From an optimization exercise on the open Yosys and OpenROAD flow, aimed at small area and a short achievable clock period; shortcuts taken in it are not production practice. Function was checked by simulation only, so behaviour that the tests miss may differ from the original. Not every run is shown, and edits may drop behaviour that the tests do not exercise. The clock port is modelled as an ideal driver; clocking choices that lean on that would not hold on a real chip. Power figures rest on the tool's default switching activity, not on a simulated workload.

[flow/config.mk]
export PLATFORM = sky130hd
export DESIGN_NAME = cpu
export DESIGN_NICKNAME = cpu
export VERILOG_FILES = /design/flow/design.v
export SDC_FILE = /design/flow/constraint.sdc
export NUM_CORES = 4
export LEC_CHECK = 0
export CAP_MARGIN = 20
export CORE_MARGIN = 2
export CORE_UTILIZATION = 40
export PLACE_DENSITY = 0.6
export SLEW_MARGIN = 20
[flow/constraint.sdc]
create_clock -name core_clock -period 12.0 [get_ports {clk}]
set_input_delay 2.4000 -clock core_clock [delete_from_list [all_inputs] [get_ports {clk}]]
set_output_delay 2.4000 -clock core_clock [all_outputs]
set_load 0.01 [all_outputs]
[flow/design.v]
module PC(pcout,pcin,clk, rst);
	input [6:0]pcin;
	input clk, rst;
	output reg [6:0] pcout;
	always@(posedge clk) begin
		if(rst) pcout <= 0;
		else pcout <= pcin;
	end
endmodule
module pcplus1(pcout,pcin);
	input[6:0] pcin;
	output [6:0] pcout;
	assign pcout = pcin + 7'b1;
endmodule
module loadWord();
endmodule
module storeWord();
endmodule
module jump(nextAddr,jumpAddr, jump,pc);
	output reg [6:0] nextAddr;
	input[25:0] jumpAddr;
	input jump;
	input [6:0] pc;
	always@(*)
	if(jump) nextAddr =  jumpAddr[6:0] ; 
	else nextAddr = pc;
endmodule 
module jumpRegister(nextAddr,s,jr,pc);
	output reg [6:0] nextAddr;
	input[31:0] s;
	input jr;
	input [6:0]pc;
	always@(*)
	if(jr) nextAddr =  s[6:0];
	else nextAddr = pc;
endmodule 
module BGT(nextAddr,offset,pc,bgt);
	output reg[6:0] nextAddr;
	input [15:0]offset;
	input bgt;
	input [6:0] pc;		
	always@(*)begin
	if (bgt) begin
		nextAddr = offset[6:0];
	end
	else nextAddr = pc;
	end
endmodule
module adderCLA32(sum, cout, overf, zerof, negf, a, b);
	output [31:0] sum;
	output cout, overf, zerof, negf;
	input [31:0] a, b;
	wire [7:0]temp;
	genvar i;
	generate
		for (i = 0; i < 8; i = i + 1)
		begin: adder
			if (i == 0)
				CLA_4bit a0(sum[3:0], temp[0], a[3:0], b[3:0], 1'b0);
			else
				CLA_4bit a1(sum[((i * 4) + 3): (i * 4)], temp[i], a[((i * 4) + 3): (i * 4)], b[((i * 4) + 3): (i * 4)], temp[i - 1]);
		end
	endgenerate
	assign cout = temp[7];
	assign overf = (a[31] == b[31]) && (sum[31] != a[31]);
	assign zerof = !overf && ((sum == 0) && !cout);
	assign negf = !overf && (cout || (!cout && sum[31]));
endmodule
module CLA_4bit(sum, cout, a, b, cin);
    output [3:0] sum;
    output cout;
    input [3:0] a, b;
    input cin;
    wire [3:0] g, p, c;
    assign g = a & b;  
    assign p = a ^ b;  
    assign c[0] = cin;
    assign c[1] = g[0] | (p[0] & c[0]);
    assign c[2] = g[1] | (p[1] & g[0]) | (p[1] & p[0] & c[0]);
    assign c[3] = g[2] | (p[2] & g[1]) | (p[2] & p[1] & g[0]) | (p[2] & p[1] & p[0] & c[0]);
    assign cout = g[3] | (p[3] & g[2]) | (p[3] & p[2] & g[1]) | (p[3] & p[2] & p[1] & g[0]) |(p[3] & p[2] & p[1] & p[0] & c[0]);
    assign sum = p ^ c;
endmodule
module subtractorRTL(diff, bout, overf, zerof, negf, a, b);
	output [31:0] diff;
	output bout, overf, zerof, negf;
	input [31:0] a, b;
	adderCLA32 sub(diff, bout, overf, zerof, negf, a, (~b + 32'b1));
endmodule
module shiftRTL(in, amount, dataOut, zeroFlag, overflowFlag, carryoutFlag, negativeFlag);
	input [31:0] in;
	input [1:0] amount;
	output [31:0] dataOut;
	output zeroFlag, overflowFlag, carryoutFlag, negativeFlag;
	assign overflowFlag = 1'b0;
	assign carryoutFlag = (amount == 2'b00) ? 1'b0 : in[31];
	assign dataOut = (amount == 2'b00) ? in : (amount == 2'b01) ? in << 1 : (amount == 2'b10) ? in << 2 : in << 3;
	assign negativeFlag = dataOut[31];
	assign zeroFlag = (dataOut == 0) ? 1'b1 : 1'b0;
endmodule
module compareRTL(busA, busB, dataOut, zeroFlag, overflowFlag, carryoutFlag, negativeFlag);
	input [31:0] busA, busB;
	output [31:0] dataOut;
	output  zeroFlag, overflowFlag, carryoutFlag, negativeFlag;
	assign zeroFlag = 0;
	assign overflowFlag = 0;
	assign carryoutFlag = 0;
	assign negativeFlag = 0;
	assign dataOut = (busA < busB) ? 1 : 0;
endmodule
module xorRTL(a,b,out,zerof,negf,overf,carry);
	input [31:0] a, b;
	output [31:0] out;
	output zerof,negf,overf,carry;
	genvar i;
	generate
		for (i = 0; i < 32; i = i + 1)
		begin: xorLogic
			xor1 o(a[i],b[i],out[i]);
		end
	endgenerate
	assign zerof = (out == 0);
	assign negf = 0;
	assign overf = 0;
	assign carry = 0;
endmodule
module xor1(a,b,out);
	input a,b;
	output  out;
	assign out = a^b;
endmodule	
module andRTL(a,b,out,zerof,negf,overf,carry);
	input  [31:0] a, b;
	output  [31:0] out;
	output  zerof,negf,overf,carry;
	genvar i;
	generate
		for (i = 0; i < 32; i = i + 1)
		begin: andLogic
			and1 o(a[i],b[i],out[i]);
		end
	endgenerate
	assign zerof = (out ==  32'b0);
	assign negf = 0;
	assign overf = 0;
	assign carry = 0;
endmodule
module and1(a,b,out);
	input a,b;
	output  out;
	assign out = a*b;
endmodule
module orRTL(a,b,out,zerof,negf,overf,carry);
	input  [31:0] a, b;
	output  [31:0] out;
	output  zerof,negf,overf,carry;
	wire zerof;
	genvar i;
	generate
		for (i = 0; i < 32; i = i + 1)
		begin: orLogic
			or1 o(a[i],b[i],out[i]);
		end
	endgenerate
	assign zerof = (out == 0);
	assign negf = 0;
	assign overf = 0;
	assign carry = 0;
endmodule
module or1(a,b,out);
	input a,b;
	output  out;
	assign out = a||b;
endmodule 
module alu(dataOut, zeroFlag, overflowFlag, carryoutFlag, negativeFlag, busA, busB, control);
	output [31:0] dataOut;
	output zeroFlag, overflowFlag, carryoutFlag, negativeFlag;
	input [31:0]busA, busB;
	input [2:0] control;
	wire [31:0] dataOut8 [7:0];
	wire [7:0] zeroFlag8, overflowFlag8, carryoutFlag8, negativeFlag8;
	assign dataOut8[0] = 32'b0;
	assign zeroFlag8[0] = 1'b0;  
	assign overflowFlag8[0] = 1'b0;
	assign carryoutFlag8[0] = 1'b0;
	assign negativeFlag8[0] = 1'b0;
	adderCLA32 adder(dataOut8[1], carryoutFlag8[1], overflowFlag8[1], zeroFlag8[1], negativeFlag8[1], busA, busB);
	subtractorRTL subtractor(dataOut8[2], carryoutFlag8[2], overflowFlag8[2], zeroFlag8[2], negativeFlag8[2], busA, busB);
	andRTL ander(busA, busB,dataOut8[3],zeroFlag8[3], negativeFlag8[3], overflowFlag8[3],carryoutFlag8[3] );
	orRTL orer(busA, busB,dataOut8[4],zeroFlag8[4], negativeFlag8[4], overflowFlag8[4],carryoutFlag8[4] );
	xorRTL xorer(busA, busB,dataOut8[5],zeroFlag8[5], negativeFlag8[5], overflowFlag8[5],carryoutFlag8[5] );
	compareRTL comparer(busA, busB,dataOut8[6], zeroFlag8[6], overflowFlag8[6], carryoutFlag8[6], negativeFlag8[6]);
	shiftRTL shifter(busA, busB[1:0],dataOut8[7], zeroFlag8[7], overflowFlag8[7], carryoutFlag8[7], negativeFlag8[7]);
	mux32_8 selDataOut(dataOut, dataOut8[0], dataOut8[1], dataOut8[2], dataOut8[3], dataOut8[4], dataOut8[5], dataOut8[6], dataOut8[7], control);
	mux1_8 selZero(zeroFlag, zeroFlag8, control);
	mux1_8 selOverf(overflowFlag, overflowFlag8, control);
	mux1_8 selCarry(carryoutFlag, carryoutFlag8, control);
	mux1_8 selNeg(negativeFlag, negativeFlag8, control);
endmodule
module mux32_8 (D0, i0,
					i1,
					i2,
					i3,
					i4,
					i5,
					i6,
					i7, sel);
	output [31:0] D0;
	input [31:0] i0, i1, i2, i3, i4, i5, i6, i7;
	input[2:0] sel;
	wire [31:0] v [1:0];
	mux32_4 m0(v[0], i0,  i1,  i2,  i3,  sel[0], sel[1]);
	mux32_4 m1(v[1], i4,  i5,  i6,  i7,  sel[0], sel[1]);
	mux32_2 m10(D0, v[0], v[1], sel[2]);
endmodule
module mux32_4(D0, in0, in1, in2, in3, sel0, sel1);
	output [31:0] D0;
	input [31:0] in0, in1, in2, in3; 
	input sel0, sel1;
	wire [31:0] q0, q1;
	mux32_2 m0(q0, in0, in1, sel0);
	mux32_2 m1(q1, in2, in3, sel0);
	mux32_2 m (D0, q0, q1, sel1);
endmodule
module mux32_2(D0, in0, in1, sel0);
	output [31:0] D0;
	input  [31:0] in0, in1;
	input sel0;
	wire nSel;
	wire [31:0] q0, q1;
	not(nSel, sel0);
	genvar i;
	generate
	for (i = 0; i < 32; i = i + 1)
	begin: ands
		and(q0[i], in1[i], sel0);
		and(q1[i], in0[i], nSel);
	end
	endgenerate
	genvar j;
	generate
	for (j = 0; j < 32; j = j + 1)
	begin: ors
		or(D0[j], q0[j], q1[j]);
	end
	endgenerate
endmodule
module mux1_8 (D0, i, sel);
	output D0;
	input [7:0] i;
	input[2:0] sel;
	wire v [1:0];
	mux1_4 m0(v[0], i[0],  i[1],  i[2],  i[3],  sel[0], sel[1]);
	mux1_4 m1(v[1], i[4],  i[5],  i[6],  i[7],  sel[0], sel[1]);
	mux1_2 m10(D0, v[0], v[1], sel[2]);
endmodule
module mux1_4(D0, in0, in1, in2, in3, sel0, sel1);
	output D0;
	input in0, in1, in2, in3; 
	input sel0, sel1;
	wire q0, q1;
	mux1_2 m0(q0, in0, in1, sel0);
	mux1_2 m1(q1, in2, in3, sel0);
	mux1_2 m (D0, q0, q1, sel1);
endmodule
module mux1_2(D0, in0, in1, sel0);
	output D0;
	input in0, in1;
	input sel0;
	wire nSel;
	wire q0, q1;
	not(nSel, sel0);
	and(q0, in1, sel0);
	and(q1, in0, nSel);
	or(D0, q0, q1);
endmodule
module registerFile (readOut_1, readOut_2, readSel_1, readSel_2, writeSel, data, we, rst, clock);
	output [31:0] readOut_1, readOut_2;
	input [4:0] readSel_1, readSel_2, writeSel;
	input [31:0] data;
	input we, rst, clock;
	reg [31:0] memory [31:0];  
	mux32 ma0(readOut_1, memory[0],
						memory[1],
						memory[2],
						memory[3],
						memory[4],
						memory[5],
						memory[6],
						memory[7],
						memory[8],
						memory[9],
						memory[10],
						memory[11],
						memory[12],
						memory[13],
						memory[14],
						memory[15],
						memory[16],
						memory[17],
						memory[18],
						memory[19],
						memory[20],
						memory[21],
						memory[22],
						memory[23],
						memory[24],
						memory[25],
						memory[26],
						memory[27],
						memory[28],
						memory[29],
						memory[30],
						memory[31], readSel_1);
	mux32 ma1(readOut_2, memory[0],
						memory[1],
						memory[2],
						memory[3],
						memory[4],
						memory[5],
						memory[6],
						memory[7],
						memory[8],
						memory[9],
						memory[10],
						memory[11],
						memory[12],
						memory[13],
						memory[14],
						memory[15],
						memory[16],
						memory[17],
						memory[18],
						memory[19],
						memory[20],
						memory[21],
						memory[22],
						memory[23],
						memory[24],
						memory[25],
						memory[26],
						memory[27],
						memory[28],
						memory[29],
						memory[30],
						memory[31], readSel_2);
	wire [31:0] writeDec, enWriteDec;
	decoder dec0(writeDec, writeSel);  
	and a0 (enWriteDec[0],  writeDec[0],  we);
	and a1 (enWriteDec[1],  writeDec[1],  we);
	and a2 (enWriteDec[2],  writeDec[2],  we);
	and a3 (enWriteDec[3],  writeDec[3],  we);
	and a4 (enWriteDec[4],  writeDec[4],  we);
	and a5 (enWriteDec[5],  writeDec[5],  we);
	and a6 (enWriteDec[6],  writeDec[6],  we);
	and a7 (enWriteDec[7],  writeDec[7],  we);
	and a8 (enWriteDec[8],  writeDec[8],  we);
	and a9 (enWriteDec[9],  writeDec[9],  we);
	and a10(enWriteDec[10], writeDec[10], we);
	and a11(enWriteDec[11], writeDec[11], we);
	and a12(enWriteDec[12], writeDec[12], we);
	and a13(enWriteDec[13], writeDec[13], we);
	and a14(enWriteDec[14], writeDec[14], we);
	and a15(enWriteDec[15], writeDec[15], we);
	and a16(enWriteDec[16], writeDec[16], we);
	and a17(enWriteDec[17], writeDec[17], we);
	and a18(enWriteDec[18], writeDec[18], we);
	and a19(enWriteDec[19], writeDec[19], we);
	and a20(enWriteDec[20], writeDec[20], we);
	and a21(enWriteDec[21], writeDec[21], we);
	and a22(enWriteDec[22], writeDec[22], we);
	and a23(enWriteDec[23], writeDec[23], we);
	and a24(enWriteDec[24], writeDec[24], we);
	and a25(enWriteDec[25], writeDec[25], we);
	and a26(enWriteDec[26], writeDec[26], we);
	and a27(enWriteDec[27], writeDec[27], we);
	and a28(enWriteDec[28], writeDec[28], we);
	and a29(enWriteDec[29], writeDec[29], we);
	and a30(enWriteDec[30], writeDec[30], we);
	and a31(enWriteDec[31], writeDec[31], we);
	integer k;
	always @(posedge clock)
	begin
		if (rst)
		begin
			for (k = 1; k < 32; k = k + 1)
				memory[k] <= 32'b0;
		end
		else
		begin
			for (k = 1; k < 32; k = k + 1)
			begin
				if (enWriteDec[k])
				begin
					memory[k][31:0] <= data[31:0];
				end
			end
		end
		memory[0] <= 32'b0;
	end
endmodule
module decoder(decode, select);
	output [31:0] decode;
	input [4:0] select;
	wire [4:0] nSelect;
	not n0(nSelect[0], select[0]);
	not n1(nSelect[1], select[1]);
	not n2(nSelect[2], select[2]);
	not n3(nSelect[3], select[3]);
	not n4(nSelect[4], select[4]);
	and a0 (decode[0],  nSelect[4], nSelect[3], nSelect[2], nSelect[1], nSelect[0]);
	and a1 (decode[1],  nSelect[4], nSelect[3], nSelect[2], nSelect[1],  select[0]);
	and a2 (decode[2],  nSelect[4], nSelect[3], nSelect[2],  select[1], nSelect[0]);
	and a3 (decode[3],  nSelect[4], nSelect[3], nSelect[2],  select[1],  select[0]);
	and a4 (decode[4],  nSelect[4], nSelect[3],  select[2], nSelect[1], nSelect[0]);
	and a5 (decode[5],  nSelect[4], nSelect[3],  select[2], nSelect[1],  select[0]);
	and a6 (decode[6],  nSelect[4], nSelect[3],  select[2],  select[1], nSelect[0]);
	and a7 (decode[7],  nSelect[4], nSelect[3],  select[2],  select[1],  select[0]);
	and a8 (decode[8],  nSelect[4],  select[3], nSelect[2], nSelect[1], nSelect[0]);
	and a9 (decode[9],  nSelect[4],  select[3], nSelect[2], nSelect[1],  select[0]);
	and a10(decode[10], nSelect[4],  select[3], nSelect[2],  select[1], nSelect[0]);
	and a11(decode[11], nSelect[4],  select[3], nSelect[2],  select[1],  select[0]);
	and a12(decode[12], nSelect[4],  select[3],  select[2], nSelect[1], nSelect[0]);
	and a13(decode[13], nSelect[4],  select[3],  select[2], nSelect[1],  select[0]);
	and a14(decode[14], nSelect[4],  select[3],  select[2],  select[1], nSelect[0]);
	and a15(decode[15], nSelect[4],  select[3],  select[2],  select[1],  select[0]);
	and a16(decode[16],  select[4], nSelect[3], nSelect[2], nSelect[1], nSelect[0]);
	and a17(decode[17],  select[4], nSelect[3], nSelect[2], nSelect[1],  select[0]);
	and a18(decode[18],  select[4], nSelect[3], nSelect[2],  select[1], nSelect[0]);
	and a19(decode[19],  select[4], nSelect[3], nSelect[2],  select[1],  select[0]);
	and a20(decode[20],  select[4], nSelect[3],  select[2], nSelect[1], nSelect[0]);
	and a21(decode[21],  select[4], nSelect[3],  select[2], nSelect[1],  select[0]);
	and a22(decode[22],  select[4], nSelect[3],  select[2],  select[1], nSelect[0]);
	and a23(decode[23],  select[4], nSelect[3],  select[2],  select[1],  select[0]);
	and a24(decode[24],  select[4],  select[3], nSelect[2], nSelect[1], nSelect[0]);
	and a25(decode[25],  select[4],  select[3], nSelect[2], nSelect[1],  select[0]);
	and a26(decode[26],  select[4],  select[3], nSelect[2],  select[1], nSelect[0]);
	and a27(decode[27],  select[4],  select[3], nSelect[2],  select[1],  select[0]);
	and a28(decode[28],  select[4],  select[3],  select[2], nSelect[1], nSelect[0]);
	and a29(decode[29],  select[4],  select[3],  select[2], nSelect[1],  select[0]);
	and a30(decode[30],  select[4],  select[3],  select[2],  select[1], nSelect[0]);
	and a31(decode[31],  select[4],  select[3],  select[2],  select[1],  select[0]);
endmodule
module mux2(D0, in0, in1, sel0);
	output [31:0] D0;
	input  [31:0] in0, in1;
	input sel0;
	wire nSel;
	wire [31:0] q0, q1;
	not(nSel, sel0);
	and(q0[0], in1[0], sel0);
	and(q0[1], in1[1], sel0);
	and(q0[2], in1[2], sel0);
	and(q0[3], in1[3], sel0);
	and(q0[4], in1[4], sel0);
	and(q0[5], in1[5], sel0);
	and(q0[6], in1[6], sel0);
	and(q0[7], in1[7], sel0);
	and(q0[8], in1[8], sel0);
	and(q0[9], in1[9], sel0);
	and(q0[10], in1[10], sel0);
	and(q0[11], in1[11], sel0);
	and(q0[12], in1[12], sel0);
	and(q0[13], in1[13], sel0);
	and(q0[14], in1[14], sel0);
	and(q0[15], in1[15], sel0);
	and(q0[16], in1[16], sel0);
	and(q0[17], in1[17], sel0);
	and(q0[18], in1[18], sel0);
	and(q0[19], in1[19], sel0);
	and(q0[20], in1[20], sel0);
	and(q0[21], in1[21], sel0);
	and(q0[22], in1[22], sel0);
	and(q0[23], in1[23], sel0);
	and(q0[24], in1[24], sel0);
	and(q0[25], in1[25], sel0);
	and(q0[26], in1[26], sel0);
	and(q0[27], in1[27], sel0);
	and(q0[28], in1[28], sel0);
	and(q0[29], in1[29], sel0);
	and(q0[30], in1[30], sel0);
	and(q0[31], in1[31], sel0);
	and(q1[0], in0[0], nSel);
	and(q1[1], in0[1], nSel);
	and(q1[2], in0[2], nSel);
	and(q1[3], in0[3], nSel);
	and(q1[4], in0[4], nSel);
	and(q1[5], in0[5], nSel);
	and(q1[6], in0[6], nSel);
	and(q1[7], in0[7], nSel);
	and(q1[8], in0[8], nSel);
	and(q1[9], in0[9], nSel);
	and(q1[10], in0[10], nSel);
	and(q1[11], in0[11], nSel);
	and(q1[12], in0[12], nSel);
	and(q1[13], in0[13], nSel);
	and(q1[14], in0[14], nSel);
	and(q1[15], in0[15], nSel);
	and(q1[16], in0[16], nSel);
	and(q1[17], in0[17], nSel);
	and(q1[18], in0[18], nSel);
	and(q1[19], in0[19], nSel);
	and(q1[20], in0[20], nSel);
	and(q1[21], in0[21], nSel);
	and(q1[22], in0[22], nSel);
	and(q1[23], in0[23], nSel);
	and(q1[24], in0[24], nSel);
	and(q1[25], in0[25], nSel);
	and(q1[26], in0[26], nSel);
	and(q1[27], in0[27], nSel);
	and(q1[28], in0[28], nSel);
	and(q1[29], in0[29], nSel);
	and(q1[30], in0[30], nSel);
	and(q1[31], in0[31], nSel);
	or(D0[0], q0[0], q1[0]);
	or(D0[1], q0[1], q1[1]);
	or(D0[2], q0[2], q1[2]);
	or(D0[3], q0[3], q1[3]);
	or(D0[4], q0[4], q1[4]);
	or(D0[5], q0[5], q1[5]);
	or(D0[6], q0[6], q1[6]);
	or(D0[7], q0[7], q1[7]);
	or(D0[8], q0[8], q1[8]);
	or(D0[9], q0[9], q1[9]);
	or(D0[10], q0[10], q1[10]);
	or(D0[11], q0[11], q1[11]);
	or(D0[12], q0[12], q1[12]);
	or(D0[13], q0[13], q1[13]);
	or(D0[14], q0[14], q1[14]);
	or(D0[15], q0[15], q1[15]);
	or(D0[16], q0[16], q1[16]);
	or(D0[17], q0[17], q1[17]);
	or(D0[18], q0[18], q1[18]);
	or(D0[19], q0[19], q1[19]);
	or(D0[20], q0[20], q1[20]);
	or(D0[21], q0[21], q1[21]);
	or(D0[22], q0[22], q1[22]);
	or(D0[23], q0[23], q1[23]);
	or(D0[24], q0[24], q1[24]);
	or(D0[25], q0[25], q1[25]);
	or(D0[26], q0[26], q1[26]);
	or(D0[27], q0[27], q1[27]);
	or(D0[28], q0[28], q1[28]);
	or(D0[29], q0[29], q1[29]);
	or(D0[30], q0[30], q1[30]);
	or(D0[31], q0[31], q1[31]);
endmodule
module mux4(D0, in0, in1, in2, in3, sel0, sel1);
	output [31:0] D0;
	input [31:0] in0, in1, in2, in3; 
	input sel0, sel1;
	wire [31:0] q0, q1;
	mux2 m0(q0, in0, in1, sel0);
	mux2 m1(q1, in2, in3, sel0);
	mux2 m (D0, q0, q1, sel1);
endmodule
module mux32 (D0, i0,
						i1,
						i2,
						i3,
						i4,
						i5,
						i6,
						i7,
						i8,
						i9,
						i10,
						i11,
						i12,
						i13,
						i14,
						i15,
						i16,
						i17,
						i18,
						i19,
						i20,
						i21,
						i22,
						i23,
						i24,
						i25,
						i26,
						i27,
						i28,
						i29,
						i30,
						i31, sel);
	output [31:0] D0;
	input [31:0] i0, i1, i2, i3, i4, i5, i6, i7, i8, i9, i10, i11, i12, i13, i14, i15, i16, i17, i18, i19, i20, i21, i22, i23, i24, i25, i26, i27, i28, i29, i30, i31;
	input[4:0] sel;
	wire [31:0] v [9:0];
	mux4 m0(v[0], i0,  i1,  i2,  i3,  sel[0], sel[1]);
	mux4 m1(v[1], i4,  i5,  i6,  i7,  sel[0], sel[1]);
	mux4 m2(v[2], i8,  i9,  i10, i11, sel[0], sel[1]);
	mux4 m3(v[3], i12, i13, i14, i15, sel[0], sel[1]);
	mux4 m4(v[4], i16, i17, i18, i19, sel[0], sel[1]);
	mux4 m5(v[5], i20, i21, i22, i23, sel[0], sel[1]);
	mux4 m6(v[6], i24, i25, i26, i27, sel[0], sel[1]);
	mux4 m7(v[7], i28, i29, i30, i31, sel[0], sel[1]);
	mux4 m8(v[8], v[0], v[1], v[2], v[3], sel[2], sel[3]);
	mux4 m9(v[9], v[4], v[5], v[6], v[7], sel[2], sel[3]);
	mux2 m10(D0, v[8], v[9], sel[4]);
endmodule
module instructiondec(instructionOut,clk,rst,instruction,pc,dmemAddr,dmemWriteData,dmemWrite,dmemRead,dmemReadData);
	input [31:0] instruction;
	input [6:0] pc;
	input clk, rst;
	output [4:0] dmemAddr;
	output [31:0] dmemWriteData;
	output dmemWrite, dmemRead;
	input [31:0] dmemReadData;
	output [6:0]instructionOut;
	 wire regDst,branch,memRead,memtoReg,memWrite,ALUSrc, regWrite,j,jr;
	 wire [2:0]ALUOp;
	 controlunit c1(regDst,branch,memRead,memtoReg,memWrite,ALUSrc, regWrite,ALUOp,j,jr,instruction[31:26]);
	wire [4:0] writereg;
	wire[31:0] readdata1,readdata2;
	wire [31:0]data;
	assign writereg = (regDst)? instruction[15:11]:instruction[20:16];
	registerFile reg1(readdata1,readdata2,instruction[25:21],instruction[20:16],writereg,data,regWrite,rst,clk);
	wire [31:0]ins32bit;
	signextend s1(ins32bit,instruction[15:0]);
	wire [31:0] busB;
	assign busB = (ALUSrc)? ins32bit:readdata2;
	wire [2:0] control;
	ALUcontrol alu1(control,instruction[5:0],ALUOp);
	wire [31:0] aluresult;
	wire zerof,overf,carryf,negf;
	alu alu2(aluresult,zerof,overf,carryf,negf,readdata1,busB,control);
	wire [31:0] readdata;  
	assign dmemAddr = aluresult[4:0];
	assign dmemWriteData = readdata2;
	assign dmemWrite = memWrite;
	assign dmemRead = memRead;
	assign readdata = dmemReadData;
	assign data = (memtoReg)? readdata:aluresult;
	wire [6:0]out1;
	jump j1(out1,instruction[25:0],j,pc);
	wire [6:0]out2;
	jumpRegister jr1(out2,readdata1,jr,out1);
	wire bgt;
	assign bgt = branch && (~negf);
	BGT b10(instructionOut, instruction[15:0], out2, bgt);
endmodule
module controlunit(regDst,branch,memRead,memtoReg,memWrite,ALUSrc, regWrite,ALUOp,j, jr, instruction);
	input[5:0] instruction;
	output reg regDst,branch,memRead,memtoReg,memWrite,ALUSrc, regWrite, j, jr;
	output reg [2:0]ALUOp;
	parameter [5:0]
	NOP =	6'b0,
	AND =	6'b100100,
	ANDI =6'b1100,
	OR =	6'b100101,
	ORI =	6'b001101,
	XOR =	6'b100110,
	XORI =6'b1110,
	ADD =	6'b100000,
	ADDI =6'b1000,
	SUB = 6'b100010,
	SLT =	6'b101010,
	SLL =	6'b1,
	J =	6'b10,
	JR =	6'b1001,
	BGT =	6'b111,
	LW = 	6'b100011,
	SW = 	6'b101011;
	always@(*) begin
		case(instruction)
			NOP: begin
					regDst=1;
					ALUSrc=0;
					memtoReg = 0;
					regWrite=1;
					memRead = 0;
					memWrite =0;
					branch = 0;
					ALUOp=3'b010;
					j=0;
					jr=0;
				end
			AND: begin
					regDst=1;
					ALUSrc=0;
					memtoReg = 0;
					regWrite=1;
					memRead = 0;
					memWrite =0;
					branch = 0;
					ALUOp=3'b010;
					j=0;
					jr=0;
				end
			ANDI: begin
					regDst=1;
					ALUSrc=1;
					memtoReg = 0;
					regWrite=1;
					memRead = 0;
					memWrite =0;
					branch = 0;
					ALUOp=3'b011;
					j=0;
					jr=0;
				end
			OR: begin
					regDst=1;
					ALUSrc=0;
					memtoReg = 0;
					regWrite=1;
					memRead = 0;
					memWrite =0;
					branch = 0;
					ALUOp=3'b010;
					j=0;
					jr=0;
				end
			ORI: begin
					regDst=1;
					ALUSrc=1;
					memtoReg = 0;
					regWrite=1;
					memRead = 0;
					memWrite =0;
					branch = 0;
					ALUOp=3'b101;
					j=0;
					jr=0;
				end
			XOR: begin
					regDst=1;
					ALUSrc=0;
					memtoReg = 0;
					regWrite=1;
					memRead = 0;
					memWrite =0;
					branch = 0;
					ALUOp=3'b010;
					j=0;
					jr=0;
				end
			XORI: begin
					regDst=1;
					ALUSrc=1;
					memtoReg = 0;
					regWrite=1;
					memRead = 0;
					memWrite =0;
					branch = 0;
					ALUOp=3'b100;
					j=0;
					jr=0;
				end
			ADD: begin
					regDst=1;
					ALUSrc=0;
					memtoReg = 0;
					regWrite=1;
					memRead = 0;
					memWrite =0;
					branch = 0;
					ALUOp=3'b010;
					j=0;
					jr=0;
				end
			ADDI: begin
					regDst=1;
					ALUSrc=1;
					memtoReg = 0;
					regWrite=1;
					memRead = 0;
					memWrite =0;
					branch = 0;
					ALUOp=3'b0;
					j=0;
					jr=0;
				end
			SUB: begin
					regDst=1;
					ALUSrc=0;
					memtoReg = 0;
					regWrite=1;
					memRead = 0;
					memWrite =0;
					branch = 0;
					ALUOp=3'b010;
					j=0;
					jr=0;
				end
			SLT: begin
					regDst=1;
					ALUSrc=0;
					memtoReg = 0;
					regWrite=1;
					memRead = 0;
					memWrite =0;
					branch = 0;
					ALUOp=3'b010;
					j=0;
					jr=0;
				end
			SLL: begin
					regDst=1;
					ALUSrc=0;
					memtoReg = 0;
					regWrite=1;
					memRead = 0;
					memWrite =0;
					branch = 0;
					ALUOp=3'b010;
					j=0;
					jr=0;
				end
			J: begin
					regDst=1;
					ALUSrc=0;
					memtoReg = 0;
					regWrite=1;
					memRead = 0;
					memWrite =0;
					branch = 0;
					ALUOp=3'b010;
					j=1;
					jr=0;
				end
			JR: begin
					regDst=1;
					ALUSrc=0;
					memtoReg = 0;
					regWrite=1;
					memRead = 0;
					memWrite =0;
					branch = 0;
					ALUOp=3'b010;
					j=0;
					jr=1;
				end
			BGT: begin
					regDst=1'bx;
					ALUSrc=0;
					memtoReg = 1'bx;
					regWrite=0;
					memRead = 0;
					memWrite =0;
					branch = 1;
					ALUOp=3'b001;
					j=0;
					jr=0;
				end
			LW: begin
					regDst=0;
					ALUSrc=1;
					memtoReg = 1;
					regWrite=1;
					memRead = 1;
					memWrite =0;
					branch = 0;
					ALUOp=3'b0;
					j=0;
					jr=0;
				end
			SW: begin
					regDst= 1'bx;
					ALUSrc=1;
					memtoReg = 1'bx;
					regWrite = 0;
					memRead = 0;
					memWrite = 1;
					branch = 0;
					ALUOp = 3'b0;
					j=0;
					jr=0;
				end
			default: begin  
					regDst=1;
					ALUSrc=0;
					memtoReg = 0;
					regWrite=1;
					memRead = 0;
					memWrite =0;
					branch = 0;
					ALUOp=2'b10;
					j=0;
					jr=0;
					end
		endcase
	end
endmodule 
module ALUcontrol (control,instruction,ALUOp);
	input [5:0] instruction;
	input [2:0] ALUOp;
	output reg [2:0] control;
	always@(*)begin
		case(ALUOp)
			3'b0: control = 3'b001;
			3'b001: control = 3'b010;
			3'b010: begin 
				if (instruction == 6'b0) control = 3'b0;
				else if (instruction == 6'b100000) control = 3'b001; 
				else if (instruction == 6'b100010) control = 3'b010; 
				else if (instruction == 6'b100100) control = 3'b011; 
				else if (instruction == 6'b100101) control = 3'b100; 
				else if (instruction == 6'b100110) control = 3'b101; 
				else if (instruction == 6'b101010) control = 3'b110; 
				else if (instruction == 6'b000001) control = 3'b111; 
				else control =3'b0;
			end
			3'b011: control = 3'b011; 
			3'b100: control = 3'b101; 
			3'b101: control = 3'b100; 
			default: control =3'b0;
			endcase
	end
endmodule
module signextend(instruction32bit,instruction);
	input[15:0] instruction;
	output [31:0] instruction32bit;
	assign instruction32bit = (instruction[15]) ? {15'b1, instruction[15:0]} : {15'b0,instruction[15:0]};
endmodule
module cpu(clk, rst, imem_addr, imem_data, dmem_addr, dmem_wdata, dmem_we, dmem_re, dmem_rdata);
	input clk;
	input rst;
	output [6:0] imem_addr;
	input [31:0] imem_data;
	output [4:0] dmem_addr;
	output [31:0] dmem_wdata;
	output dmem_we;
	output dmem_re;
	input [31:0] dmem_rdata;
	wire[6:0] programcounter,pcout,instructionOut;
	PC p1(programcounter,instructionOut,clk,rst);
	pcplus1 pc2(pcout,programcounter);
	assign imem_addr = programcounter;
	instructiondec in2(instructionOut,clk,rst,imem_data,pcout,dmem_addr,dmem_wdata,dmem_we,dmem_re,dmem_rdata);
endmodule
[flow/run.sh]
#!/bin/bash
# synth_recipe.tcl (not shown) runs the flow's synth.tcl, then flattens the netlist and writes it again
# the make line also repeats each setting of config.mk as NAME=value (left out here)
make -C /OpenROAD-flow-scripts/flow DESIGN_CONFIG=/design/flow/config.mk WORK_HOME=/design/flow/orfs CLKGATE_MAP_FILE= SYNTH_SCRIPT=/design/flow/synth_recipe.tcl finish
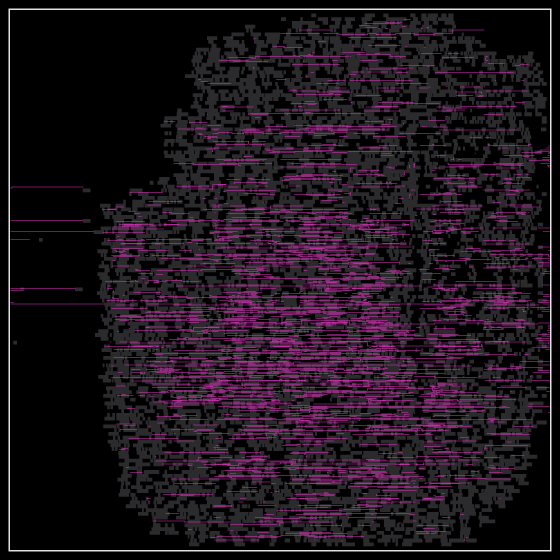
*M3 wires, run 1*
nets with wire on the layer: 732
share of all routed wire: 11%
main direction: horizontal
wire length on this layer: 27.5 mm
via count: 52.73k
met3 usage in global routing: 7.128%
WL final: 242.4 mm

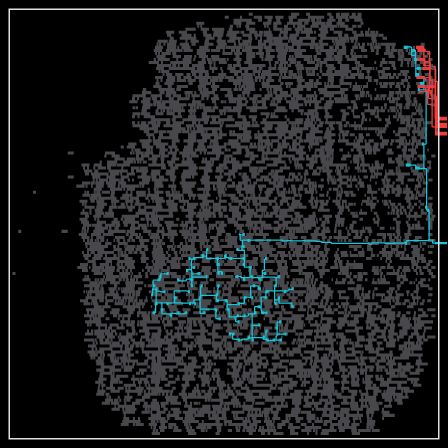
*Port wiring, run 1*
| colour | port | bits | direction | end cells | buffers | wire |
|---|---|---|---|---|---|---|
| cyan | `rst` | 1 | input | 106 | 2 | 1330 um |
| red | `imem_addr` | 7 | output | 7 | 7 | 435 um |
Port Buffers: 111
IO Pins: 112

==> results.tsv, run 1 <==
stage	metric	value	unit
setup_path	flop2flop setup slack	4.19	ns
setup_path	CP Launch Point	imem_data[21]	
finish	layout cells sized above 1	17.58	%
timing	RSZ-0062 raised after global routing	false	
timing	final worst slack	1.196	ns
detailed_routing	WL/cell	30.38	um
finish	Biggest register	in2.reg1.memory	
finish	Non-clk invs	120	
setup_path	worst-path maximum fanout	61	
power	Top pwr grp	clock	
timing	final-report max-slew violation count	0	
finish	Seq cells	999	
logic_synthesis	Syn Nets	6407	
global_route	largest net degree at the start of global routing	216	
logic_synthesis	leading area contributor after synthesis	dfxtp_1	
power	combinational share of power	17.4	%
clock_tree	CTS tree	yes	
finish	largest class	multi-input combinational cells	
timing	Slew HR	19.13	%
logic_synthesis	largest family of logic cells by synthesized area	multiplexers	
finish	sequential share of cell area	31.03	%
global_route	met1 usage in global routing	41.96	%
place	worst slack, placed	1.273	ns
floorplan	Die Y	385.9	um
setup_path	CP Depth	16	
finish	Repair and plain buffers	337	
power	combinational power	1440	uW
clock_tree	Num CTS Buffers	105	
setup_path	crit start category	input pin	
setup_path	Setup CP Type	input pin to output port	
clock_tree	clock buffer depth	3	
logic_synthesis	top cells by count, synth	dfxtp_1 (999), o21ai_0 (818), nand3_1 (493)	
finish	fillers	13786	
logic_synthesis	Post-Synthesis Cells	6189	
logic_synthesis	top-area cell type share of the netlist area	34.27	%
power	sequential power	3410	uW
logic_synthesis	post-synth cell types	106	
power	switching share of power	30.18	%
logic_synthesis	most frequent cell after synthesis	dfxtp_1	
setup_path	Setup crit end	dmem_addr[0]	
timing	Clock Skews	0.07798	ns
detailed_routing	met2 wire length	106.4	mm
power	Peak VDD IR	0.0001122	V
flow_run	MaxCap Viol Count	0	
hold_path	hold path endpoint	in2.reg1.memory[11][10]$_SDFFE_PP0P_	
global_route	initial antenna violation count	15	
logic_synthesis	Post-Syn Area per Cell	9.428	um^2
setup_path	worst path arrival time	8.40	ns
finish	biggest regs	in2.reg1.memory: 992 flops, p1.pcout: 7 flops	
global_route	Top Usage Layer GRT	met2	
finish	commonest non-fill, non-tap cell in the layout	dfxtp_1	
finish	commonest cells after routing, fill and taps aside	dfxtp_1 (999), o21ai_0 (813), nand3_1 (492)	
finish	Non-clock buffer share	4.720	%
global_route	grt total ovfl	0	
power	total power after layout	8298	uW
power	Pleak	0.02399	uW
finish	multi-input logic area	34890	um^2
detailed_routing	met1 wire length	94.14	mm
detailed_routing	Final ANT Viol Nets	0	
setup_path	Buf+Inv Stages, Crit Path	4	
global_route	GR Util All Layers	31.73	%
floorplan	Die Width	385.9	um
logic_synthesis	Synth Area in XOR/XNOR	1.036	%
setup_path	Crit path max-delay family	multiplexers	
clock_tree	setup bufs post-CTS	0	
finish	multi-input gate share of total cell area	54.14	%
place	Post-Place Cells	7779	
logic_synthesis	Ys Warns	13	
detailed_routing	vias per cell	6.610	
setup_path	Critical Path Max Stage Delay	0.76	ns
hold_path	Hold/Removal Path Class	flop to flop	
place	routability cong.	0.9696	
power	clock network power	3440	uW
setup_path	Worst path slowest cell	mux2i_1	
timing	count of final hold-check violations	0	
setup_path	Worst R2R End	in2.reg1.memory[13][28]$_SDFFE_PP0P_	
hold_path	min-delay src	in2.reg1.memory[11][10]$_SDFFE_PP0P_	
floorplan	Core Area	145200	um^2
clock_tree	later-pin clock latency in the skew report	0.78	ns
timing	Setup TNS	0	ns
logic_synthesis	post-synthesis simple-gate area fraction	11.69	%
global_route	met2 usage	48.16	%
logic_synthesis	asr flop ratio synth	0	%
detailed_routing	metal3 WL	27.48	mm
timing	Final min period	10.80	ns
setup_path	R2R Path Start	in2.reg1.memory[11][0]$_SDFFE_PP0P_	
global_route	first-pass GRT wire length	349.1	mm
global_route	vias in the first global route	49138	
floorplan	n_taps	1917	
finish	Reg area	20000	um^2
power	power density cells	128.8	nW/um^2
power	Int Pwr	5793	uW
place	dpl hpwl	157.5	mm
detailed_routing	DRT Pass-1 Iters	6	
finish	clk_buf instances	151	
detailed_routing	# DRC	0	
logic_synthesis	Adder-Cell Fraction of Synth Area	3.465	%
finish	P&R area growth vs syn	10.45	%
timing	Final setup violation count	0	
setup_path	worst reg2reg path depth	27	
power	Clock Power Share	41.5	%
logic_synthesis	Post-synth EDFFs	0	
floorplan	FP Rows	140	
timing	Hold WS	0.4673	ns
finish	# diodes	8	
finish	nets@finish	6187	
clock_tree	clk sinks	999	
logic_synthesis	main flop type after synthesis	dfxtp_1	
timing	Tcrit/Tclk final	90.04	%
timing	Fmax	92.56	MHz
clock_tree	H-tree depth	3	
place	Area after DPL	60780	um^2
detailed_routing	1st-iter DRT viols	7283	
detailed_routing	uppermost routed layer	met5	
logic_synthesis	sequential cell area fraction in the yosys report	34.27	%
setup_path	crit-path cells	buf_8, buf_12, mux4_1, mux4_2, mux2i_1, inv_1, ha_1, nand4b_1, or4b_2, nor3_1, nor2b_1, a2111oi_0, o221ai_1, a31oi_1, a2bb2oi_2, clkdlybuf4s50_1	
finish	Clock-cell share	5.642	%
setup_path	CP endpoint kind	output port	
logic_synthesis	largest cells by area after synthesis	dfxtp_1 (34%), mux4_2 (16%), o21ai_0 (7.0%)	
clock_tree	Post-CTS Hold Fix Bufs	0	
outcome	status	timing/DRC/antenna clean	
setup_path	CP Data Required Time	9.60	ns
finish	max reg flops	992	
logic_synthesis	mux cell area share after synthesis	22.66	%
floorplan	Initial Util	40.18	%
logic_synthesis	Post-Syn Area	58350	um^2
clock_tree	post-CTS sizing	0	
clock_tree	root buf cell	clkbuf_16	
timing	worst slew pin tran	1.213	ns
hold_path	Worst Hold Path Cells	2	
clock_tree	clock-pin slew on the worst setup and hold paths	0.06	ns
power	P_sw	2504	uW
power	sequential share of power	41.1	%
logic_synthesis	area fraction in compound gates after synthesis	20.24	%
finish	Multi-input comb cells	4406	
logic_synthesis	#FFs+latches synth	999	
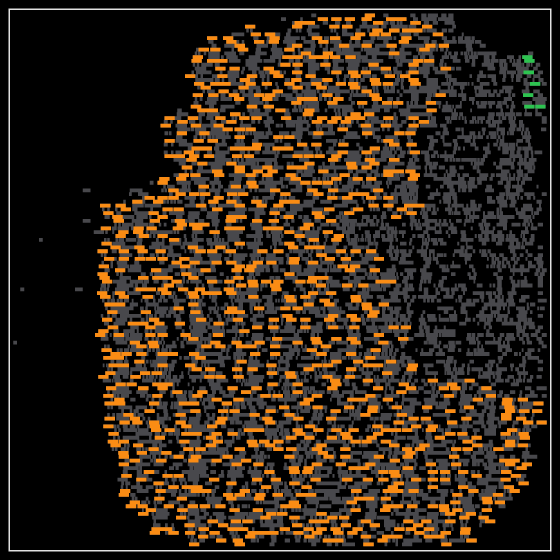
*Flops by top-level scope, run 1*
| colour | scope | flops |
|---|---|---|
| green | `p1` | 7 |
| orange | `in2` | 992 |
fin util: 44.38%
Finished Layout Cells: 7978
die area: 149000 um^2

### Congestion heat map, run 1

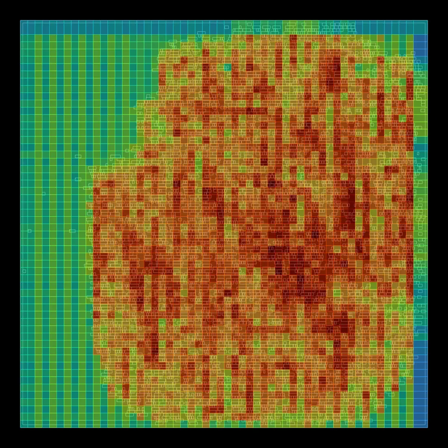

## Run 2: files that changed since run 1, shown whole
==> flow/design.v <==
module rdport(input [991:0] d, input [4:0] sel, output [31:0] q);
	wire [31:1] oh;
	genvar k, i;
	generate
		for (k = 1; k < 32; k = k + 1) begin : g_dec
			assign oh[k] = (sel == k);
		end
		for (i = 0; i < 32; i = i + 1) begin : g_bit
			wire [9:0] y;
			wire n31, n0, n1, n2;
			for (k = 0; k < 10; k = k + 1) begin : g_grp
				aoi222 u(.a1(oh[3*k+1]), .b1(d[(3*k)*32+i]), .a2(oh[3*k+2]), .b2(d[(3*k+1)*32+i]), .a3(oh[3*k+3]), .b3(d[(3*k+2)*32+i]), .y(y[k]));
			end
			nd2 u31(.a(oh[31]), .b(d[30*32+i]), .y(n31));
			nd4 u0(.a(y[0]), .b(y[1]), .c(y[2]), .d(y[3]), .y(n0));
			nd4 u1(.a(y[4]), .b(y[5]), .c(y[6]), .d(y[7]), .y(n1));
			nd3 u2(.a(y[8]), .b(y[9]), .c(n31), .y(n2));
			or3 u3(.a(n0), .b(n1), .c(n2), .y(q[i]));
		end
	endgenerate
endmodule
module aoi222(input a1, b1, a2, b2, a3, b3, output y);
	assign y = ~((a1 & b1) | (a2 & b2) | (a3 & b3));
endmodule
module nd2(input a, b, output y);
	assign y = ~(a & b);
endmodule
module nd3(input a, b, c, output y);
	assign y = ~(a & b & c);
endmodule
module nd4(input a, b, c, d, output y);
	assign y = ~(a & b & c & d);
endmodule
module or3(input a, b, c, output y);
	assign y = a | b | c;
endmodule
module cpu(clk, rst, imem_addr, imem_data, dmem_addr, dmem_wdata, dmem_we, dmem_re, dmem_rdata);
	input clk;
	input rst;
	output [6:0] imem_addr;
	input [31:0] imem_data;
	output [4:0] dmem_addr;
	output [31:0] dmem_wdata;
	output dmem_we;
	output dmem_re;
	input [31:0] dmem_rdata;
	wire [5:0] op = imem_data[31:26];
	wire [4:0] rs = imem_data[25:21];
	wire [4:0] rt = imem_data[20:16];
	wire [4:0] rd = imem_data[15:11];
	wire [5:0] fn = imem_data[5:0];
	wire [15:0] imm = imem_data[15:0];
	wire is_addi = (op == 6'h08);
	wire is_andi = (op == 6'h0c);
	wire is_ori  = (op == 6'h0d);
	wire is_xori = (op == 6'h0e);
	wire is_lw   = (op == 6'h23);
	wire is_sw   = (op == 6'h2b);
	wire is_bgt  = (op == 6'h07);
	wire is_j    = (op == 6'h02);
	wire is_jr   = (op == 6'h09);
	wire is_imm  = is_addi | is_andi | is_ori | is_xori | is_lw | is_sw;
	wire rtype   = ~(is_imm | is_bgt);
	wire f_add = rtype & (fn == 6'h20);
	wire f_sub = rtype & (fn == 6'h22);
	wire f_and = rtype & (fn == 6'h24);
	wire f_or  = rtype & (fn == 6'h25);
	wire f_xor = rtype & (fn == 6'h26);
	wire f_slt = rtype & (fn == 6'h2a);
	wire f_shl = rtype & (fn == 6'h01);
	wire op_add = is_addi | is_lw | is_sw | f_add;
	wire op_sub = f_sub;
	wire op_and = is_andi | f_and;
	wire op_or  = is_ori | f_or;
	wire op_xor = is_xori | f_xor;
	reg [31:0] rf [1:31];
	wire [31:0] ra, rb;
	integer k;
	genvar gk;
	wire [991:0] rflat;
	generate
		for (gk = 1; gk < 32; gk = gk + 1) begin : g_flat
			assign rflat[gk*32-32 +: 32] = rf[gk];
		end
	endgenerate
	rdport port_a(.d(rflat), .sel(rs), .q(ra));
	rdport port_b(.d(rflat), .sel(rt), .q(rb));
	wire [31:0] A = ra;
	wire [31:0] ext = {15'b0, imm[15], imm};
	wire [31:0] B = is_imm ? ext : rb;
	wire [31:0] sum = A + B;
	wire [32:0] dif = {1'b0, A} + {1'b0, ~rb} + 33'd1;
	wire [31:0] diff = dif[31:0];
	wire cs = dif[32];
	wire [31:0] shl = A << rb[1:0];
	wire [31:0] result =
		({32{op_add}} & sum) |
		({32{op_sub}} & diff) |
		({32{op_and}} & (A & B)) |
		({32{op_or}}  & (A | B)) |
		({32{op_xor}} & (A ^ B)) |
		({32{f_slt}}  & {31'b0, ~cs}) |
		({32{f_shl}}  & shl);
	wire nb31  = ~rb[31] ^ (rb[30:0] == 31'b0);
	wire carry = cs & (rb != 32'b0);
	wire ovf   = (A[31] == nb31) & (diff[31] != A[31]);
	wire neg   = ~ovf & (carry | diff[31]);
	wire taken = is_bgt & ~neg;
	reg [6:0] pc;
	wire [6:0] pc1 = pc + 7'd1;
	wire [6:0] npc = (taken | is_j) ? imem_data[6:0] : is_jr ? A[6:0] : pc1;
	always @(posedge clk) begin
		if (rst) pc <= 7'd0;
		else pc <= npc;
	end
	wire we = ~(is_bgt | is_sw);
	wire [4:0] wsel = is_lw ? rt : rd;
	wire [31:0] wdata = is_lw ? dmem_rdata : result;
	wire [31:0] wd = wdata & {32{~rst}};
	always @(posedge clk) begin
		for (k = 1; k < 32; k = k + 1) begin
			if (rst | (we & (wsel == k))) rf[k] <= wd;
		end
	end
	assign imem_addr = pc;
	assign dmem_addr = A[4:0] + imm[4:0];
	assign dmem_wdata = rb;
	assign dmem_we = is_sw;
	assign dmem_re = is_lw;
endmodule
==> flow/config.mk <==
export PLATFORM = sky130hd
export DESIGN_NAME = cpu
export DESIGN_NICKNAME = cpu
export VERILOG_FILES = /design/flow/design.v
export SDC_FILE = /design/flow/constraint.sdc
export NUM_CORES = 4
export LEC_CHECK = 0
export CAP_MARGIN = 20
export CORE_MARGIN = 2
export CORE_UTILIZATION = 45
export PLACE_DENSITY = 0.6
export SETUP_SLACK_MARGIN = 5
export SLEW_MARGIN = 20
export SYNTH_HIERARCHICAL = 1
export SYNTH_MINIMUM_KEEP_SIZE = 0
export TNS_END_PERCENT = 0
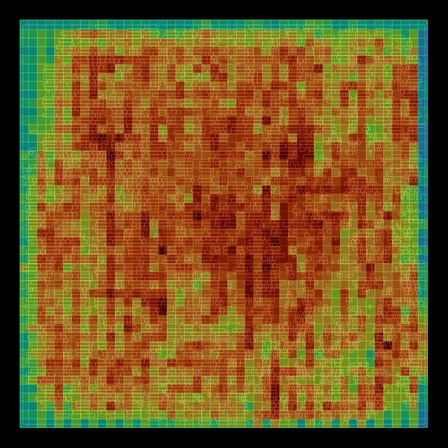
*Congestion heat map, run 2*
Top Usage Layer GRT: met2
met1 usage in global routing: 52.61%

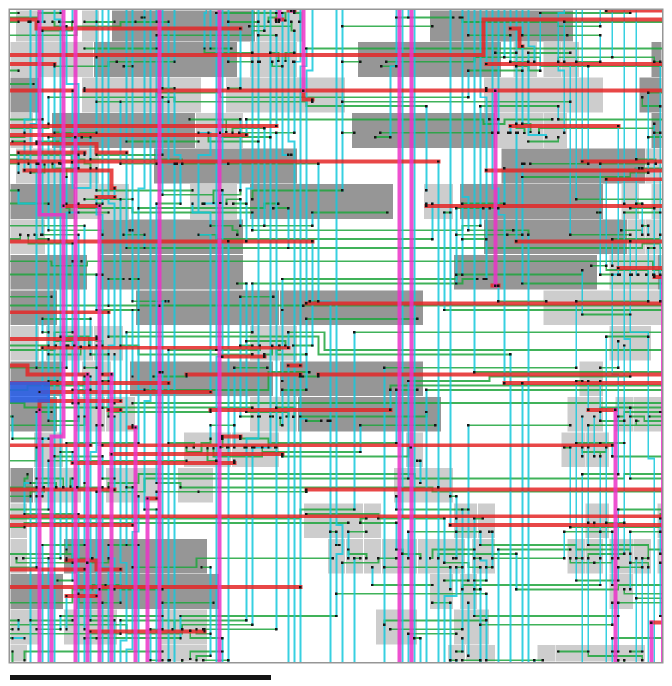
*A small window of the routed layout, run 2*
The bar under the picture is 20 um long. Region (219, 219) to (269, 269) um. Cells in grey, sequential cells in the stronger grey; small squares are vias.
| colour | layer |
|---|---|
| green | M1 |
| magenta | M4 |
| blue | M5 |
| cyan | M2 |
| red | M3 |
sequential cells in the window: 22
cells with their middle in the window: 93
most frequent: edfxtp_1 (22), a222oi_1 (16), nand2_1 (6)
netlist names of flops here include: `rf` (22)

==> run 2 against run 1 <==
Against the previous run: still clean on timing, DRC and antenna; hold slack gained 0.21 ns; final area shrank 12%; first-iteration DRC count grew 38%; synthesized area shrank 21%; global-route usage grew 8.1 points; routed wire length shrank 10%; count of clock-buffer cells in the layout shrank 22; fmax grew 36%; non-clock buffer count grew 58; critical path type is now input pin to flop; largest cell class is now registers.
==> results.tsv, run 2 <==
stage	metric	value	unit	change
floorplan	Core Area	102000	um^2	was 145200 um^2
logic_synthesis	largest family of logic cells by synthesized area	compound AO/OA/AOI/OAI gates		was multiplexers
clock_tree	clk sinks	999		unchanged
power	combinational share of power	20.8	%	was 17.4%
setup_path	worst reg2reg path depth	13		was 27
clock_tree	root buf cell	clkbuf_16		unchanged
detailed_routing	Final ANT Viol Nets	0		unchanged
logic_synthesis	top-area cell type share of the netlist area	64.26	%	was 34.27%
logic_synthesis	main flop type after synthesis	edfxtp_1		was dfxtp_1
timing	Hold WS	0.6736	ns	was 0.4673 ns
flow_run	MaxCap Viol Count	0		unchanged
timing	RSZ-0062 raised after global routing	true		was false
setup_path	crit start category	input pin		unchanged
global_route	initial antenna violation count	18		was 15
place	routability cong.	0.9677		was 0.9696
setup_path	crit-path cells	buf_6, nand2b_4, nor2_4, buf_12, buf_4, a222oi_1, nand4_1, or3_1, ha_1, and3_1, and4_1, nand2_1, nor2_1, a211oi_4, o211ai_2, nand3_1, a311oi_4, buf_4		was buf_8, buf_12, mux4_1, mux4_2, mux2i_1, inv_1, ha_1, nand4b_1, or4b_2, nor3_1, nor2b_1, a2111oi_0, o221ai_1, a31oi_1, a2bb2oi_2, clkdlybuf4s50_1
clock_tree	Num CTS Buffers	103		was 105
logic_synthesis	asr flop ratio synth	0	%	unchanged
place	Area after DPL	51130	um^2	was 60780 um^2
power	Pleak	0.01997	uW	was 0.02399 uW
detailed_routing	uppermost routed layer	met5		unchanged
finish	Reg area	29930	um^2	was 20000 um^2
finish	sequential share of cell area	52.70	%	was 31.03%
detailed_routing	met2 wire length	91.78	mm	was 106.4 mm
logic_synthesis	Post-Synthesis Cells	3254		was 6189
detailed_routing	# DRC	0		unchanged
global_route	vias in the first global route	37025		was 49.14k
clock_tree	clock-pin slew on the worst setup and hold paths	0.06	ns	about the same
hold_path	Worst Hold Path Cells	3		was 2
setup_path	Critical Path Max Stage Delay	0.72	ns	was 0.76 ns
global_route	first-pass GRT wire length	295.7	mm	was 349.1 mm
clock_tree	post-CTS sizing	239		was 0
logic_synthesis	post-synth cell types	86		was 106
place	dpl hpwl	137.7	mm	was 157.5 mm
setup_path	Worst R2R End	rf[10][31]$_DFFE_PP_		was in2.reg1.memory[13][28]$_SDFFE_PP0P_
clock_tree	CTS tree	yes		unchanged
power	Top pwr grp	registers		was clock
logic_synthesis	most frequent cell after synthesis	edfxtp_1		was dfxtp_1
timing	Final setup violation count	0		unchanged
timing	worst slew pin tran	1.212	ns	was 1.213 ns
place	worst slack, placed	1.811	ns	was 1.273 ns
setup_path	CP Launch Point	imem_data[25]		was imem_data[21]
floorplan	Initial Util	45.43	%	was 40.18%
power	Int Pwr	6702	uW	was 5793 uW
place	Post-Place Cells	4798		was 7779
finish	fin util	55.66	%	was 44.38%
power	Clock Power Share	33.0	%	was 41.5%
finish	Repair and plain buffers	395		was 337
finish	Non-clk invs	131		was 120
hold_path	Hold/Removal Path Class	flop to flop		unchanged
timing	Clock Skews	0.05216	ns	was 0.07798 ns
detailed_routing	met1 wire length	78.00	mm	was 94.14 mm
finish	Finished Layout Cells	5145		was 7978
clock_tree	setup bufs post-CTS	128		was 0
timing	final-report max-slew violation count	0		unchanged
place	Port Buffers	111		unchanged
logic_synthesis	Post-synth EDFFs	992		was 0
timing	Setup TNS	0	ns	unchanged
finish	Clock-cell share	5.865	%	was 5.642%
setup_path	worst-path maximum fanout	31		was 61
clock_tree	later-pin clock latency in the skew report	0.74	ns	was 0.78 ns
finish	Multi-input comb cells	2052		was 4406
clock_tree	clock buffer depth	3		unchanged
outcome	status	timing/DRC/antenna clean		unchanged
finish	layout cells sized above 1	18.58	%	was 17.58%
logic_synthesis	largest cells by area after synthesis	edfxtp_1 (64%), a222oi_1 (14%), ha_1 (2.8%)		was dfxtp_1 (34%), mux4_2 (16%), o21ai_0 (7.0%)
logic_synthesis	Synth Area in XOR/XNOR	0.8691	%	was 1.036%
power	clock network power	3200	uW	was 3440 uW
finish	Seq cells	999		unchanged
floorplan	n_taps	1368		was 1917
logic_synthesis	Syn Nets	3425		was 6407
logic_synthesis	Post-Syn Area	46350	um^2	was 58350 um^2
finish	max reg flops	992		unchanged
timing	count of final hold-check violations	0		unchanged
finish	multi-input gate share of total cell area	30.45	%	was 54.14%
power	Peak VDD IR	0.0001223	V	was 0.0001122 V
power	switching share of power	30.90	%	was 30.18%
setup_path	R2R Path Start	rf[10][14]$_DFFE_PP_		was in2.reg1.memory[11][0]$_SDFFE_PP0P_
finish	multi-input logic area	17290	um^2	was 34890 um^2
floorplan	FP Rows	117		was 140
finish	commonest non-fill, non-tap cell in the layout	edfxtp_1		was dfxtp_1
setup_path	Crit path max-delay family	simple AND/OR/NAND/NOR gates		was multiplexers
setup_path	flop2flop setup slack	6.19	ns	was 4.19 ns
setup_path	Setup CP Type	input pin to flop		was input pin to output port
clock_tree	Post-CTS Hold Fix Bufs	0		unchanged
timing	Slew HR	19.13	%	about the same
logic_synthesis	Post-Syn Area per Cell	14.25	um^2	was 9.428 um^2
floorplan	Die Y	325.0	um	was 385.9 um
setup_path	Worst path slowest cell	or3_1		was mux2i_1
setup_path	CP Data Required Time	12.46	ns	was 9.60 ns
detailed_routing	1st-iter DRT viols	10064		was 7283
finish	# diodes	14		was 8
logic_synthesis	sequential cell area fraction in the yosys report	64.56	%	was 34.27%
floorplan	Die Width	325.0	um	was 385.9 um
logic_synthesis	#FFs+latches synth	999		unchanged
floorplan	IO Pins	112		unchanged
logic_synthesis	mux cell area share after synthesis	0.8125	%	was 22.66%
detailed_routing	WL/cell	42.25	um	was 30.38 um
setup_path	CP Depth	18		was 16
setup_path	Buf+Inv Stages, Crit Path	4		unchanged
clock_tree	H-tree depth	3		unchanged
logic_synthesis	post-synthesis simple-gate area fraction	8.565	%	was 11.69%
finish	fillers	8309		was 13.79k
finish	Non-clock buffer share	7.033	%	was 4.720%
finish	Biggest register	rf		was in2.reg1.memory
logic_synthesis	top cells by count, synth	edfxtp_1 (992), a222oi_1 (640), nor2_1 (181)		was dfxtp_1 (999), o21ai_0 (818), nand3_1 (493)
logic_synthesis	leading area contributor after synthesis	edfxtp_1		was dfxtp_1
finish	clk_buf instances	129		was 151
finish	largest class	registers		was multi-input combinational cells
power	power density cells	170.8	nW/um^2	was 128.8 nW/um^2
logic_synthesis	Adder-Cell Fraction of Synth Area	2.929	%	was 3.465%
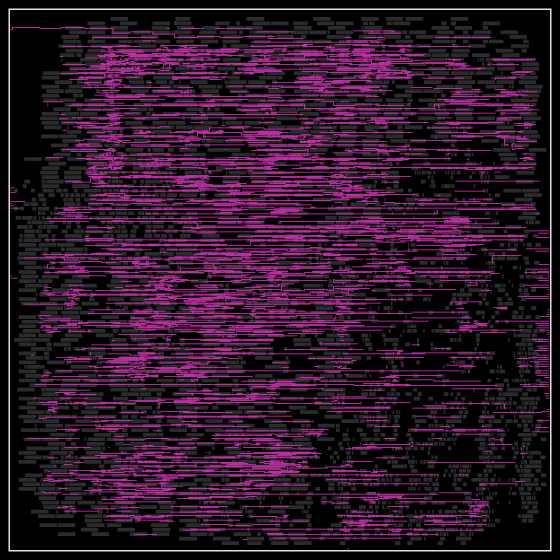
*M3 wires, run 2*
wire length on this layer: 32.9 mm
nets with wire on the layer: 942
WL final: 217.4 mm
met3 usage in global routing: 13.27%
via count: 39.57k

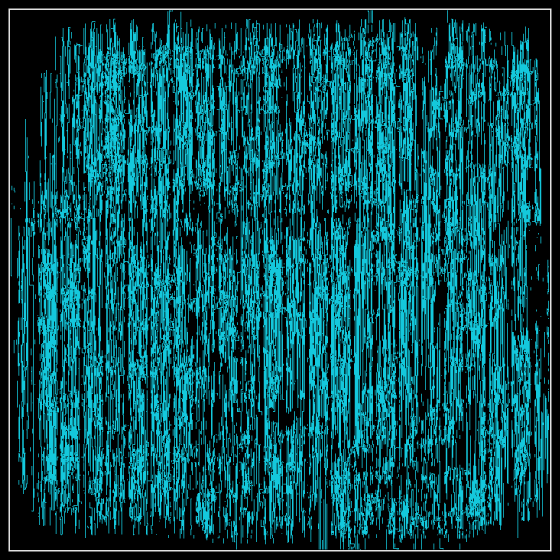
*The metal 2 layer, run 2*
longest straight run: 161 um
share of all routed wire: 42%
nets with wire on the layer: 3517
main direction: vertical
met2 usage: 57.85%

### IR drop over the die, run 2

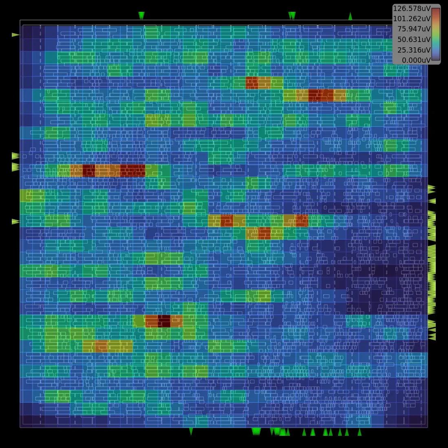

## Run 3: files that changed since run 2, shown whole
removed: flow/run.sh
==> flow/design.v <==
module add32(input [31:0] a, input [31:0] b, input ci, output [31:0] s, output co,
		output [31:0] g, output [31:0] t, output [31:0] p);
	wire [32:0] c;
	genvar i;
	generate
		for (i = 0; i < 32; i = i + 1) begin : g_bit
			gt ugt(.a(a[i]), .b(b[i]), .g(g[i]), .t(t[i]));
			x2 up(.a(a[i]), .b(b[i]), .y(p[i]));
			x2 us(.a(p[i]), .b(c[i]), .y(s[i]));
		end
	endgenerate
	carry32 uc(.g(g), .t(t), .ci(ci), .c(c));
	assign co = c[32];
endmodule
module gt(input a, b, output g, t);
	assign g = a & b;
	assign t = a | b;
endmodule
module carry32(input [31:0] g, input [31:0] t, input ci, output [32:0] c);
	reg [32:0] G [0:5];
	reg [32:0] T [0:5];
	integer l, i;
	always @(*) begin
		G[0] = {g, ci};
		T[0] = {t, 1'b0};
		for (l = 0; l < 5; l = l + 1) begin
			for (i = 0; i < 33; i = i + 1) begin
				if (((i >> l) & 1) == 1) begin
					G[l+1][i] = G[l][i] | (T[l][i] & G[l][((i >> l) << l) - 1]);
					T[l+1][i] = T[l][i] & T[l][((i >> l) << l) - 1];
				end else begin
					G[l+1][i] = G[l][i];
					T[l+1][i] = T[l][i];
				end
			end
		end
	end
	genvar k;
	generate
		for (k = 0; k < 32; k = k + 1) begin : g_c
			assign c[k] = G[5][k];
		end
	endgenerate
	assign c[32] = G[5][32] | (T[5][32] & G[5][31]);
endmodule
module agen(input [14:0] lo, input [4:0] m, output [4:0] s);
	wire [4:0] g, t, p;
	wire [4:1] c;
	genvar i;
	generate
		for (i = 0; i < 5; i = i + 1) begin : g_gt
			gt3 u(.n0(lo[i]), .n1(lo[5+i]), .n2(lo[10+i]), .m(m[i]), .g(g[i]), .t(t[i]));
			xo3 up(.n0(lo[i]), .n1(lo[5+i]), .n2(lo[10+i]), .m(m[i]), .y(p[i]));
		end
		for (i = 1; i < 5; i = i + 1) begin : g_s
			x2 us(.a(p[i]), .b(c[i]), .y(s[i]));
		end
	endgenerate
	assign s[0] = p[0];
	assign c[1] = g[0];
	cy2 u2(.g(g[1:0]), .t(t[1]), .c(c[2]));
	cy3 u3(.g(g[2:0]), .t(t[2:1]), .c(c[3]));
	cy4 u4(.g(g[3:0]), .t(t[3:1]), .c(c[4]));
endmodule
module gt3(input n0, n1, n2, m, output g, t);
	assign g = (n0 | n1 | n2) & m;
	assign t = n0 | n1 | n2 | m;
endmodule
module xo3(input n0, n1, n2, m, output y);
	assign y = (n0 | n1 | n2) ^ m;
endmodule
module cy2(input [1:0] g, input [1:1] t, output c);
	assign c = g[1] | (t[1] & g[0]);
endmodule
module cy3(input [2:0] g, input [2:1] t, output c);
	assign c = g[2] | (t[2] & g[1]) | (t[2] & t[1] & g[0]);
endmodule
module cy4(input [3:0] g, input [3:1] t, output c);
	assign c = g[3] | (t[3] & g[2]) | (t[3] & t[2] & g[1]) | (t[3] & t[2] & t[1] & g[0]);
endmodule
module x2(input a, b, output y);
	assign y = a ^ b;
endmodule
module xn2(input a, b, output y);
	assign y = ~(a ^ b);
endmodule
module memdec(input [5:0] op, output we, output re);
	assign we = (op == 6'h2b);
	assign re = (op == 6'h23);
endmodule
module rdport(input [991:0] d, input [4:0] sel, output [31:0] qn, output [14:0] lo);
	wire [31:1] oh;
	genvar k, i;
	generate
		for (k = 1; k < 32; k = k + 1) begin : g_dec
			assign oh[k] = (sel == k);
		end
		for (i = 0; i < 32; i = i + 1) begin : g_bit
			wire [9:0] y;
			wire n31, n0, n1, n2;
			for (k = 0; k < 10; k = k + 1) begin : g_grp
				aoi222 u(.a1(oh[3*k+1]), .b1(d[(3*k)*32+i]), .a2(oh[3*k+2]), .b2(d[(3*k+1)*32+i]), .a3(oh[3*k+3]), .b3(d[(3*k+2)*32+i]), .y(y[k]));
			end
			nd2 u31(.a(oh[31]), .b(d[30*32+i]), .y(n31));
			nd4 u0(.a(y[0]), .b(y[1]), .c(y[2]), .d(y[3]), .y(n0));
			nd4 u1(.a(y[4]), .b(y[5]), .c(y[6]), .d(y[7]), .y(n1));
			nd3 u2(.a(y[8]), .b(y[9]), .c(n31), .y(n2));
			nr3 u3(.a(n0), .b(n1), .c(n2), .y(qn[i]));
			if (i < 5) begin : g_lo
				assign lo[i] = n0;
				assign lo[5+i] = n1;
				assign lo[10+i] = n2;
			end
		end
	endgenerate
endmodule
module aoi222(input a1, b1, a2, b2, a3, b3, output y);
	assign y = ~((a1 & b1) | (a2 & b2) | (a3 & b3));
endmodule
module nd2(input a, b, output y);
	assign y = ~(a & b);
endmodule
module nd3(input a, b, c, output y);
	assign y = ~(a & b & c);
endmodule
module nd4(input a, b, c, d, output y);
	assign y = ~(a & b & c & d);
endmodule
module nr3(input a, b, c, output y);
	assign y = ~(a | b | c);
endmodule
module holdrow(input en, input enb, input [31:0] d, input [31:0] q, output [31:0] y);
	genvar i;
	generate
		for (i = 0; i < 32; i = i + 1) begin : g_b
			ao22 u(.a1(en), .b1(d[i]), .a2(enb), .b2(q[i]), .y(y[i]));
		end
	endgenerate
endmodule
module ao22(input a1, b1, a2, b2, output y);
	assign y = (a1 & b1) | (a2 & b2);
endmodule
module cpu(clk, rst, imem_addr, imem_data, dmem_addr, dmem_wdata, dmem_we, dmem_re, dmem_rdata);
	input clk;
	input rst;
	output [6:0] imem_addr;
	input [31:0] imem_data;
	output [4:0] dmem_addr;
	output [31:0] dmem_wdata;
	output dmem_we;
	output dmem_re;
	input [31:0] dmem_rdata;
	wire [5:0] op = imem_data[31:26];
	wire [4:0] rs = imem_data[25:21];
	wire [4:0] rt = imem_data[20:16];
	wire [4:0] rd = imem_data[15:11];
	wire [5:0] fn = imem_data[5:0];
	wire [15:0] imm = imem_data[15:0];
	wire is_addi = (op == 6'h08);
	wire is_andi = (op == 6'h0c);
	wire is_ori  = (op == 6'h0d);
	wire is_xori = (op == 6'h0e);
	wire is_lw   = (op == 6'h23);
	wire is_sw   = (op == 6'h2b);
	wire is_bgt  = (op == 6'h07);
	wire is_j    = (op == 6'h02);
	wire is_jr   = (op == 6'h09);
	wire is_imm  = is_addi | is_andi | is_ori | is_xori | is_lw | is_sw;
	wire rtype   = ~(is_imm | is_bgt);
	wire f_add = rtype & (fn == 6'h20);
	wire f_sub = rtype & (fn == 6'h22);
	wire f_and = rtype & (fn == 6'h24);
	wire f_or  = rtype & (fn == 6'h25);
	wire f_xor = rtype & (fn == 6'h26);
	wire f_slt = rtype & (fn == 6'h2a);
	wire f_shl = rtype & (fn == 6'h01);
	wire op_add = is_addi | is_lw | is_sw | f_add;
	wire op_sub = f_sub;
	wire op_and = is_andi | f_and;
	wire op_or  = is_ori | f_or;
	wire op_xor = is_xori | f_xor;
	reg [31:0] rf [1:31];
	wire [31:0] ra, rb;
	integer k;
	genvar gk;
	wire [991:0] rflat;
	generate
		for (gk = 1; gk < 32; gk = gk + 1) begin : g_flat
			assign rflat[gk*32-32 +: 32] = rf[gk];
		end
	endgenerate
	wire [31:0] ran, rbn;
	wire [14:0] ralo;
	rdport port_a(.d(rflat), .sel(rs), .qn(ran), .lo(ralo));
	rdport port_b(.d(rflat), .sel(rt), .qn(rbn), .lo());
	assign ra = ~ran;
	assign rb = ~rbn;
	wire [31:0] A = ra;
	wire [31:0] ext = {15'b0, imm[15], imm};
	wire [31:0] B = is_imm ? ext : rb;
	wire sm = is_bgt | f_sub | f_slt;
	wire [31:0] Bx = is_imm ? ext : (sm ? rbn : rb);
	wire [31:0] sum;
	wire cs;
	wire [31:0] a_and, a_or, a_xor;
	add32 u_add(.a(A), .b(Bx), .ci(sm), .s(sum), .co(cs), .g(a_and), .t(a_or), .p(a_xor));
	wire [31:0] diff = sum;
	wire [31:0] shl = A << rb[1:0];
	wire [31:0] result =
		({32{op_add | op_sub}} & sum) |
		({32{op_and}} & a_and) |
		({32{op_or}}  & a_or) |
		({32{op_xor}} & a_xor) |
		({32{f_slt}}  & {31'b0, ~cs}) |
		({32{f_shl}}  & shl);
	wire nb31  = ~rb[31] ^ (rb[30:0] == 31'b0);
	wire carry = cs & (rb != 32'b0);
	wire ovf   = (A[31] == nb31) & (diff[31] != A[31]);
	wire neg   = ~ovf & (carry | diff[31]);
	wire taken = is_bgt & ~neg;
	reg [6:0] pc;
	wire [6:0] pc1 = pc + 7'd1;
	wire [6:0] npc = (taken | is_j) ? imem_data[6:0] : is_jr ? A[6:0] : pc1;
	always @(posedge clk) begin
		if (rst) pc <= 7'd0;
		else pc <= npc;
	end
	wire we = ~(is_bgt | is_sw);
	wire [4:0] wsel = is_lw ? rt : rd;
	wire [31:0] wdata = is_lw ? dmem_rdata : result;
	wire [31:0] wd = wdata & {32{~rst}};
	wire [31:1] ld;
	wire [991:0] nxt;
	generate
		for (gk = 1; gk < 32; gk = gk + 1) begin : g_wr
			assign ld[gk] = rst | (we & (wsel == gk));
			holdrow hr(.en(ld[gk]), .enb(~ld[gk]), .d(wd), .q(rf[gk]), .y(nxt[gk*32-32 +: 32]));
		end
	endgenerate
	always @(posedge clk) begin
		for (k = 1; k < 32; k = k + 1) begin
			rf[k] <= nxt[k*32-32 +: 32];
		end
	end
	assign imem_addr = pc;
	agen ag(.lo(ralo), .m(imm[4:0]), .s(dmem_addr));
	assign dmem_wdata = rb;
	memdec md(.op(op), .we(dmem_we), .re(dmem_re));
endmodule
==> flow/flow/run.sh <==
#!/bin/bash
set -euo pipefail
bash standard.sh "BUFFER_PORTS_ARGS=-buffer_cell sky130_fd_sc_hd__buf_2" finish > standard_flow.log 2>&1
==> flow/standard.sh <==
#!/bin/bash
# synth_recipe.tcl (not shown) runs the flow's synth.tcl, then flattens the netlist and writes it again
# the make line also repeats each setting of config.mk as NAME=value (left out here)
make -C /OpenROAD-flow-scripts/flow DESIGN_CONFIG=/design/flow/config.mk WORK_HOME=/design/flow/orfs CLKGATE_MAP_FILE= SYNTH_SCRIPT=/design/flow/synth_recipe.tcl "${@:-finish}"
==> flow/config.mk <==
export PLATFORM = sky130hd
export DESIGN_NAME = cpu
export DESIGN_NICKNAME = cpu
export VERILOG_FILES = /design/flow/design.v
export SDC_FILE = /design/flow/constraint.sdc
export NUM_CORES = 4
export LEC_CHECK = 0
export CAP_MARGIN = 20
export CORE_MARGIN = 2
export CORE_UTILIZATION = 55
export CTS_BUF_LIST = sky130_fd_sc_hd__clkbuf_16
export CTS_CLUSTER_DIAMETER = 80
export CTS_CLUSTER_SIZE = 30
export PLACE_DENSITY = 0.7
export SETUP_SLACK_MARGIN = 5
export SLEW_MARGIN = 20
export SYNTH_HIERARCHICAL = 1
export SYNTH_MINIMUM_KEEP_SIZE = 0
export TNS_END_PERCENT = 0
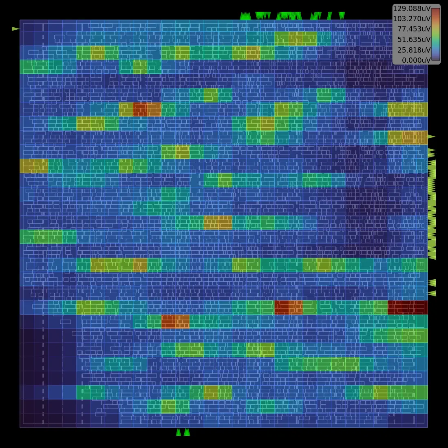
*IR drop over the die, run 3*
power density cells: 116.7 nW/um^2
total power after layout: 6135 uW

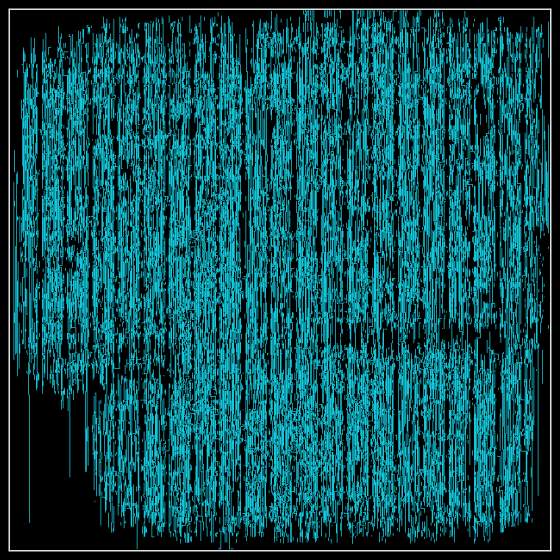
*The metal 2 layer, run 3*
main direction: vertical
wire length on this layer: 83.7 mm
WL final: 218.9 mm
met2 usage: 67.10%
via count: 46.77k

==> run 3 against run 2 <==
Against the previous run: worst setup slack gained 0.22 ns; largest cell class is now multi-input combinational cells; synthesized cell count is 22% higher; core utilization rose by 9.9 points; combinational power is 66% lower; synthesized area shrank 4.2%; still clean; critical path type unchanged; global-route usage increased by 10 points; critical endpoint is now rf[17][27]$_DFF_P_; first-iteration DRC count grew 27%; critical path depth rose by 2; final area fell by 7.4%; die area fell by 21%; routed wire length rose by 0.69%.
==> results.tsv, run 3 <==
stage	metric	value	unit	change
timing	final worst slack	4.273	ns	was 4.058 ns
clock_tree	H-tree depth	2		was 3
power	Peak VDD IR	0.0001597	V	was 0.0001223 V
setup_path	Buf+Inv Stages, Crit Path	6		was 4
power	Clock Power Share	32.9	%	was 33.0%
finish	Repair and plain buffers	456		was 395
power	sequential share of power	55.9	%	was 46.2%
finish	multi-input logic area	25280	um^2	was 17290 um^2
setup_path	Setup crit end	rf[17][27]$_DFF_P_		was rf[10][31]$_DFFE_PP_
power	Int Pwr	4372	uW	was 6702 uW
outcome	status	timing/DRC/antenna clean		unchanged
setup_path	CP endpoint kind	flop		unchanged
global_route	first-pass GRT wire length	304.2	mm	was 295.7 mm
clock_tree	Post-CTS Hold Fix Bufs	0		unchanged
finish	largest class	multi-input combinational cells		was registers
finish	Multi-input comb cells	2835		was 2052
clock_tree	setup bufs post-CTS	152		was 128
detailed_routing	metal3 WL	40.73	mm	was 32.87 mm
floorplan	Die Y	288.1	um	was 325.0 um
clock_tree	CTS tree	yes		unchanged
floorplan	die area	83010	um^2	was 105600 um^2
floorplan	Die Width	288.1	um	was 325.0 um
clock_tree	clock buffer depth	3		unchanged
timing	Fmax	129.4	MHz	was 125.9 MHz
timing	Clock Skews	0.06221	ns	was 0.05216 ns
hold_path	hold path endpoint	rf[29][5]$_DFF_P_		was pc[0]$_SDFF_PP0_
logic_synthesis	Ys Warns	12		was 8
timing	Final setup violation count	0		unchanged
clock_tree	clk sinks	999		unchanged
setup_path	flop2flop setup slack	6.53	ns	was 6.19 ns
finish	biggest regs	rf: 992 flops, pc: 7 flops		unchanged
detailed_routing	uppermost routed layer	met5		unchanged
timing	worst slew pin tran	1.313	ns	was 1.212 ns
power	combinational share of power	11.2	%	was 20.8%
setup_path	worst-path maximum fanout	31		unchanged
timing	Final min period	7.727	ns	was 7.942 ns
global_route	Top Usage Layer GRT	met2		unchanged
hold_path	min-delay src	rf[29][5]$_DFF_P_		was pc[0]$_SDFF_PP0_
finish	P&R area growth vs syn	18.39	%	was 22.51%
setup_path	worst reg2reg path depth	18		was 13
detailed_routing	vias per cell	8.492		was 7.692
setup_path	worst path arrival time	8.29	ns	was 8.40 ns
finish	Reg area	20000	um^2	was 29930 um^2
finish	sequential share of cell area	38.05	%	was 52.70%
timing	Setup TNS	0	ns	unchanged
finish	multi-input gate share of total cell area	48.10	%	was 30.45%
setup_path	CP Launch Point	imem_data[21]		was imem_data[25]
clock_tree	root buf cell	clkbuf_16		unchanged
finish	# diodes	7		was 14
timing	Tcrit/Tclk final	64.39	%	was 66.19%
floorplan	Initial Util	55.39	%	was 45.43%
clock_tree	clock-pin slew on the worst setup and hold paths	0.11	ns	was 0.06 ns
setup_path	Worst R2R End	rf[2][22]$_DFF_P_		was rf[10][31]$_DFFE_PP_
logic_synthesis	Post-Syn Area	44400	um^2	was 46350 um^2
place	routability cong.	0.9795		was 0.9677
setup_path	crit-path cells	buf_6, or3b_4, nor2_4, bufbuf_16, buf_4, a222oi_1, nand4_1, nor3_2, inv_1, or2_1, and4_2, and2_2, o311ai_4, buf_4, nand2_1, xor2_1, a221oi_2, a211oi_4, buf_4, a22o_1		was buf_6, nand2b_4, nor2_4, buf_12, buf_4, a222oi_1, nand4_1, or3_1, ha_1, and3_1, and4_1, nand2_1, nor2_1, a211oi_4, o211ai_2, nand3_1, a311oi_4, buf_4
setup_path	CP Data Required Time	12.57	ns	was 12.46 ns
finish	nets@finish	4481		was 3853
detailed_routing	1st-iter DRT viols	12795		was 10.06k
finish	Non-clock buffer share	7.789	%	was 7.033%
finish	layout cells sized above 1	21.01	%	was 18.58%
place	worst slack, placed	3.039	ns	was 1.811 ns
clock_tree	Num CTS Buffers	46		was 103
finish	commonest cells after routing, fill and taps aside	dfxtp_1 (999), a22o_1 (993), a222oi_1 (640)		was edfxtp_1 (992), a222oi_1 (640), buf_4 (218)
floorplan	Core Area	80160	um^2	was 102000 um^2
finish	fillers	6238		was 8309
power	Pleak	0.01997	uW	about the same
power	sequential power	3430	uW	was 4480 uW
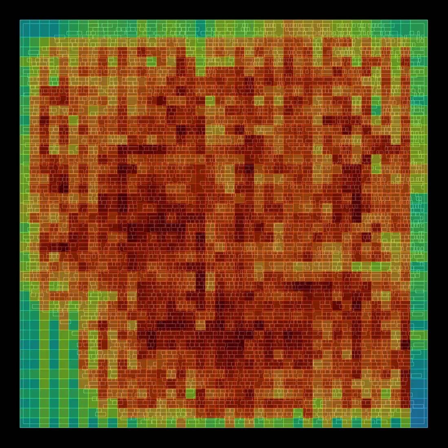
*Congestion heat map, run 3*
met1 usage in global routing: 61.58%
met3 usage in global routing: 25.65%
GR Util All Layers: 50.14%
WL/cell: 39.73 um
fin util: 65.58%

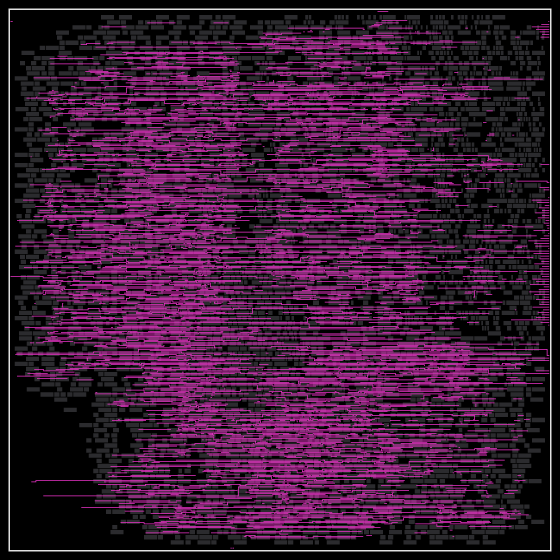
*M3 wires, run 3*
main direction: horizontal
wire length on this layer: 40.7 mm
nets with wire on the layer: 1033

### Port wiring, run 3

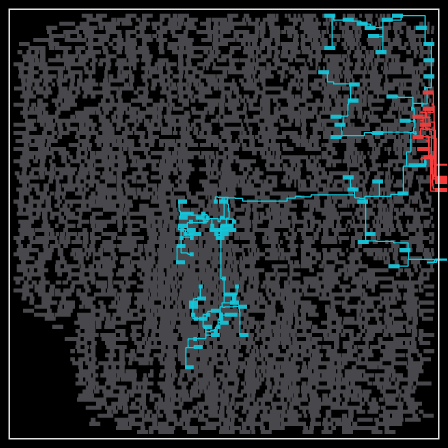

==> run 4: changes to the inputs <==
==> flow/run.sh (new file) <==
#!/bin/bash
# synth_recipe.tcl (not shown) runs the flow's synth.tcl, then flattens the netlist and writes it again
# the make line also repeats each setting of config.mk as NAME=value (left out here)
make -C /OpenROAD-flow-scripts/flow DESIGN_CONFIG=/design/flow/config.mk WORK_HOME=/design/flow/orfs CLKGATE_MAP_FILE= SYNTH_SCRIPT=/design/flow/synth_recipe.tcl finish
--- a/flow/config.mk
+++ b/flow/config.mk
@@ -7,11 +7,11 @@
 export LEC_CHECK = 0
 export CAP_MARGIN = 20
 export CORE_MARGIN = 2
-export CORE_UTILIZATION = 55
+export CORE_UTILIZATION = 45
 export CTS_BUF_LIST = sky130_fd_sc_hd__clkbuf_16
 export CTS_CLUSTER_DIAMETER = 80
 export CTS_CLUSTER_SIZE = 30
-export PLACE_DENSITY = 0.7
+export PLACE_DENSITY = 0.6
 export SETUP_SLACK_MARGIN = 5
 export SLEW_MARGIN = 20
 export SYNTH_HIERARCHICAL = 1
removed: flow/flow/run.sh
removed: flow/standard.sh
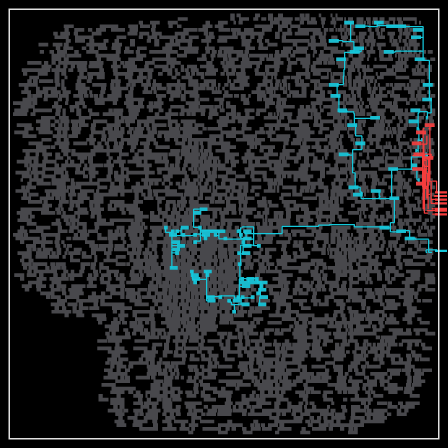
*Port wiring, run 4*
| colour | port | bits | direction | end cells | buffers | wire |
|---|---|---|---|---|---|---|
| cyan | `rst` | 1 | input | 101 | 2 | 1180 um |
| red | `imem_addr` | 7 | output | 7 | 7 | 381 um |

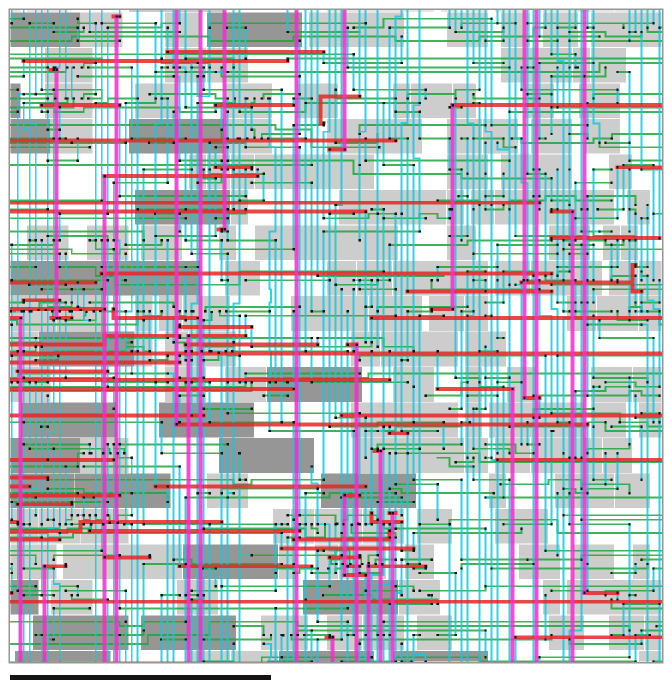
*A small window of the routed layout, run 4*
The bar under the picture is 20 um long. Region (214, 214) to (264, 264) um. Cells in grey, sequential cells in the stronger grey; small squares are vias.
| colour | layer |
|---|---|
| red | M3 |
| green | M1 |
| cyan | M2 |
| magenta | M4 |
sequential cells in the window: 19
cells with their middle in the window: 153
netlist names of flops here include: `rf` (19)
most frequent: a22o_1 (20), dfxtp_1 (19), a222oi_1 (13)

==> run 4 against run 3 <==
Against the previous run: still clean; cell count grew 6.0%; count of clock-buffer cells in the layout is the same; power grew 1.6%; hold slack is essentially flat; die area grew 22%; synthesized area is the same; flip-flop and latch count is the same; first-iteration DRC count shrank 19%; core utilization shrank 9.8 points; via count shrank 1.2%; clock skew grew 0.0028 ns; critical path depth shrank 9; critical path type is now input pin to output port.
==> results.tsv, run 4 <==
stage	metric	value	unit	change
outcome	status	timing/DRC/antenna clean		unchanged
place	Post-Place Cells	5407		was 5175
hold_path	Hold/Removal Path Class	flop to flop		unchanged
clock_tree	H-tree depth	2		unchanged
hold_path	min-delay src	rf[29][9]$_DFF_P_		was rf[29][5]$_DFF_P_
finish	clk_buf instances	47		unchanged
timing	Slew HR	12.62	%	was 12.37%
place	worst slack, placed	2.711	ns	was 3.039 ns
global_route	met3 usage in global routing	17.08	%	was 25.65%
detailed_routing	Final ANT Viol Nets	0		unchanged
power	Clock Power Share	33.5	%	was 32.9%
detailed_routing	met2 wire length	89.34	mm	was 83.74 mm
finish	Non-clock buffer share	10.61	%	was 7.789%
timing	Fmax	128.1	MHz	was 129.4 MHz
detailed_routing	met1 wire length	82.26	mm	was 73.85 mm
setup_path	R2R Path Start	rf[1][22]$_DFF_P_		was rf[1][15]$_DFF_P_
power	clock network power	2090	uW	was 2020 uW
power	switching share of power	28.39	%	was 28.73%
finish	Finished Layout Cells	5837		was 5508
setup_path	CP Depth	11		was 20
detailed_routing	vias per cell	7.915		was 8.492
detailed_routing	DRT Pass-1 Iters	15		was 19
setup_path	worst path arrival time	5.40	ns	was 8.29 ns
detailed_routing	metal3 WL	36.92	mm	was 40.73 mm
timing	final worst slack	4.196	ns	was 4.273 ns
clock_tree	Post-CTS Hold Fix Bufs	0		unchanged
global_route	largest net degree at the start of global routing	62		was 70
clock_tree	clock-pin slew on the worst setup and hold paths	0.08	ns	was 0.11 ns
global_route	vias in the first global route	42015		was 42.08k
clock_tree	clock buffer depth	3		unchanged
detailed_routing	via count	46202		was 46.77k
power	Peak VDD IR	0.0001051	V	was 0.0001597 V
global_route	grt total ovfl	0		unchanged
detailed_routing	uppermost routed layer	met5		unchanged
finish	Clock-cell share	3.004	%	was 2.952%
finish	max reg flops	992		unchanged
timing	Final setup violation count	0		unchanged
setup_path	Setup crit end	dmem_wdata[14]		was rf[17][27]$_DFF_P_
global_route	initial antenna violation count	4		was 7
hold_path	Worst Hold Path Cells	1		unchanged
finish	multi-input logic area	25340	um^2	was 25280 um^2
setup_path	CP Launch Point	imem_data[17]		was imem_data[21]
clock_tree	root buf cell	clkbuf_16		unchanged
floorplan	n_taps	1287		was 1060
floorplan	IO Pins	112		unchanged
setup_path	CP endpoint kind	output port		was flop
timing	final-report max-slew violation count	0		unchanged
place	dpl hpwl	124.3	mm	was 117.5 mm
detailed_routing	# DRC	0		unchanged
finish	commonest non-fill, non-tap cell in the layout	dfxtp_1		unchanged
setup_path	worst reg2reg path depth	30		was 18
flow_run	MaxCap Viol Count	0		unchanged
logic_synthesis	Ys Warns	12		unchanged
logic_synthesis	Post-Synthesis Cells	3958		unchanged
timing	Setup TNS	0	ns	unchanged
setup_path	Worst R2R End	pc[1]$_SDFF_PP0_		was rf[2][22]$_DFF_P_
power	combinational share of power	11.5	%	was 11.2%
power	sequential share of power	55.0	%	was 55.9%
clock_tree	post-CTS sizing	251		was 120
logic_synthesis	Syn Nets	4025		unchanged
setup_path	crit-path cells	buf_12, nand3b_1, buf_12, nor2_4, buf_4, buf_12, a222oi_1, nand4_1, nor3_4, inv_2, buf_4		was buf_6, or3b_4, nor2_4, bufbuf_16, buf_4, a222oi_1, nand4_1, nor3_2, inv_1, or2_1, and4_2, and2_2, o311ai_4, buf_4, nand2_1, xor2_1, a221oi_2, a211oi_4, buf_4, a22o_1
finish	sequential share of cell area	36.57	%	was 38.05%
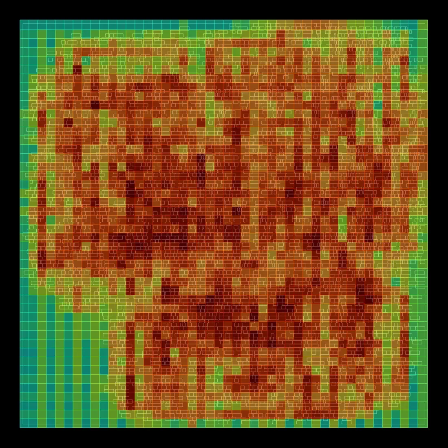
*Congestion heat map, run 4*
WL/cell: 39.02 um
met2 usage: 58.30%
GR Util All Layers: 41.94%
fin util: 55.73%

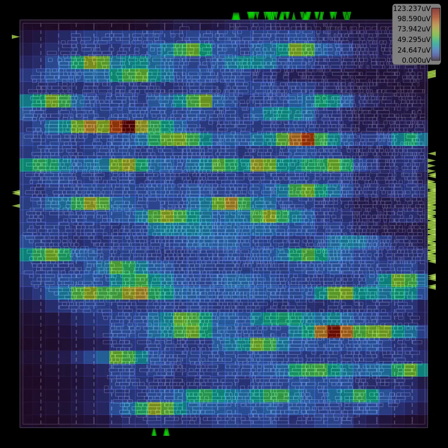
*IR drop over the die, run 4*
P_sw: 1769 uW
Int Pwr: 4463 uW
total power after layout: 6233 uW
power density cells: 114.0 nW/um^2

### The metal 2 layer, run 4

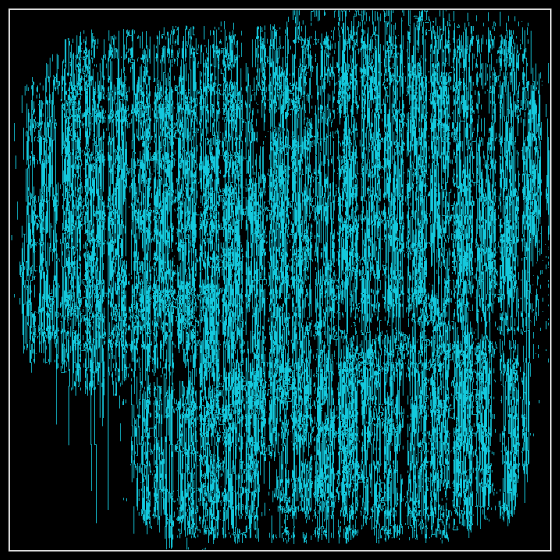

==> run 5: changes to the inputs <==
==> flow/flow/run.sh (new file) <==
#!/bin/bash
set -euo pipefail
CTS="-sink_clustering_enable -repair_clock_nets -sink_clustering_size 26 -sink_clustering_max_diameter 70 -buf_list sky130_fd_sc_hd__clkbuf_16 -dont_use_dummy_load"
bash standard.sh "BUFFER_PORTS_ARGS=-buffer_cell sky130_fd_sc_hd__buf_2" \
  "CTS_ARGS=$CTS" finish > standard_flow.log 2>&1
==> flow/standard.sh (new file) <==
#!/bin/bash
# synth_recipe.tcl (not shown) runs the flow's synth.tcl, then flattens the netlist and writes it again
# the make line also repeats each setting of config.mk as NAME=value (left out here)
make -C /OpenROAD-flow-scripts/flow DESIGN_CONFIG=/design/flow/config.mk WORK_HOME=/design/flow/orfs CLKGATE_MAP_FILE= SYNTH_SCRIPT=/design/flow/synth_recipe.tcl "${@:-finish}"
--- a/flow/config.mk
+++ b/flow/config.mk
@@ -9,8 +9,8 @@
 export CORE_MARGIN = 2
 export CORE_UTILIZATION = 45
 export CTS_BUF_LIST = sky130_fd_sc_hd__clkbuf_16
-export CTS_CLUSTER_DIAMETER = 80
-export CTS_CLUSTER_SIZE = 30
+export CTS_CLUSTER_DIAMETER = 70
+export CTS_CLUSTER_SIZE = 26
 export PLACE_DENSITY = 0.6
 export SETUP_SLACK_MARGIN = 5
 export SLEW_MARGIN = 20
removed: flow/run.sh
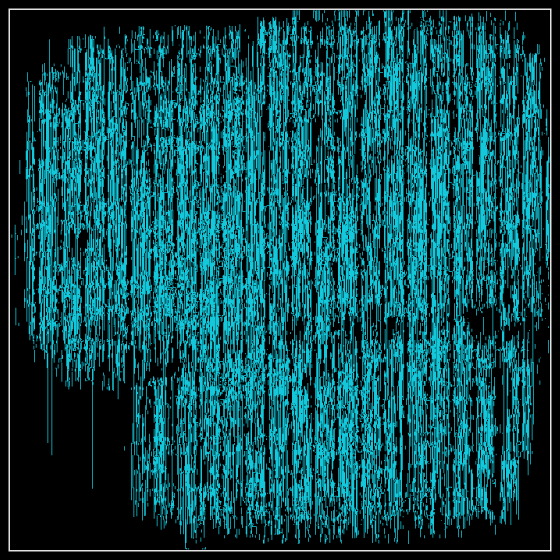
*The metal 2 layer, run 5*
main direction: vertical
wire length on this layer: 89.8 mm
nets with wire on the layer: 3971
longest straight run: 150 um
via count: 46.26k
WL final: 227.2 mm
met2 usage: 58.78%

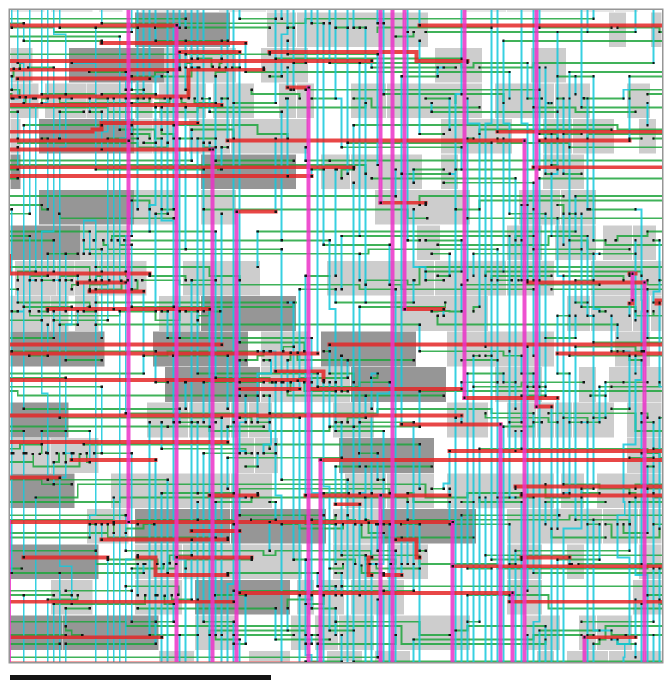
*A small window of the routed layout, run 5*
The bar under the picture is 20 um long. Region (214, 214) to (264, 264) um. Cells in grey, sequential cells in the stronger grey; small squares are vias.
| colour | layer |
|---|---|
| magenta | M4 |
| red | M3 |
| green | M1 |
| cyan | M2 |
netlist names of flops here include: `rf` (22)
most frequent: dfxtp_1 (22), a22o_1 (17), a222oi_1 (13)
cells with their middle in the window: 146
sequential cells in the window: 22

==> run 5 against run 4 <==
Against the previous run: first-iteration DRC count up 5.4%; via count up 0.13%; clock power down 4%; critical endpoint is now dmem_wdata[31]; routed wire length down 0.23%; core utilization down 1.6 points; still clean; synthesized area unchanged; die area unchanged; clock skew up 0.069 ns; critical path type unchanged; count of clock-buffer cells in the layout up 11.
==> results.tsv, run 5 <==
stage	metric	value	unit	change
outcome	status	timing/DRC/antenna clean		unchanged
clock_tree	later-pin clock latency in the skew report	0.77	ns	was 0.72 ns
floorplan	Core Area	98130	um^2	unchanged
finish	commonest cells after routing, fill and taps aside	dfxtp_1 (999), a22o_1 (993), a222oi_1 (640)		unchanged
finish	# diodes	7		was 2
setup_path	Buf+Inv Stages, Crit Path	5		was 6
logic_synthesis	Ys Warns	12		unchanged
clock_tree	Post-CTS Hold Fix Bufs	0		unchanged
detailed_routing	Final ANT Viol Nets	0		unchanged
logic_synthesis	Post-Syn Area per Cell	11.22	um^2	unchanged
finish	Reg area	20000	um^2	unchanged
timing	worst slew pin tran	1.301	ns	was 1.309 ns
detailed_routing	met2 wire length	89.80	mm	was 89.34 mm
finish	fin util	54.15	%	was 55.73%
timing	count of final hold-check violations	0		unchanged
detailed_routing	WL/cell	39.57	um	was 39.02 um
place	Area after DPL	48250	um^2	was 48820 um^2
timing	Final setup violation count	0		unchanged
finish	Finished Layout Cells	5742		was 5837
global_route	vias in the first global route	41572		was 42.02k
setup_path	CP Depth	10		was 11
setup_path	worst path arrival time	5.22	ns	was 5.40 ns
setup_path	crit-path cells	buf_6, nand3b_1, buf_12, buf_4, nor2_4, a222oi_1, nand4_1, nor3_4, inv_1, buf_2		was buf_12, nand3b_1, buf_12, nor2_4, buf_4, buf_12, a222oi_1, nand4_1, nor3_4, inv_2, buf_4
global_route	largest net degree at the start of global routing	62		unchanged
power	Clock Power Share	32.8	%	was 33.5%
setup_path	flop2flop setup slack	6.54	ns	was 6.48 ns
global_route	met1 usage in global routing	52.71	%	was 53.01%
logic_synthesis	Post-Synthesis Cells	3958		unchanged
floorplan	Initial Util	45.24	%	unchanged
clock_tree	clk sinks	999		unchanged
global_route	grt total ovfl	0		unchanged
detailed_routing	# DRC	0		unchanged
hold_path	hold path endpoint	rf[23][4]$_DFF_P_		was rf[29][9]$_DFF_P_
detailed_routing	met1 wire length	82.26	mm	about the same
hold_path	min-delay src	rf[23][4]$_DFF_P_		was rf[29][9]$_DFF_P_
setup_path	worst reg2reg path depth	19		was 30
setup_path	Setup CP Type	input pin to output port		unchanged
global_route	first-pass GRT wire length	311.9	mm	was 312.8 mm
finish	Repair and plain buffers	482		was 563
clock_tree	post-CTS sizing	148		was 251
floorplan	FP Rows	115		unchanged
setup_path	Worst path slowest cell	nand4_1		unchanged
power	power density cells	115.3	nW/um^2	was 114.0 nW/um^2
power	switching share of power	27.79	%	was 28.39%
finish	layout cells sized above 1	21.56	%	was 21.22%
setup_path	CP endpoint kind	output port		unchanged
floorplan	Die Width	318.1	um	unchanged
timing	final-report max-slew violation count	0		unchanged
timing	final worst slack	4.382	ns	was 4.196 ns
setup_path	crit start category	input pin		unchanged
setup_path	Setup crit end	dmem_wdata[31]		was dmem_wdata[14]
timing	Fmax	131.3	MHz	was 128.1 MHz
power	combinational share of power	11.3	%	was 11.5%
timing	Hold WS	0.4986	ns	was 0.5062 ns
setup_path	Crit path max-delay family	simple AND/OR/NAND/NOR gates		unchanged
finish	Biggest register	rf		unchanged
setup_path	CP Data Required Time	9.60	ns	about the same
setup_path	CP Launch Point	imem_data[16]		was imem_data[17]
logic_synthesis	Post-Syn Area	44400	um^2	unchanged
finish	sequential share of cell area	37.64	%	was 36.57%
clock_tree	clock-pin slew on the worst setup and hold paths	0.05	ns	was 0.08 ns
place	Post-Place Cells	5405		was 5407
timing	Clock Skews	0.1338	ns	was 0.06506 ns
clock_tree	root buf cell	clkbuf_16		unchanged
detailed_routing	vias per cell	8.057		was 7.915
finish	multi-input logic area	25300	um^2	was 25340 um^2
place	dpl hpwl	126.0	mm	was 124.3 mm
detailed_routing	1st-iter DRT viols	10955		was 10.40k
floorplan	IO Pins	112		unchanged
finish	P&R area growth vs syn	19.68	%	was 23.19%
power	combinational power	693	uW	was 718 uW
power	sequential share of power	55.9	%	was 55.0%
clock_tree	clock buffer depth	3		unchanged
finish	nets@finish	4517		was 4584
setup_path	R2R Path Start	rf[1][12]$_DFF_P_		was rf[1][22]$_DFF_P_
clock_tree	CTS tree	yes		unchanged
place	worst slack, placed	3.254	ns	was 2.711 ns
timing	Setup TNS	0	ns	unchanged
global_route	GR Util All Layers	41.90	%	was 41.94%
place	Port Buffers	111		unchanged
finish	multi-input gate share of total cell area	47.61	%	was 46.33%
setup_path	Worst R2R End	rf[19][29]$_DFF_P_		was pc[1]$_SDFF_PP0_
floorplan	die area	101200	um^2	unchanged
finish	Multi-input comb cells	2833		was 2831
finish	Clock-cell share	2.732	%	was 3.004%
power	sequential power	3430	uW	about the same
finish	max reg flops	992		unchanged
hold_path	Worst Hold Path Cells	1		unchanged
clock_tree	Num CTS Buffers	58		was 46
finish	Non-clock buffer share	8.404	%	was 10.61%
setup_path	worst-path maximum fanout	16		unchanged
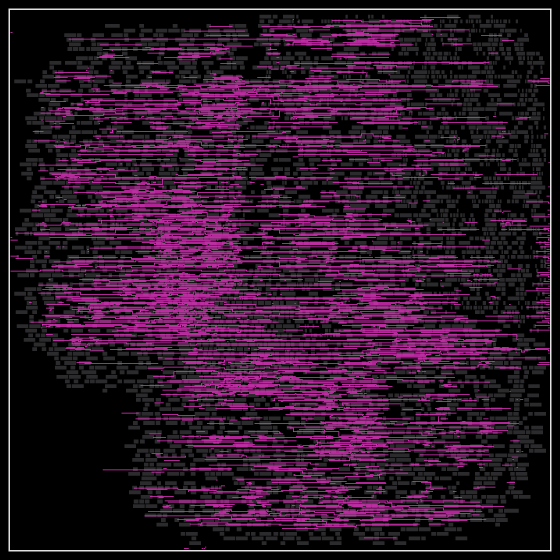
*M3 wires, run 5*
wire length on this layer: 35.5 mm
nets with wire on the layer: 951
main direction: horizontal
met3 usage in global routing: 17.03%

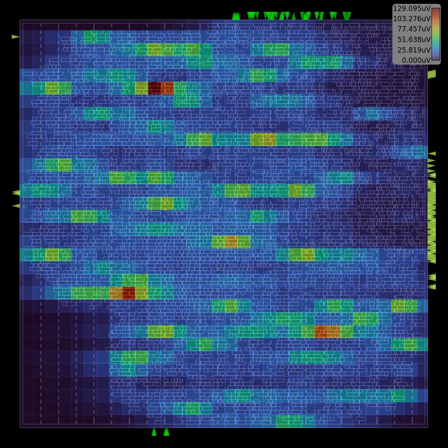
*IR drop over the die, run 5*
P_sw: 1702 uW
Int Pwr: 4423 uW
total power after layout: 6125 uW

### Congestion heat map, run 5

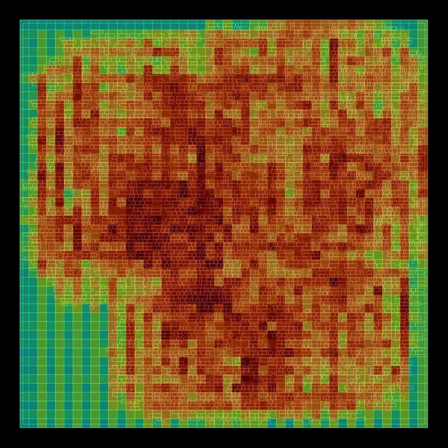

==> run 6: changes to the inputs <==
==> flow/flow/run.sh (replaced) <==
#!/bin/bash
set -euo pipefail
bash standard.sh "BUFFER_PORTS_ARGS=-buffer_cell sky130_fd_sc_hd__buf_2" \
  "POST_CTS_TCL=$(pwd)/flow/post_cts.tcl" finish > standard_flow.log 2>&1
==> flow/flow/post_cts.tcl (new file) <==
# Extra setup repair after CTS: resize and swap pins only, toward the same
# margin as the flow's own repair, over every violating endpoint.
estimate_parasitics -placement
repair_timing -setup -setup_margin $::env(SETUP_SLACK_MARGIN) -repair_tns 100 \
  -sequence "sizeup,swap" -skip_last_gasp -verbose
detailed_placement
check_placement -verbose
estimate_parasitics -placement
report_worst_slack
report_design_area
--- a/flow/config.mk
+++ b/flow/config.mk
@@ -9,8 +9,8 @@
 export CORE_MARGIN = 2
 export CORE_UTILIZATION = 45
 export CTS_BUF_LIST = sky130_fd_sc_hd__clkbuf_16
-export CTS_CLUSTER_DIAMETER = 70
-export CTS_CLUSTER_SIZE = 26
+export CTS_CLUSTER_DIAMETER = 80
+export CTS_CLUSTER_SIZE = 30
 export PLACE_DENSITY = 0.6
 export SETUP_SLACK_MARGIN = 5
 export SLEW_MARGIN = 20
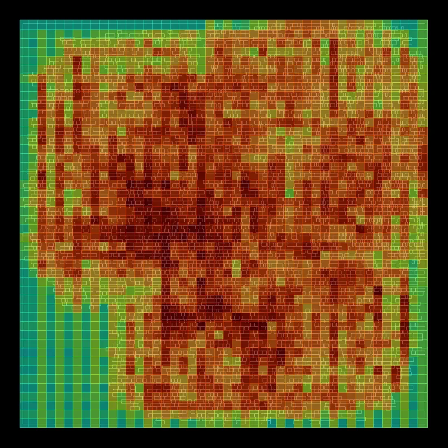
*Congestion heat map, run 6*
met3 usage in global routing: 16.92%
met1 usage in global routing: 52.82%
WL/cell: 39.61 um
met2 usage: 58.79%

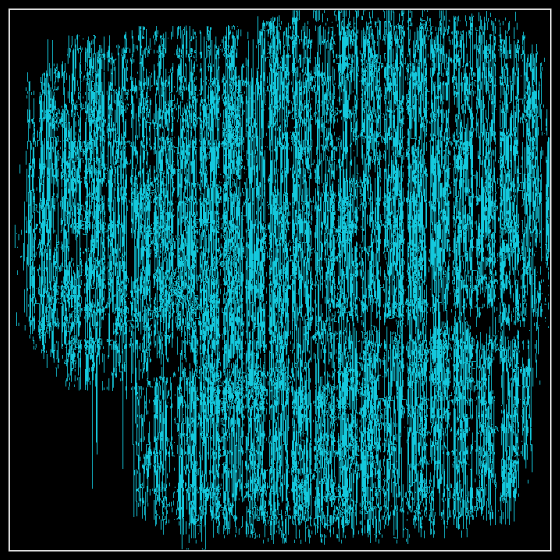
*The metal 2 layer, run 6*
nets with wire on the layer: 3955
share of all routed wire: 40%
via count: 46.05k
WL final: 227.4 mm

==> run 6 against run 5 <==
Against the previous run: largest cell class unchanged; power up 1.6%; first-iteration DRC count is 1.7% lower; hold slack better by 0.0069 ns; combinational power rose by 0.6%; still clean on timing, DRC and antenna; fmax rose by 0.17%; count of clock-buffer cells in the layout decreased by 12.
==> results.tsv, run 6 <==
stage	metric	value	unit	change
outcome	status	timing/DRC/antenna clean		unchanged
finish	nets@finish	4486		was 4517
global_route	largest net degree at the start of global routing	62		unchanged
floorplan	Die Width	318.1	um	unchanged
global_route	first-pass GRT wire length	314.0	mm	was 311.9 mm
detailed_routing	vias per cell	8.020		was 8.057
finish	max reg flops	992		unchanged
clock_tree	clk sinks	999		unchanged
timing	Clock Skews	0.06803	ns	was 0.1338 ns
power	Top pwr grp	registers		unchanged
detailed_routing	met1 wire length	80.50	mm	was 82.26 mm
finish	clk_buf instances	46		was 58
setup_path	worst reg2reg path depth	17		was 19
power	Clock Power Share	33.7	%	was 32.8%
setup_path	flop2flop setup slack	6.60	ns	was 6.54 ns
setup_path	Buf+Inv Stages, Crit Path	6		was 5
finish	multi-input gate share of total cell area	47.43	%	was 47.61%
timing	count of final hold-check violations	0		unchanged
hold_path	hold path endpoint	rf[23][16]$_DFF_P_		was rf[23][4]$_DFF_P_
timing	Final min period	7.605	ns	was 7.618 ns
power	clock network power	2100	uW	was 2010 uW
logic_synthesis	Post-Syn Area	44400	um^2	unchanged
setup_path	Critical Path Max Stage Delay	0.74	ns	was 0.65 ns
power	combinational power	697	uW	was 693 uW
detailed_routing	uppermost routed layer	met5		unchanged
clock_tree	later-pin clock latency in the skew report	0.72	ns	was 0.77 ns
place	Area after DPL	48250	um^2	unchanged
finish	multi-input logic area	25360	um^2	was 25300 um^2
finish	Multi-input comb cells	2831		was 2833
finish	Repair and plain buffers	465		was 482
hold_path	min-delay src	rf[23][16]$_DFF_P_		was rf[23][4]$_DFF_P_
setup_path	crit-path cells	buf_12, nand2b_4, buf_12, buf_4, buf_4, nor2_2, a222oi_1, nand4_1, nor3_4, inv_1, or2_1, a21oi_1, o21a_2, or3b_1, o31ai_2, a21oi_1, xor2_1, a221oi_2, a211oi_4, buf_6, a22o_1		was buf_6, nand3b_1, buf_12, buf_4, nor2_4, a222oi_1, nand4_1, nor3_4, inv_1, buf_2
power	switching share of power	28.72	%	was 27.79%
floorplan	die area	101200	um^2	unchanged
setup_path	Crit path max-delay family	simple AND/OR/NAND/NOR gates		unchanged
finish	sequential share of cell area	37.41	%	was 37.64%
logic_synthesis	Post-Synthesis Cells	3958		unchanged
floorplan	Initial Util	45.24	%	unchanged
timing	final worst slack	4.395	ns	was 4.382 ns
setup_path	CP Launch Point	imem_data[25]		was imem_data[16]
setup_path	worst-path maximum fanout	31		was 16
place	Port Buffers	111		unchanged
setup_path	Setup crit end	rf[2][22]$_DFF_P_		was dmem_wdata[31]
global_route	vias in the first global route	41783		was 41.57k
timing	RSZ-0062 raised after global routing	true		unchanged
floorplan	Core Area	98130	um^2	unchanged
setup_path	CP Depth	21		was 10
setup_path	crit start category	input pin		unchanged
finish	commonest cells after routing, fill and taps aside	dfxtp_1 (999), a22o_1 (993), a222oi_1 (640)		unchanged
clock_tree	clock-pin slew on the worst setup and hold paths	0.10	ns	was 0.05 ns
finish	Clock-cell share	3.029	%	was 2.732%
power	combinational share of power	11.2	%	was 11.3%
finish	P&R area growth vs syn	20.42	%	was 19.68%
global_route	initial antenna violation count	7		unchanged
logic_synthesis	Post-Syn Area per Cell	11.22	um^2	unchanged
floorplan	FP Rows	115		unchanged
finish	# diodes	4		was 7
logic_synthesis	Syn Nets	4025		unchanged
global_route	GR Util All Layers	42.20	%	was 41.90%
flow_run	MaxCap Viol Count	0		unchanged
setup_path	Worst R2R End	rf[15][25]$_DFF_P_		was rf[19][29]$_DFF_P_
place	worst slack, placed	3.254	ns	unchanged
setup_path	Worst path slowest cell	nand4_1		unchanged
hold_path	Hold/Removal Path Class	flop to flop		unchanged
floorplan	IO Pins	112		unchanged
finish	Non-clk invs	76		unchanged
global_route	Top Usage Layer GRT	met2		unchanged
timing	Fmax	131.5	MHz	was 131.3 MHz
finish	layout cells sized above 1	21.93	%	was 21.56%
detailed_routing	Final ANT Viol Nets	0		unchanged
setup_path	R2R Path Start	rf[1][17]$_DFF_P_		was rf[1][12]$_DFF_P_
hold_path	Worst Hold Path Cells	1		unchanged
timing	Hold WS	0.5054	ns	was 0.4986 ns
finish	commonest non-fill, non-tap cell in the layout	dfxtp_1		unchanged
timing	Tcrit/Tclk final	63.37	%	was 63.48%
power	Peak VDD IR	0.0001101	V	was 0.0001106 V
floorplan	n_taps	1287		unchanged
floorplan	Die Y	318.1	um	unchanged
finish	largest class	multi-input combinational cells		unchanged
detailed_routing	met2 wire length	90.18	mm	was 89.80 mm
timing	final-report max-slew violation count	0		unchanged
global_route	grt total ovfl	0		unchanged
power	power density cells	116.3	nW/um^2	was 115.3 nW/um^2
finish	final non-filler cell area	53460	um^2	was 53130 um^2
timing	Setup TNS	0	ns	unchanged
place	routability cong.	0.9730		unchanged
detailed_routing	# DRC	0		unchanged
detailed_routing	DRT Pass-1 Iters	19		unchanged
power	sequential share of power	55.1	%	was 55.9%
finish	Seq cells	999		unchanged
power	sequential power	3430	uW	about the same
power	P_sw	1786	uW	was 1702 uW
finish	Non-clock buffer share	8.533	%	was 8.404%
finish	fillers	8505		was 8548
power	total power after layout	6220	uW	was 6125 uW
detailed_routing	metal3 WL	36.78	mm	was 35.45 mm
place	Post-Place Cells	5405		unchanged
timing	worst slew pin tran	1.275	ns	was 1.301 ns
place	dpl hpwl	126.0	mm	unchanged
setup_path	Setup CP Type	input pin to flop		was input pin to output port
timing	Final setup violation count	0		unchanged
timing	Slew HR	14.81	%	was 13.17%
finish	Finished Layout Cells	5742		unchanged
setup_path	worst path arrival time	8.20	ns	was 5.22 ns
setup_path	CP endpoint kind	flop		was output port
setup_path	CP Data Required Time	12.60	ns	was 9.60 ns
clock_tree	CTS tree	yes		unchanged
finish	biggest regs	rf: 992 flops, pc: 7 flops		unchanged
finish	fin util	54.48	%	was 54.15%
logic_synthesis	Ys Warns	12		unchanged
power	Pleak	0.02010	uW	was 0.02007 uW
detailed_routing	1st-iter DRT viols	10771		was 10.96k
power	Int Pwr	4434	uW	was 4423 uW
finish	Biggest register	rf		unchanged
finish	Reg area	20000	um^2	unchanged
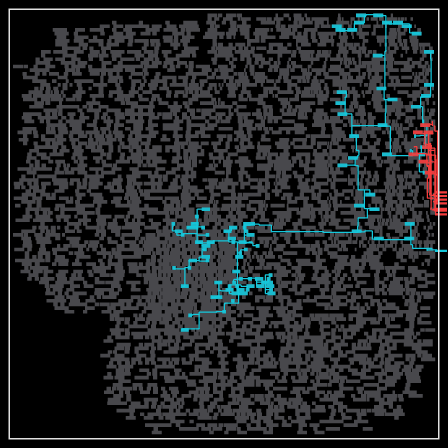
*Port wiring, run 6*
| colour | port | bits | direction | end cells | buffers | wire |
|---|---|---|---|---|---|---|
| red | `imem_addr` | 7 | output | 7 | 7 | 411 um |
| cyan | `rst` | 1 | input | 101 | 2 | 1220 um |

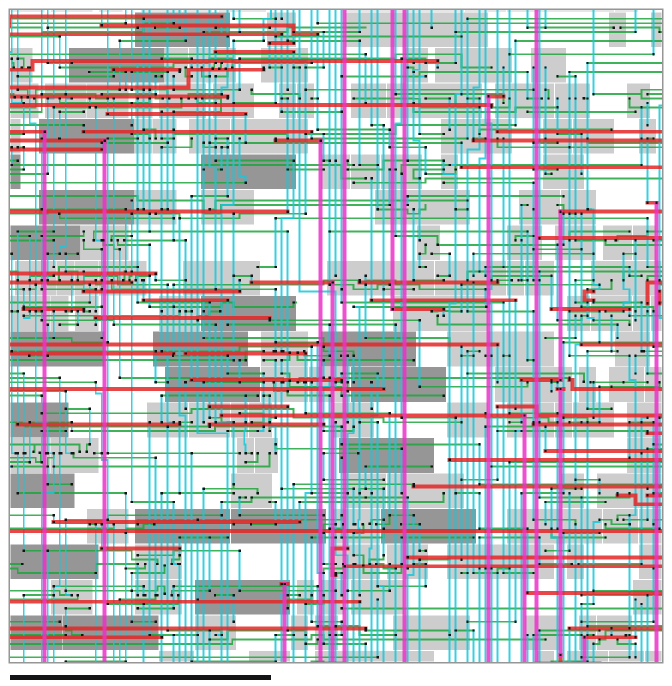
*A small window of the routed layout, run 6*
The bar under the picture is 20 um long. Region (214, 214) to (264, 264) um. Cells in grey, sequential cells in the stronger grey; small squares are vias.
| colour | layer |
|---|---|
| cyan | M2 |
| green | M1 |
| red | M3 |
| magenta | M4 |
sequential cells in the window: 22
netlist names of flops here include: `rf` (22)
most frequent: dfxtp_1 (22), a22o_1 (17), a222oi_1 (13)
cells with their middle in the window: 141

### IR drop over the die, run 6

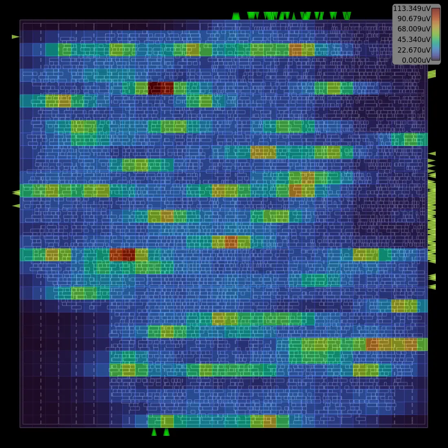

==> run 7: changes to the inputs <==
==> flow/flow/run.sh (replaced) <==
#!/bin/bash
set -euo pipefail
CTS="-sink_clustering_enable -repair_clock_nets -sink_clustering_size 26 -sink_clustering_max_diameter 70 -buf_list sky130_fd_sc_hd__clkbuf_16 -dont_use_dummy_load"
bash standard.sh "BUFFER_PORTS_ARGS=-buffer_cell sky130_fd_sc_hd__buf_2" \
  "CTS_ARGS=$CTS" \
  "POST_CTS_TCL=$(pwd)/flow/post_cts.tcl" \
  "POST_GLOBAL_ROUTE_TCL=$(pwd)/flow/post_grt.tcl" finish > standard_flow.log 2>&1
==> flow/flow/post_grt.tcl (new file) <==
# Extra setup repair after global routing, with global-route parasitics:
# resize and swap pins only, toward the flow's margin, over every violating
# endpoint; then legalize and reroute the changed nets as global_route.tcl does.
estimate_parasitics -global_routing
repair_timing -setup -setup_margin $::env(SETUP_SLACK_MARGIN) -repair_tns 100 \
  -sequence "sizeup,swap" -skip_last_gasp -verbose
global_route -start_incremental
detailed_placement
global_route -end_incremental
check_placement -verbose
estimate_parasitics -global_routing
report_worst_slack
report_design_area
--- a/flow/config.mk
+++ b/flow/config.mk
@@ -9,8 +9,8 @@
 export CORE_MARGIN = 2
 export CORE_UTILIZATION = 45
 export CTS_BUF_LIST = sky130_fd_sc_hd__clkbuf_16
-export CTS_CLUSTER_DIAMETER = 80
-export CTS_CLUSTER_SIZE = 30
+export CTS_CLUSTER_DIAMETER = 70
+export CTS_CLUSTER_SIZE = 26
 export PLACE_DENSITY = 0.6
 export SETUP_SLACK_MARGIN = 5
 export SLEW_MARGIN = 20
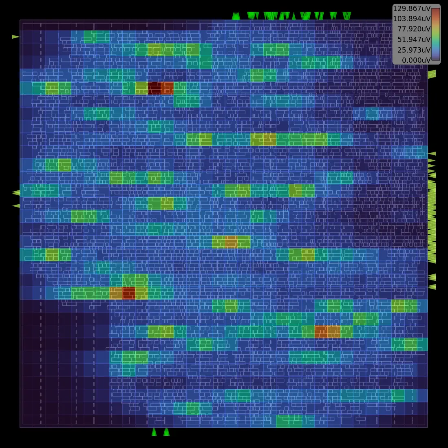
*IR drop over the die, run 7*
Int Pwr: 4425 uW
P_sw: 1701 uW
total power after layout: 6127 uW
power density cells: 114.6 nW/um^2

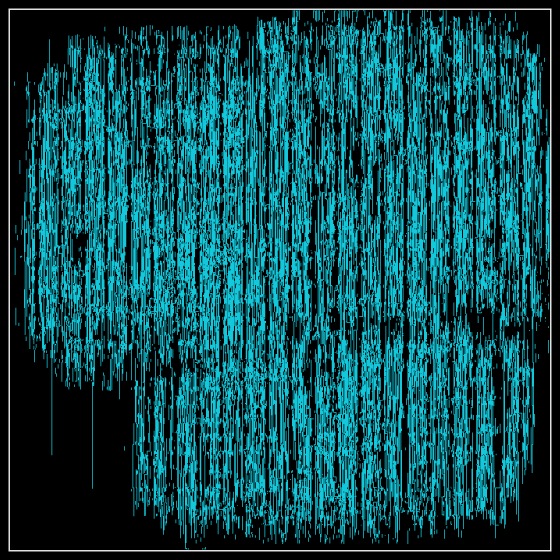
*The metal 2 layer, run 7*
nets with wire on the layer: 3930
longest straight run: 131 um
share of all routed wire: 40%
via count: 45.89k
WL final: 225.1 mm
met2 usage: 59.15%

==> run 7 against run 6 <==
Against the previous run: still clean on timing, DRC and antenna; critical path depth is 12 lower; core utilization about the same; clock skew is 0.066 ns higher; fmax grew 1.8%; combinational power about the same; clock power down 4%; power shrank 1.5%; critical endpoint is now dmem_wdata[20].
==> results.tsv, run 7 <==
stage	metric	value	unit	change
outcome	status	timing/DRC/antenna clean		unchanged
setup_path	R2R Path Start	rf[1][12]$_DFF_P_		was rf[1][17]$_DFF_P_
finish	Finished Layout Cells	5683		was 5742
setup_path	Crit path max-delay family	simple AND/OR/NAND/NOR gates		unchanged
finish	P&R area growth vs syn	20.41	%	was 20.42%
finish	largest class	multi-input combinational cells		unchanged
setup_path	worst path arrival time	5.07	ns	was 8.20 ns
setup_path	CP Launch Point	imem_data[18]		was imem_data[25]
hold_path	Hold/Removal Path Class	flop to flop		unchanged
finish	biggest regs	rf: 992 flops, pc: 7 flops		unchanged
power	sequential power	3430	uW	about the same
setup_path	CP Data Required Time	9.60	ns	was 12.60 ns
finish	Non-clock buffer share	8.187	%	was 8.533%
timing	Slew HR	15.25	%	was 14.81%
timing	worst slew pin tran	1.270	ns	was 1.275 ns
clock_tree	clk sinks	999		unchanged
floorplan	Die Width	318.1	um	unchanged
global_route	met1 usage in global routing	52.51	%	was 52.82%
global_route	vias in the first global route	41660		was 41.78k
finish	nets@finish	4463		was 4486
clock_tree	CTS tree	yes		unchanged
setup_path	Setup CP Type	input pin to output port		was input pin to flop
timing	Tcrit/Tclk final	62.27	%	was 63.37%
finish	Non-clk invs	76		unchanged
detailed_routing	DRT Pass-1 Iters	13		was 19
detailed_routing	1st-iter DRT viols	10400		was 10.77k
finish	final non-filler cell area	53460	um^2	about the same
timing	final worst slack	4.527	ns	was 4.395 ns
place	Port Buffers	111		unchanged
power	sequential share of power	55.9	%	was 55.1%
setup_path	Worst R2R End	rf[16][30]$_DFF_P_		was rf[15][25]$_DFF_P_
logic_synthesis	Post-Syn Area per Cell	11.22	um^2	unchanged
timing	Hold WS	0.4984	ns	was 0.5054 ns
finish	Clock-cell share	2.715	%	was 3.029%
finish	Reg area	20000	um^2	unchanged
logic_synthesis	Ys Warns	12		unchanged
timing	final-report max-slew violation count	0		unchanged
detailed_routing	metal3 WL	35.52	mm	was 36.78 mm
detailed_routing	met1 wire length	80.52	mm	was 80.50 mm
power	Top pwr grp	registers		unchanged
timing	Fmax	133.8	MHz	was 131.5 MHz
detailed_routing	met2 wire length	89.36	mm	was 90.18 mm
power	clock network power	2010	uW	was 2100 uW
logic_synthesis	Post-Syn Area	44400	um^2	unchanged
setup_path	crit-path cells	buf_12, or3b_4, nor2_4, buf_6, a222oi_1, nand4_1, nor3_2, inv_2, buf_2		was buf_12, nand2b_4, buf_12, buf_4, buf_4, nor2_2, a222oi_1, nand4_1, nor3_4, inv_1, or2_1, a21oi_1, o21a_2, or3b_1, o31ai_2, a21oi_1, xor2_1, a221oi_2, a211oi_4, buf_6, a22o_1
hold_path	hold path endpoint	rf[31][3]$_DFF_P_		was rf[23][16]$_DFF_P_
power	combinational share of power	11.4	%	was 11.2%
place	routability cong.	0.9730		unchanged
power	Pleak	0.01993	uW	was 0.02010 uW
global_route	initial antenna violation count	7		unchanged
clock_tree	clock-pin slew on the worst setup and hold paths	0.07	ns	was 0.10 ns
setup_path	Worst path slowest cell	nand4_1		unchanged
timing	Clock Skews	0.1340	ns	was 0.06803 ns
timing	count of final hold-check violations	0		unchanged
finish	Biggest register	rf		unchanged
finish	fin util	54.48	%	about the same
setup_path	worst-path maximum fanout	12		was 31
global_route	Top Usage Layer GRT	met2		unchanged
power	Peak VDD IR	0.0001088	V	was 0.0001101 V
floorplan	Die Y	318.1	um	unchanged
setup_path	crit start category	input pin		unchanged
finish	# diodes	2		was 4
setup_path	Setup crit end	dmem_wdata[20]		was rf[2][22]$_DFF_P_
finish	fillers	8472		was 8505
finish	layout cells sized above 1	22.03	%	was 21.93%
finish	commonest cells after routing, fill and taps aside	dfxtp_1 (999), a22o_1 (993), a222oi_1 (640)		unchanged
timing	Final min period	7.473	ns	was 7.605 ns
global_route	GR Util All Layers	41.93	%	was 42.20%
floorplan	Initial Util	45.24	%	unchanged
finish	multi-input gate share of total cell area	48.09	%	was 47.43%
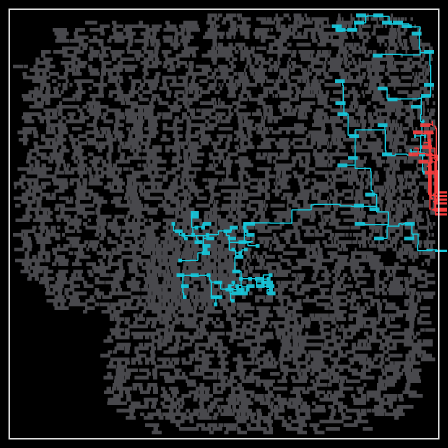
*Port wiring, run 7*
| colour | port | bits | direction | end cells | buffers | wire |
|---|---|---|---|---|---|---|
| cyan | `rst` | 1 | input | 101 | 2 | 1200 um |
| red | `imem_addr` | 7 | output | 7 | 7 | 420 um |

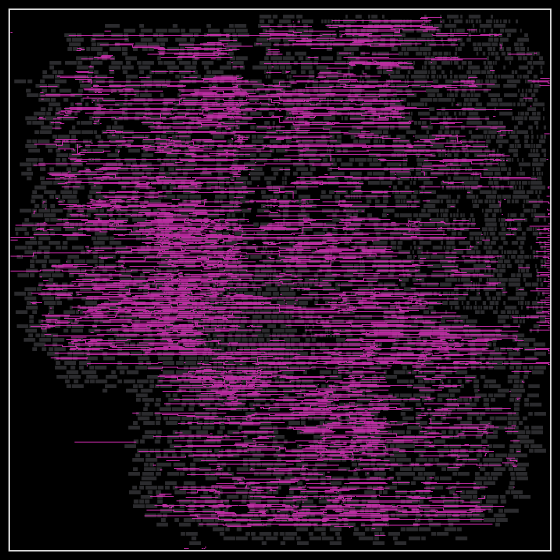
*M3 wires, run 7*
share of all routed wire: 16%
longest straight run: 178 um
met3 usage in global routing: 17.27%

### A small window of the routed layout, run 7

The bar under the picture is 20 um long. Region (214, 214) to (264, 264) um. Cells in grey, sequential cells in the stronger grey; small squares are vias.
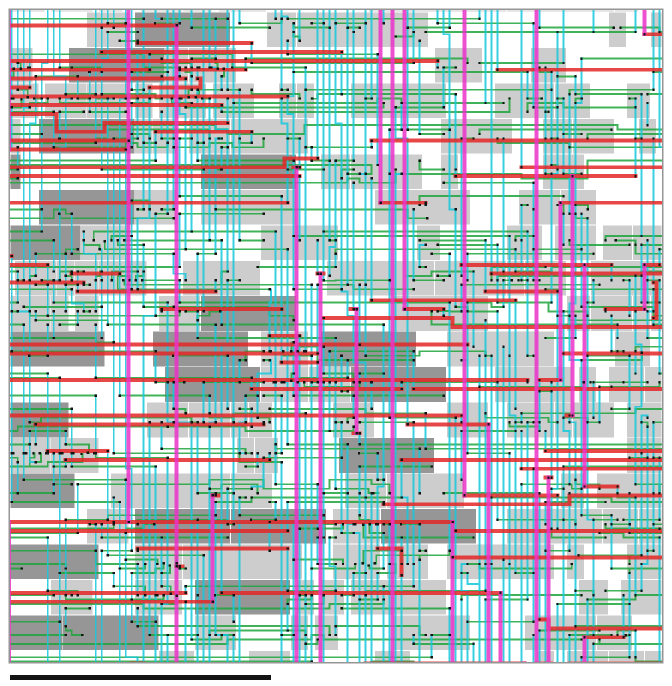

==> run 8: changes to the inputs <==
--- a/flow/design.v
+++ b/flow/design.v
@@ -63,11 +63,11 @@
 	cy4 u4(.g(g[3:0]), .t(t[3:1]), .c(c[4]));
 endmodule
 module gt3(input n0, n1, n2, m, output g, t);
-	assign g = (n0 | n1 | n2) & m;
-	assign t = n0 | n1 | n2 | m;
+	assign g = ~(n0 & n1 & n2) & m;
+	assign t = ~(n0 & n1 & n2) | m;
 endmodule
 module xo3(input n0, n1, n2, m, output y);
-	assign y = (n0 | n1 | n2) ^ m;
+	assign y = ~(n0 & n1 & n2) ^ m;
 endmodule
 module cy2(input [1:0] g, input [1:1] t, output c);
 	assign c = g[1] | (t[1] & g[0]);
@@ -88,7 +88,7 @@
 	assign we = (op == 6'h2b);
 	assign re = (op == 6'h23);
 endmodule
-module rdport(input [991:0] d, input [4:0] sel, output [31:0] qn, output [14:0] lo);
+module rdport(input [991:0] d, input [4:0] sel, output [31:0] q, output [14:0] lo);
 	wire [31:1] oh;
 	genvar k, i;
 	generate
@@ -102,10 +102,10 @@
 				aoi222 u(.a1(oh[3*k+1]), .b1(d[(3*k)*32+i]), .a2(oh[3*k+2]), .b2(d[(3*k+1)*32+i]), .a3(oh[3*k+3]), .b3(d[(3*k+2)*32+i]), .y(y[k]));
 			end
 			nd2 u31(.a(oh[31]), .b(d[30*32+i]), .y(n31));
-			nd4 u0(.a(y[0]), .b(y[1]), .c(y[2]), .d(y[3]), .y(n0));
-			nd4 u1(.a(y[4]), .b(y[5]), .c(y[6]), .d(y[7]), .y(n1));
-			nd3 u2(.a(y[8]), .b(y[9]), .c(n31), .y(n2));
-			nr3 u3(.a(n0), .b(n1), .c(n2), .y(qn[i]));
+			an4 u0(.a(y[0]), .b(y[1]), .c(y[2]), .d(y[3]), .y(n0));
+			an4 u1(.a(y[4]), .b(y[5]), .c(y[6]), .d(y[7]), .y(n1));
+			an3 u2(.a(y[8]), .b(y[9]), .c(n31), .y(n2));
+			nd3 u3(.a(n0), .b(n1), .c(n2), .y(q[i]));
 			if (i < 5) begin : g_lo
 				assign lo[i] = n0;
 				assign lo[5+i] = n1;
@@ -123,11 +123,11 @@
 module nd3(input a, b, c, output y);
 	assign y = ~(a & b & c);
 endmodule
-module nd4(input a, b, c, d, output y);
-	assign y = ~(a & b & c & d);
-endmodule
-module nr3(input a, b, c, output y);
-	assign y = ~(a | b | c);
+module an3(input a, b, c, output y);
+	assign y = a & b & c;
+endmodule
+module an4(input a, b, c, d, output y);
+	assign y = a & b & c & d;
 endmodule
 module holdrow(input en, input enb, input [31:0] d, input [31:0] q, output [31:0] y);
 	genvar i;
@@ -189,12 +189,10 @@
 			assign rflat[gk*32-32 +: 32] = rf[gk];
 		end
 	endgenerate
-	wire [31:0] ran, rbn;
+	wire [31:0] rbn = ~rb;
 	wire [14:0] ralo;
-	rdport port_a(.d(rflat), .sel(rs), .qn(ran), .lo(ralo));
-	rdport port_b(.d(rflat), .sel(rt), .qn(rbn), .lo());
-	assign ra = ~ran;
-	assign rb = ~rbn;
+	rdport port_a(.d(rflat), .sel(rs), .q(ra), .lo(ralo));
+	rdport port_b(.d(rflat), .sel(rt), .q(rb), .lo());
 	wire [31:0] A = ra;
 	wire [31:0] ext = {15'b0, imm[15], imm};
 	wire [31:0] B = is_imm ? ext : rb;
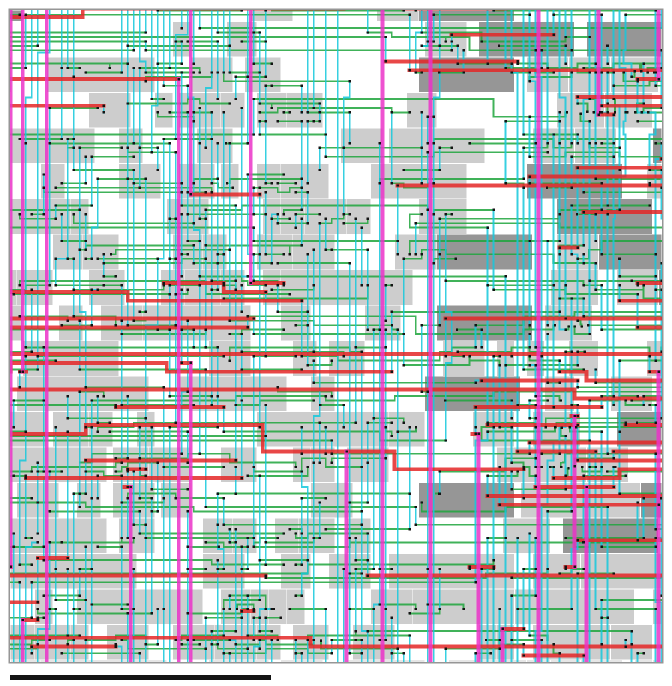
*A small window of the routed layout, run 8*
The bar under the picture is 20 um long. Region (212, 212) to (262, 262) um. Cells in grey, sequential cells in the stronger grey; small squares are vias.

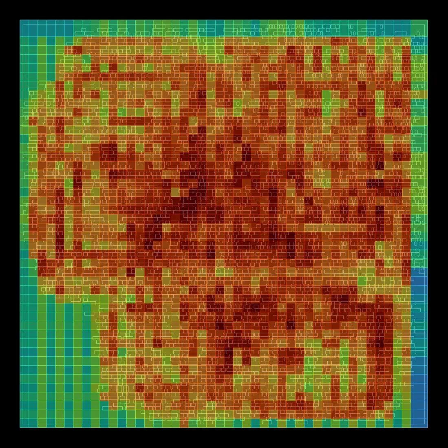
*Congestion heat map, run 8*
met3 usage in global routing: 18.64%
met2 usage: 58.26%
met1 usage in global routing: 54.14%
GR Util All Layers: 42.69%
WL/cell: 39.82 um

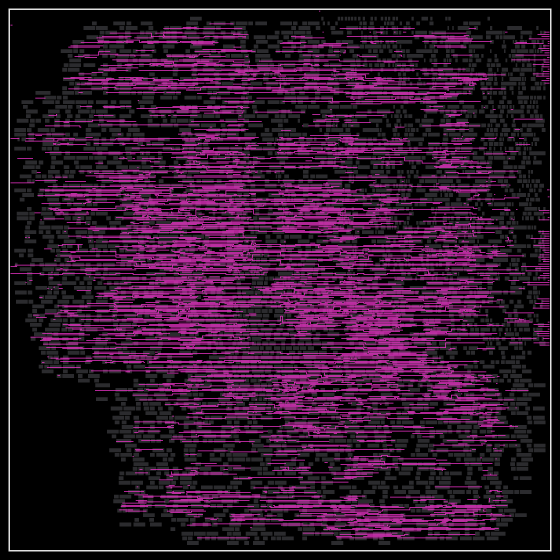
*M3 wires, run 8*
longest straight run: 187 um
nets with wire on the layer: 879
WL final: 224.8 mm
via count: 45.74k

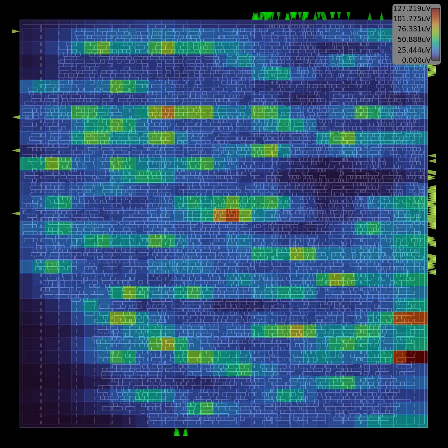
*IR drop over the die, run 8*
power density cells: 117.9 nW/um^2
P_sw: 1723 uW
Int Pwr: 4547 uW

==> run 8 against run 7 <==
Against the previous run: routed wire length decreased by 0.14%; combinational power decreased by 3.6%; die area shrank 0.99%; synthesized cell count shrank 0.56%; power increased by 2.3%; critical path depth increased by 3; count of clock-buffer cells in the layout increased by 9; sequential share of layout area rose by 0.20 points; core utilization increased by 0.51 points; worst setup slack improved by 0.27 ns; flip-flop and latch count unchanged; largest power group unchanged.
==> results.tsv, run 8 <==
stage	metric	value	unit	change
detailed_routing	met1 wire length	81.44	mm	was 80.52 mm
hold_path	min-delay src	rf[20][10]$_DFF_P_		was rf[31][3]$_DFF_P_
finish	sequential share of cell area	37.61	%	was 37.41%
timing	Setup TNS	0	ns	unchanged
timing	Fmax	138.8	MHz	was 133.8 MHz
setup_path	Buf+Inv Stages, Crit Path	3		was 4
power	sequential share of power	54.6	%	was 55.9%
setup_path	CP Data Required Time	9.60	ns	about the same
power	Top pwr grp	registers		unchanged
timing	Hold WS	0.4971	ns	was 0.4984 ns
setup_path	CP Launch Point	imem_data[23]		was imem_data[18]
power	combinational power	671	uW	was 696 uW
detailed_routing	vias per cell	8.101		was 8.075
timing	Tcrit/Tclk final	60.03	%	was 62.27%
detailed_routing	met2 wire length	87.66	mm	was 89.36 mm
finish	Non-clock buffer share	7.571	%	was 8.187%
setup_path	Critical Path Max Stage Delay	0.48	ns	was 0.70 ns
finish	Reg area	20000	um^2	unchanged
timing	Final setup violation count	0		unchanged
power	combinational share of power	10.7	%	was 11.4%
finish	clk_buf instances	67		was 58
global_route	initial antenna violation count	4		was 7
finish	Non-clk invs	10		was 76
floorplan	IO Pins	112		unchanged
setup_path	Crit path max-delay family	simple AND/OR/NAND/NOR gates		unchanged
global_route	largest net degree at the start of global routing	59		was 62
setup_path	worst-path maximum fanout	8		was 12
floorplan	n_taps	1276		was 1287
power	Peak VDD IR	0.00008597	V	was 0.0001088 V
finish	biggest regs	rf: 992 flops, pc: 7 flops		unchanged
finish	fin util	54.99	%	was 54.48%
clock_tree	clk sinks	999		unchanged
finish	# diodes	6		was 2
place	worst slack, placed	3.098	ns	was 3.254 ns
hold_path	Hold/Removal Path Class	flop to flop		unchanged
floorplan	Core Area	96710	um^2	was 98130 um^2
timing	Clock Skews	0.1009	ns	was 0.1340 ns
finish	Multi-input comb cells	2858		was 2832
finish	multi-input logic area	25830	um^2	was 25710 um^2
outcome	status	timing/DRC/antenna clean		unchanged
place	Area after DPL	48300	um^2	was 48250 um^2
logic_synthesis	Post-Syn Area per Cell	11.17	um^2	was 11.22 um^2
logic_synthesis	Syn Nets	4003		was 4025
detailed_routing	# DRC	0		unchanged
finish	final non-filler cell area	53180	um^2	was 53460 um^2
timing	worst slew pin tran	1.276	ns	was 1.270 ns
clock_tree	clock-pin slew on the worst setup and hold paths	0.06	ns	was 0.07 ns
setup_path	crit-path cells	buf_8, or3b_4, nor2_4, buf_12, a222oi_1, and4_4, nand3_2, or2_1, a21oi_2, o21ai_1, xor2_1, buf_2		was buf_12, or3b_4, nor2_4, buf_6, a222oi_1, nand4_1, nor3_2, inv_2, buf_2
detailed_routing	metal3 WL	36.96	mm	was 35.52 mm
detailed_routing	DRT Pass-1 Iters	13		unchanged
setup_path	CP Depth	12		was 9
setup_path	CP endpoint kind	output port		unchanged
place	routability cong.	0.9329		was 0.9730
clock_tree	later-pin clock latency in the skew report	0.71	ns	was 0.77 ns
timing	count of final hold-check violations	0		unchanged
hold_path	hold path endpoint	rf[20][10]$_DFF_P_		was rf[31][3]$_DFF_P_
power	sequential power	3430	uW	about the same
setup_path	R2R Path Start	rf[13][4]$_DFF_P_		was rf[1][12]$_DFF_P_
detailed_routing	1st-iter DRT viols	10235		was 10.40k
detailed_routing	Final ANT Viol Nets	0		unchanged
finish	layout cells sized above 1	20.14	%	was 22.03%
clock_tree	CTS tree	yes		unchanged
finish	commonest non-fill, non-tap cell in the layout	dfxtp_1		unchanged

Re-timed with assumed drivers on the ports (clkbuf_16 on the clock, buf_2 on other inputs), run 8 has 4.711 ns of setup slack against 4.796 ns with ideal ports, and 4.255 ns once port delays also move by the mid clock arrival of 0.729 ns.
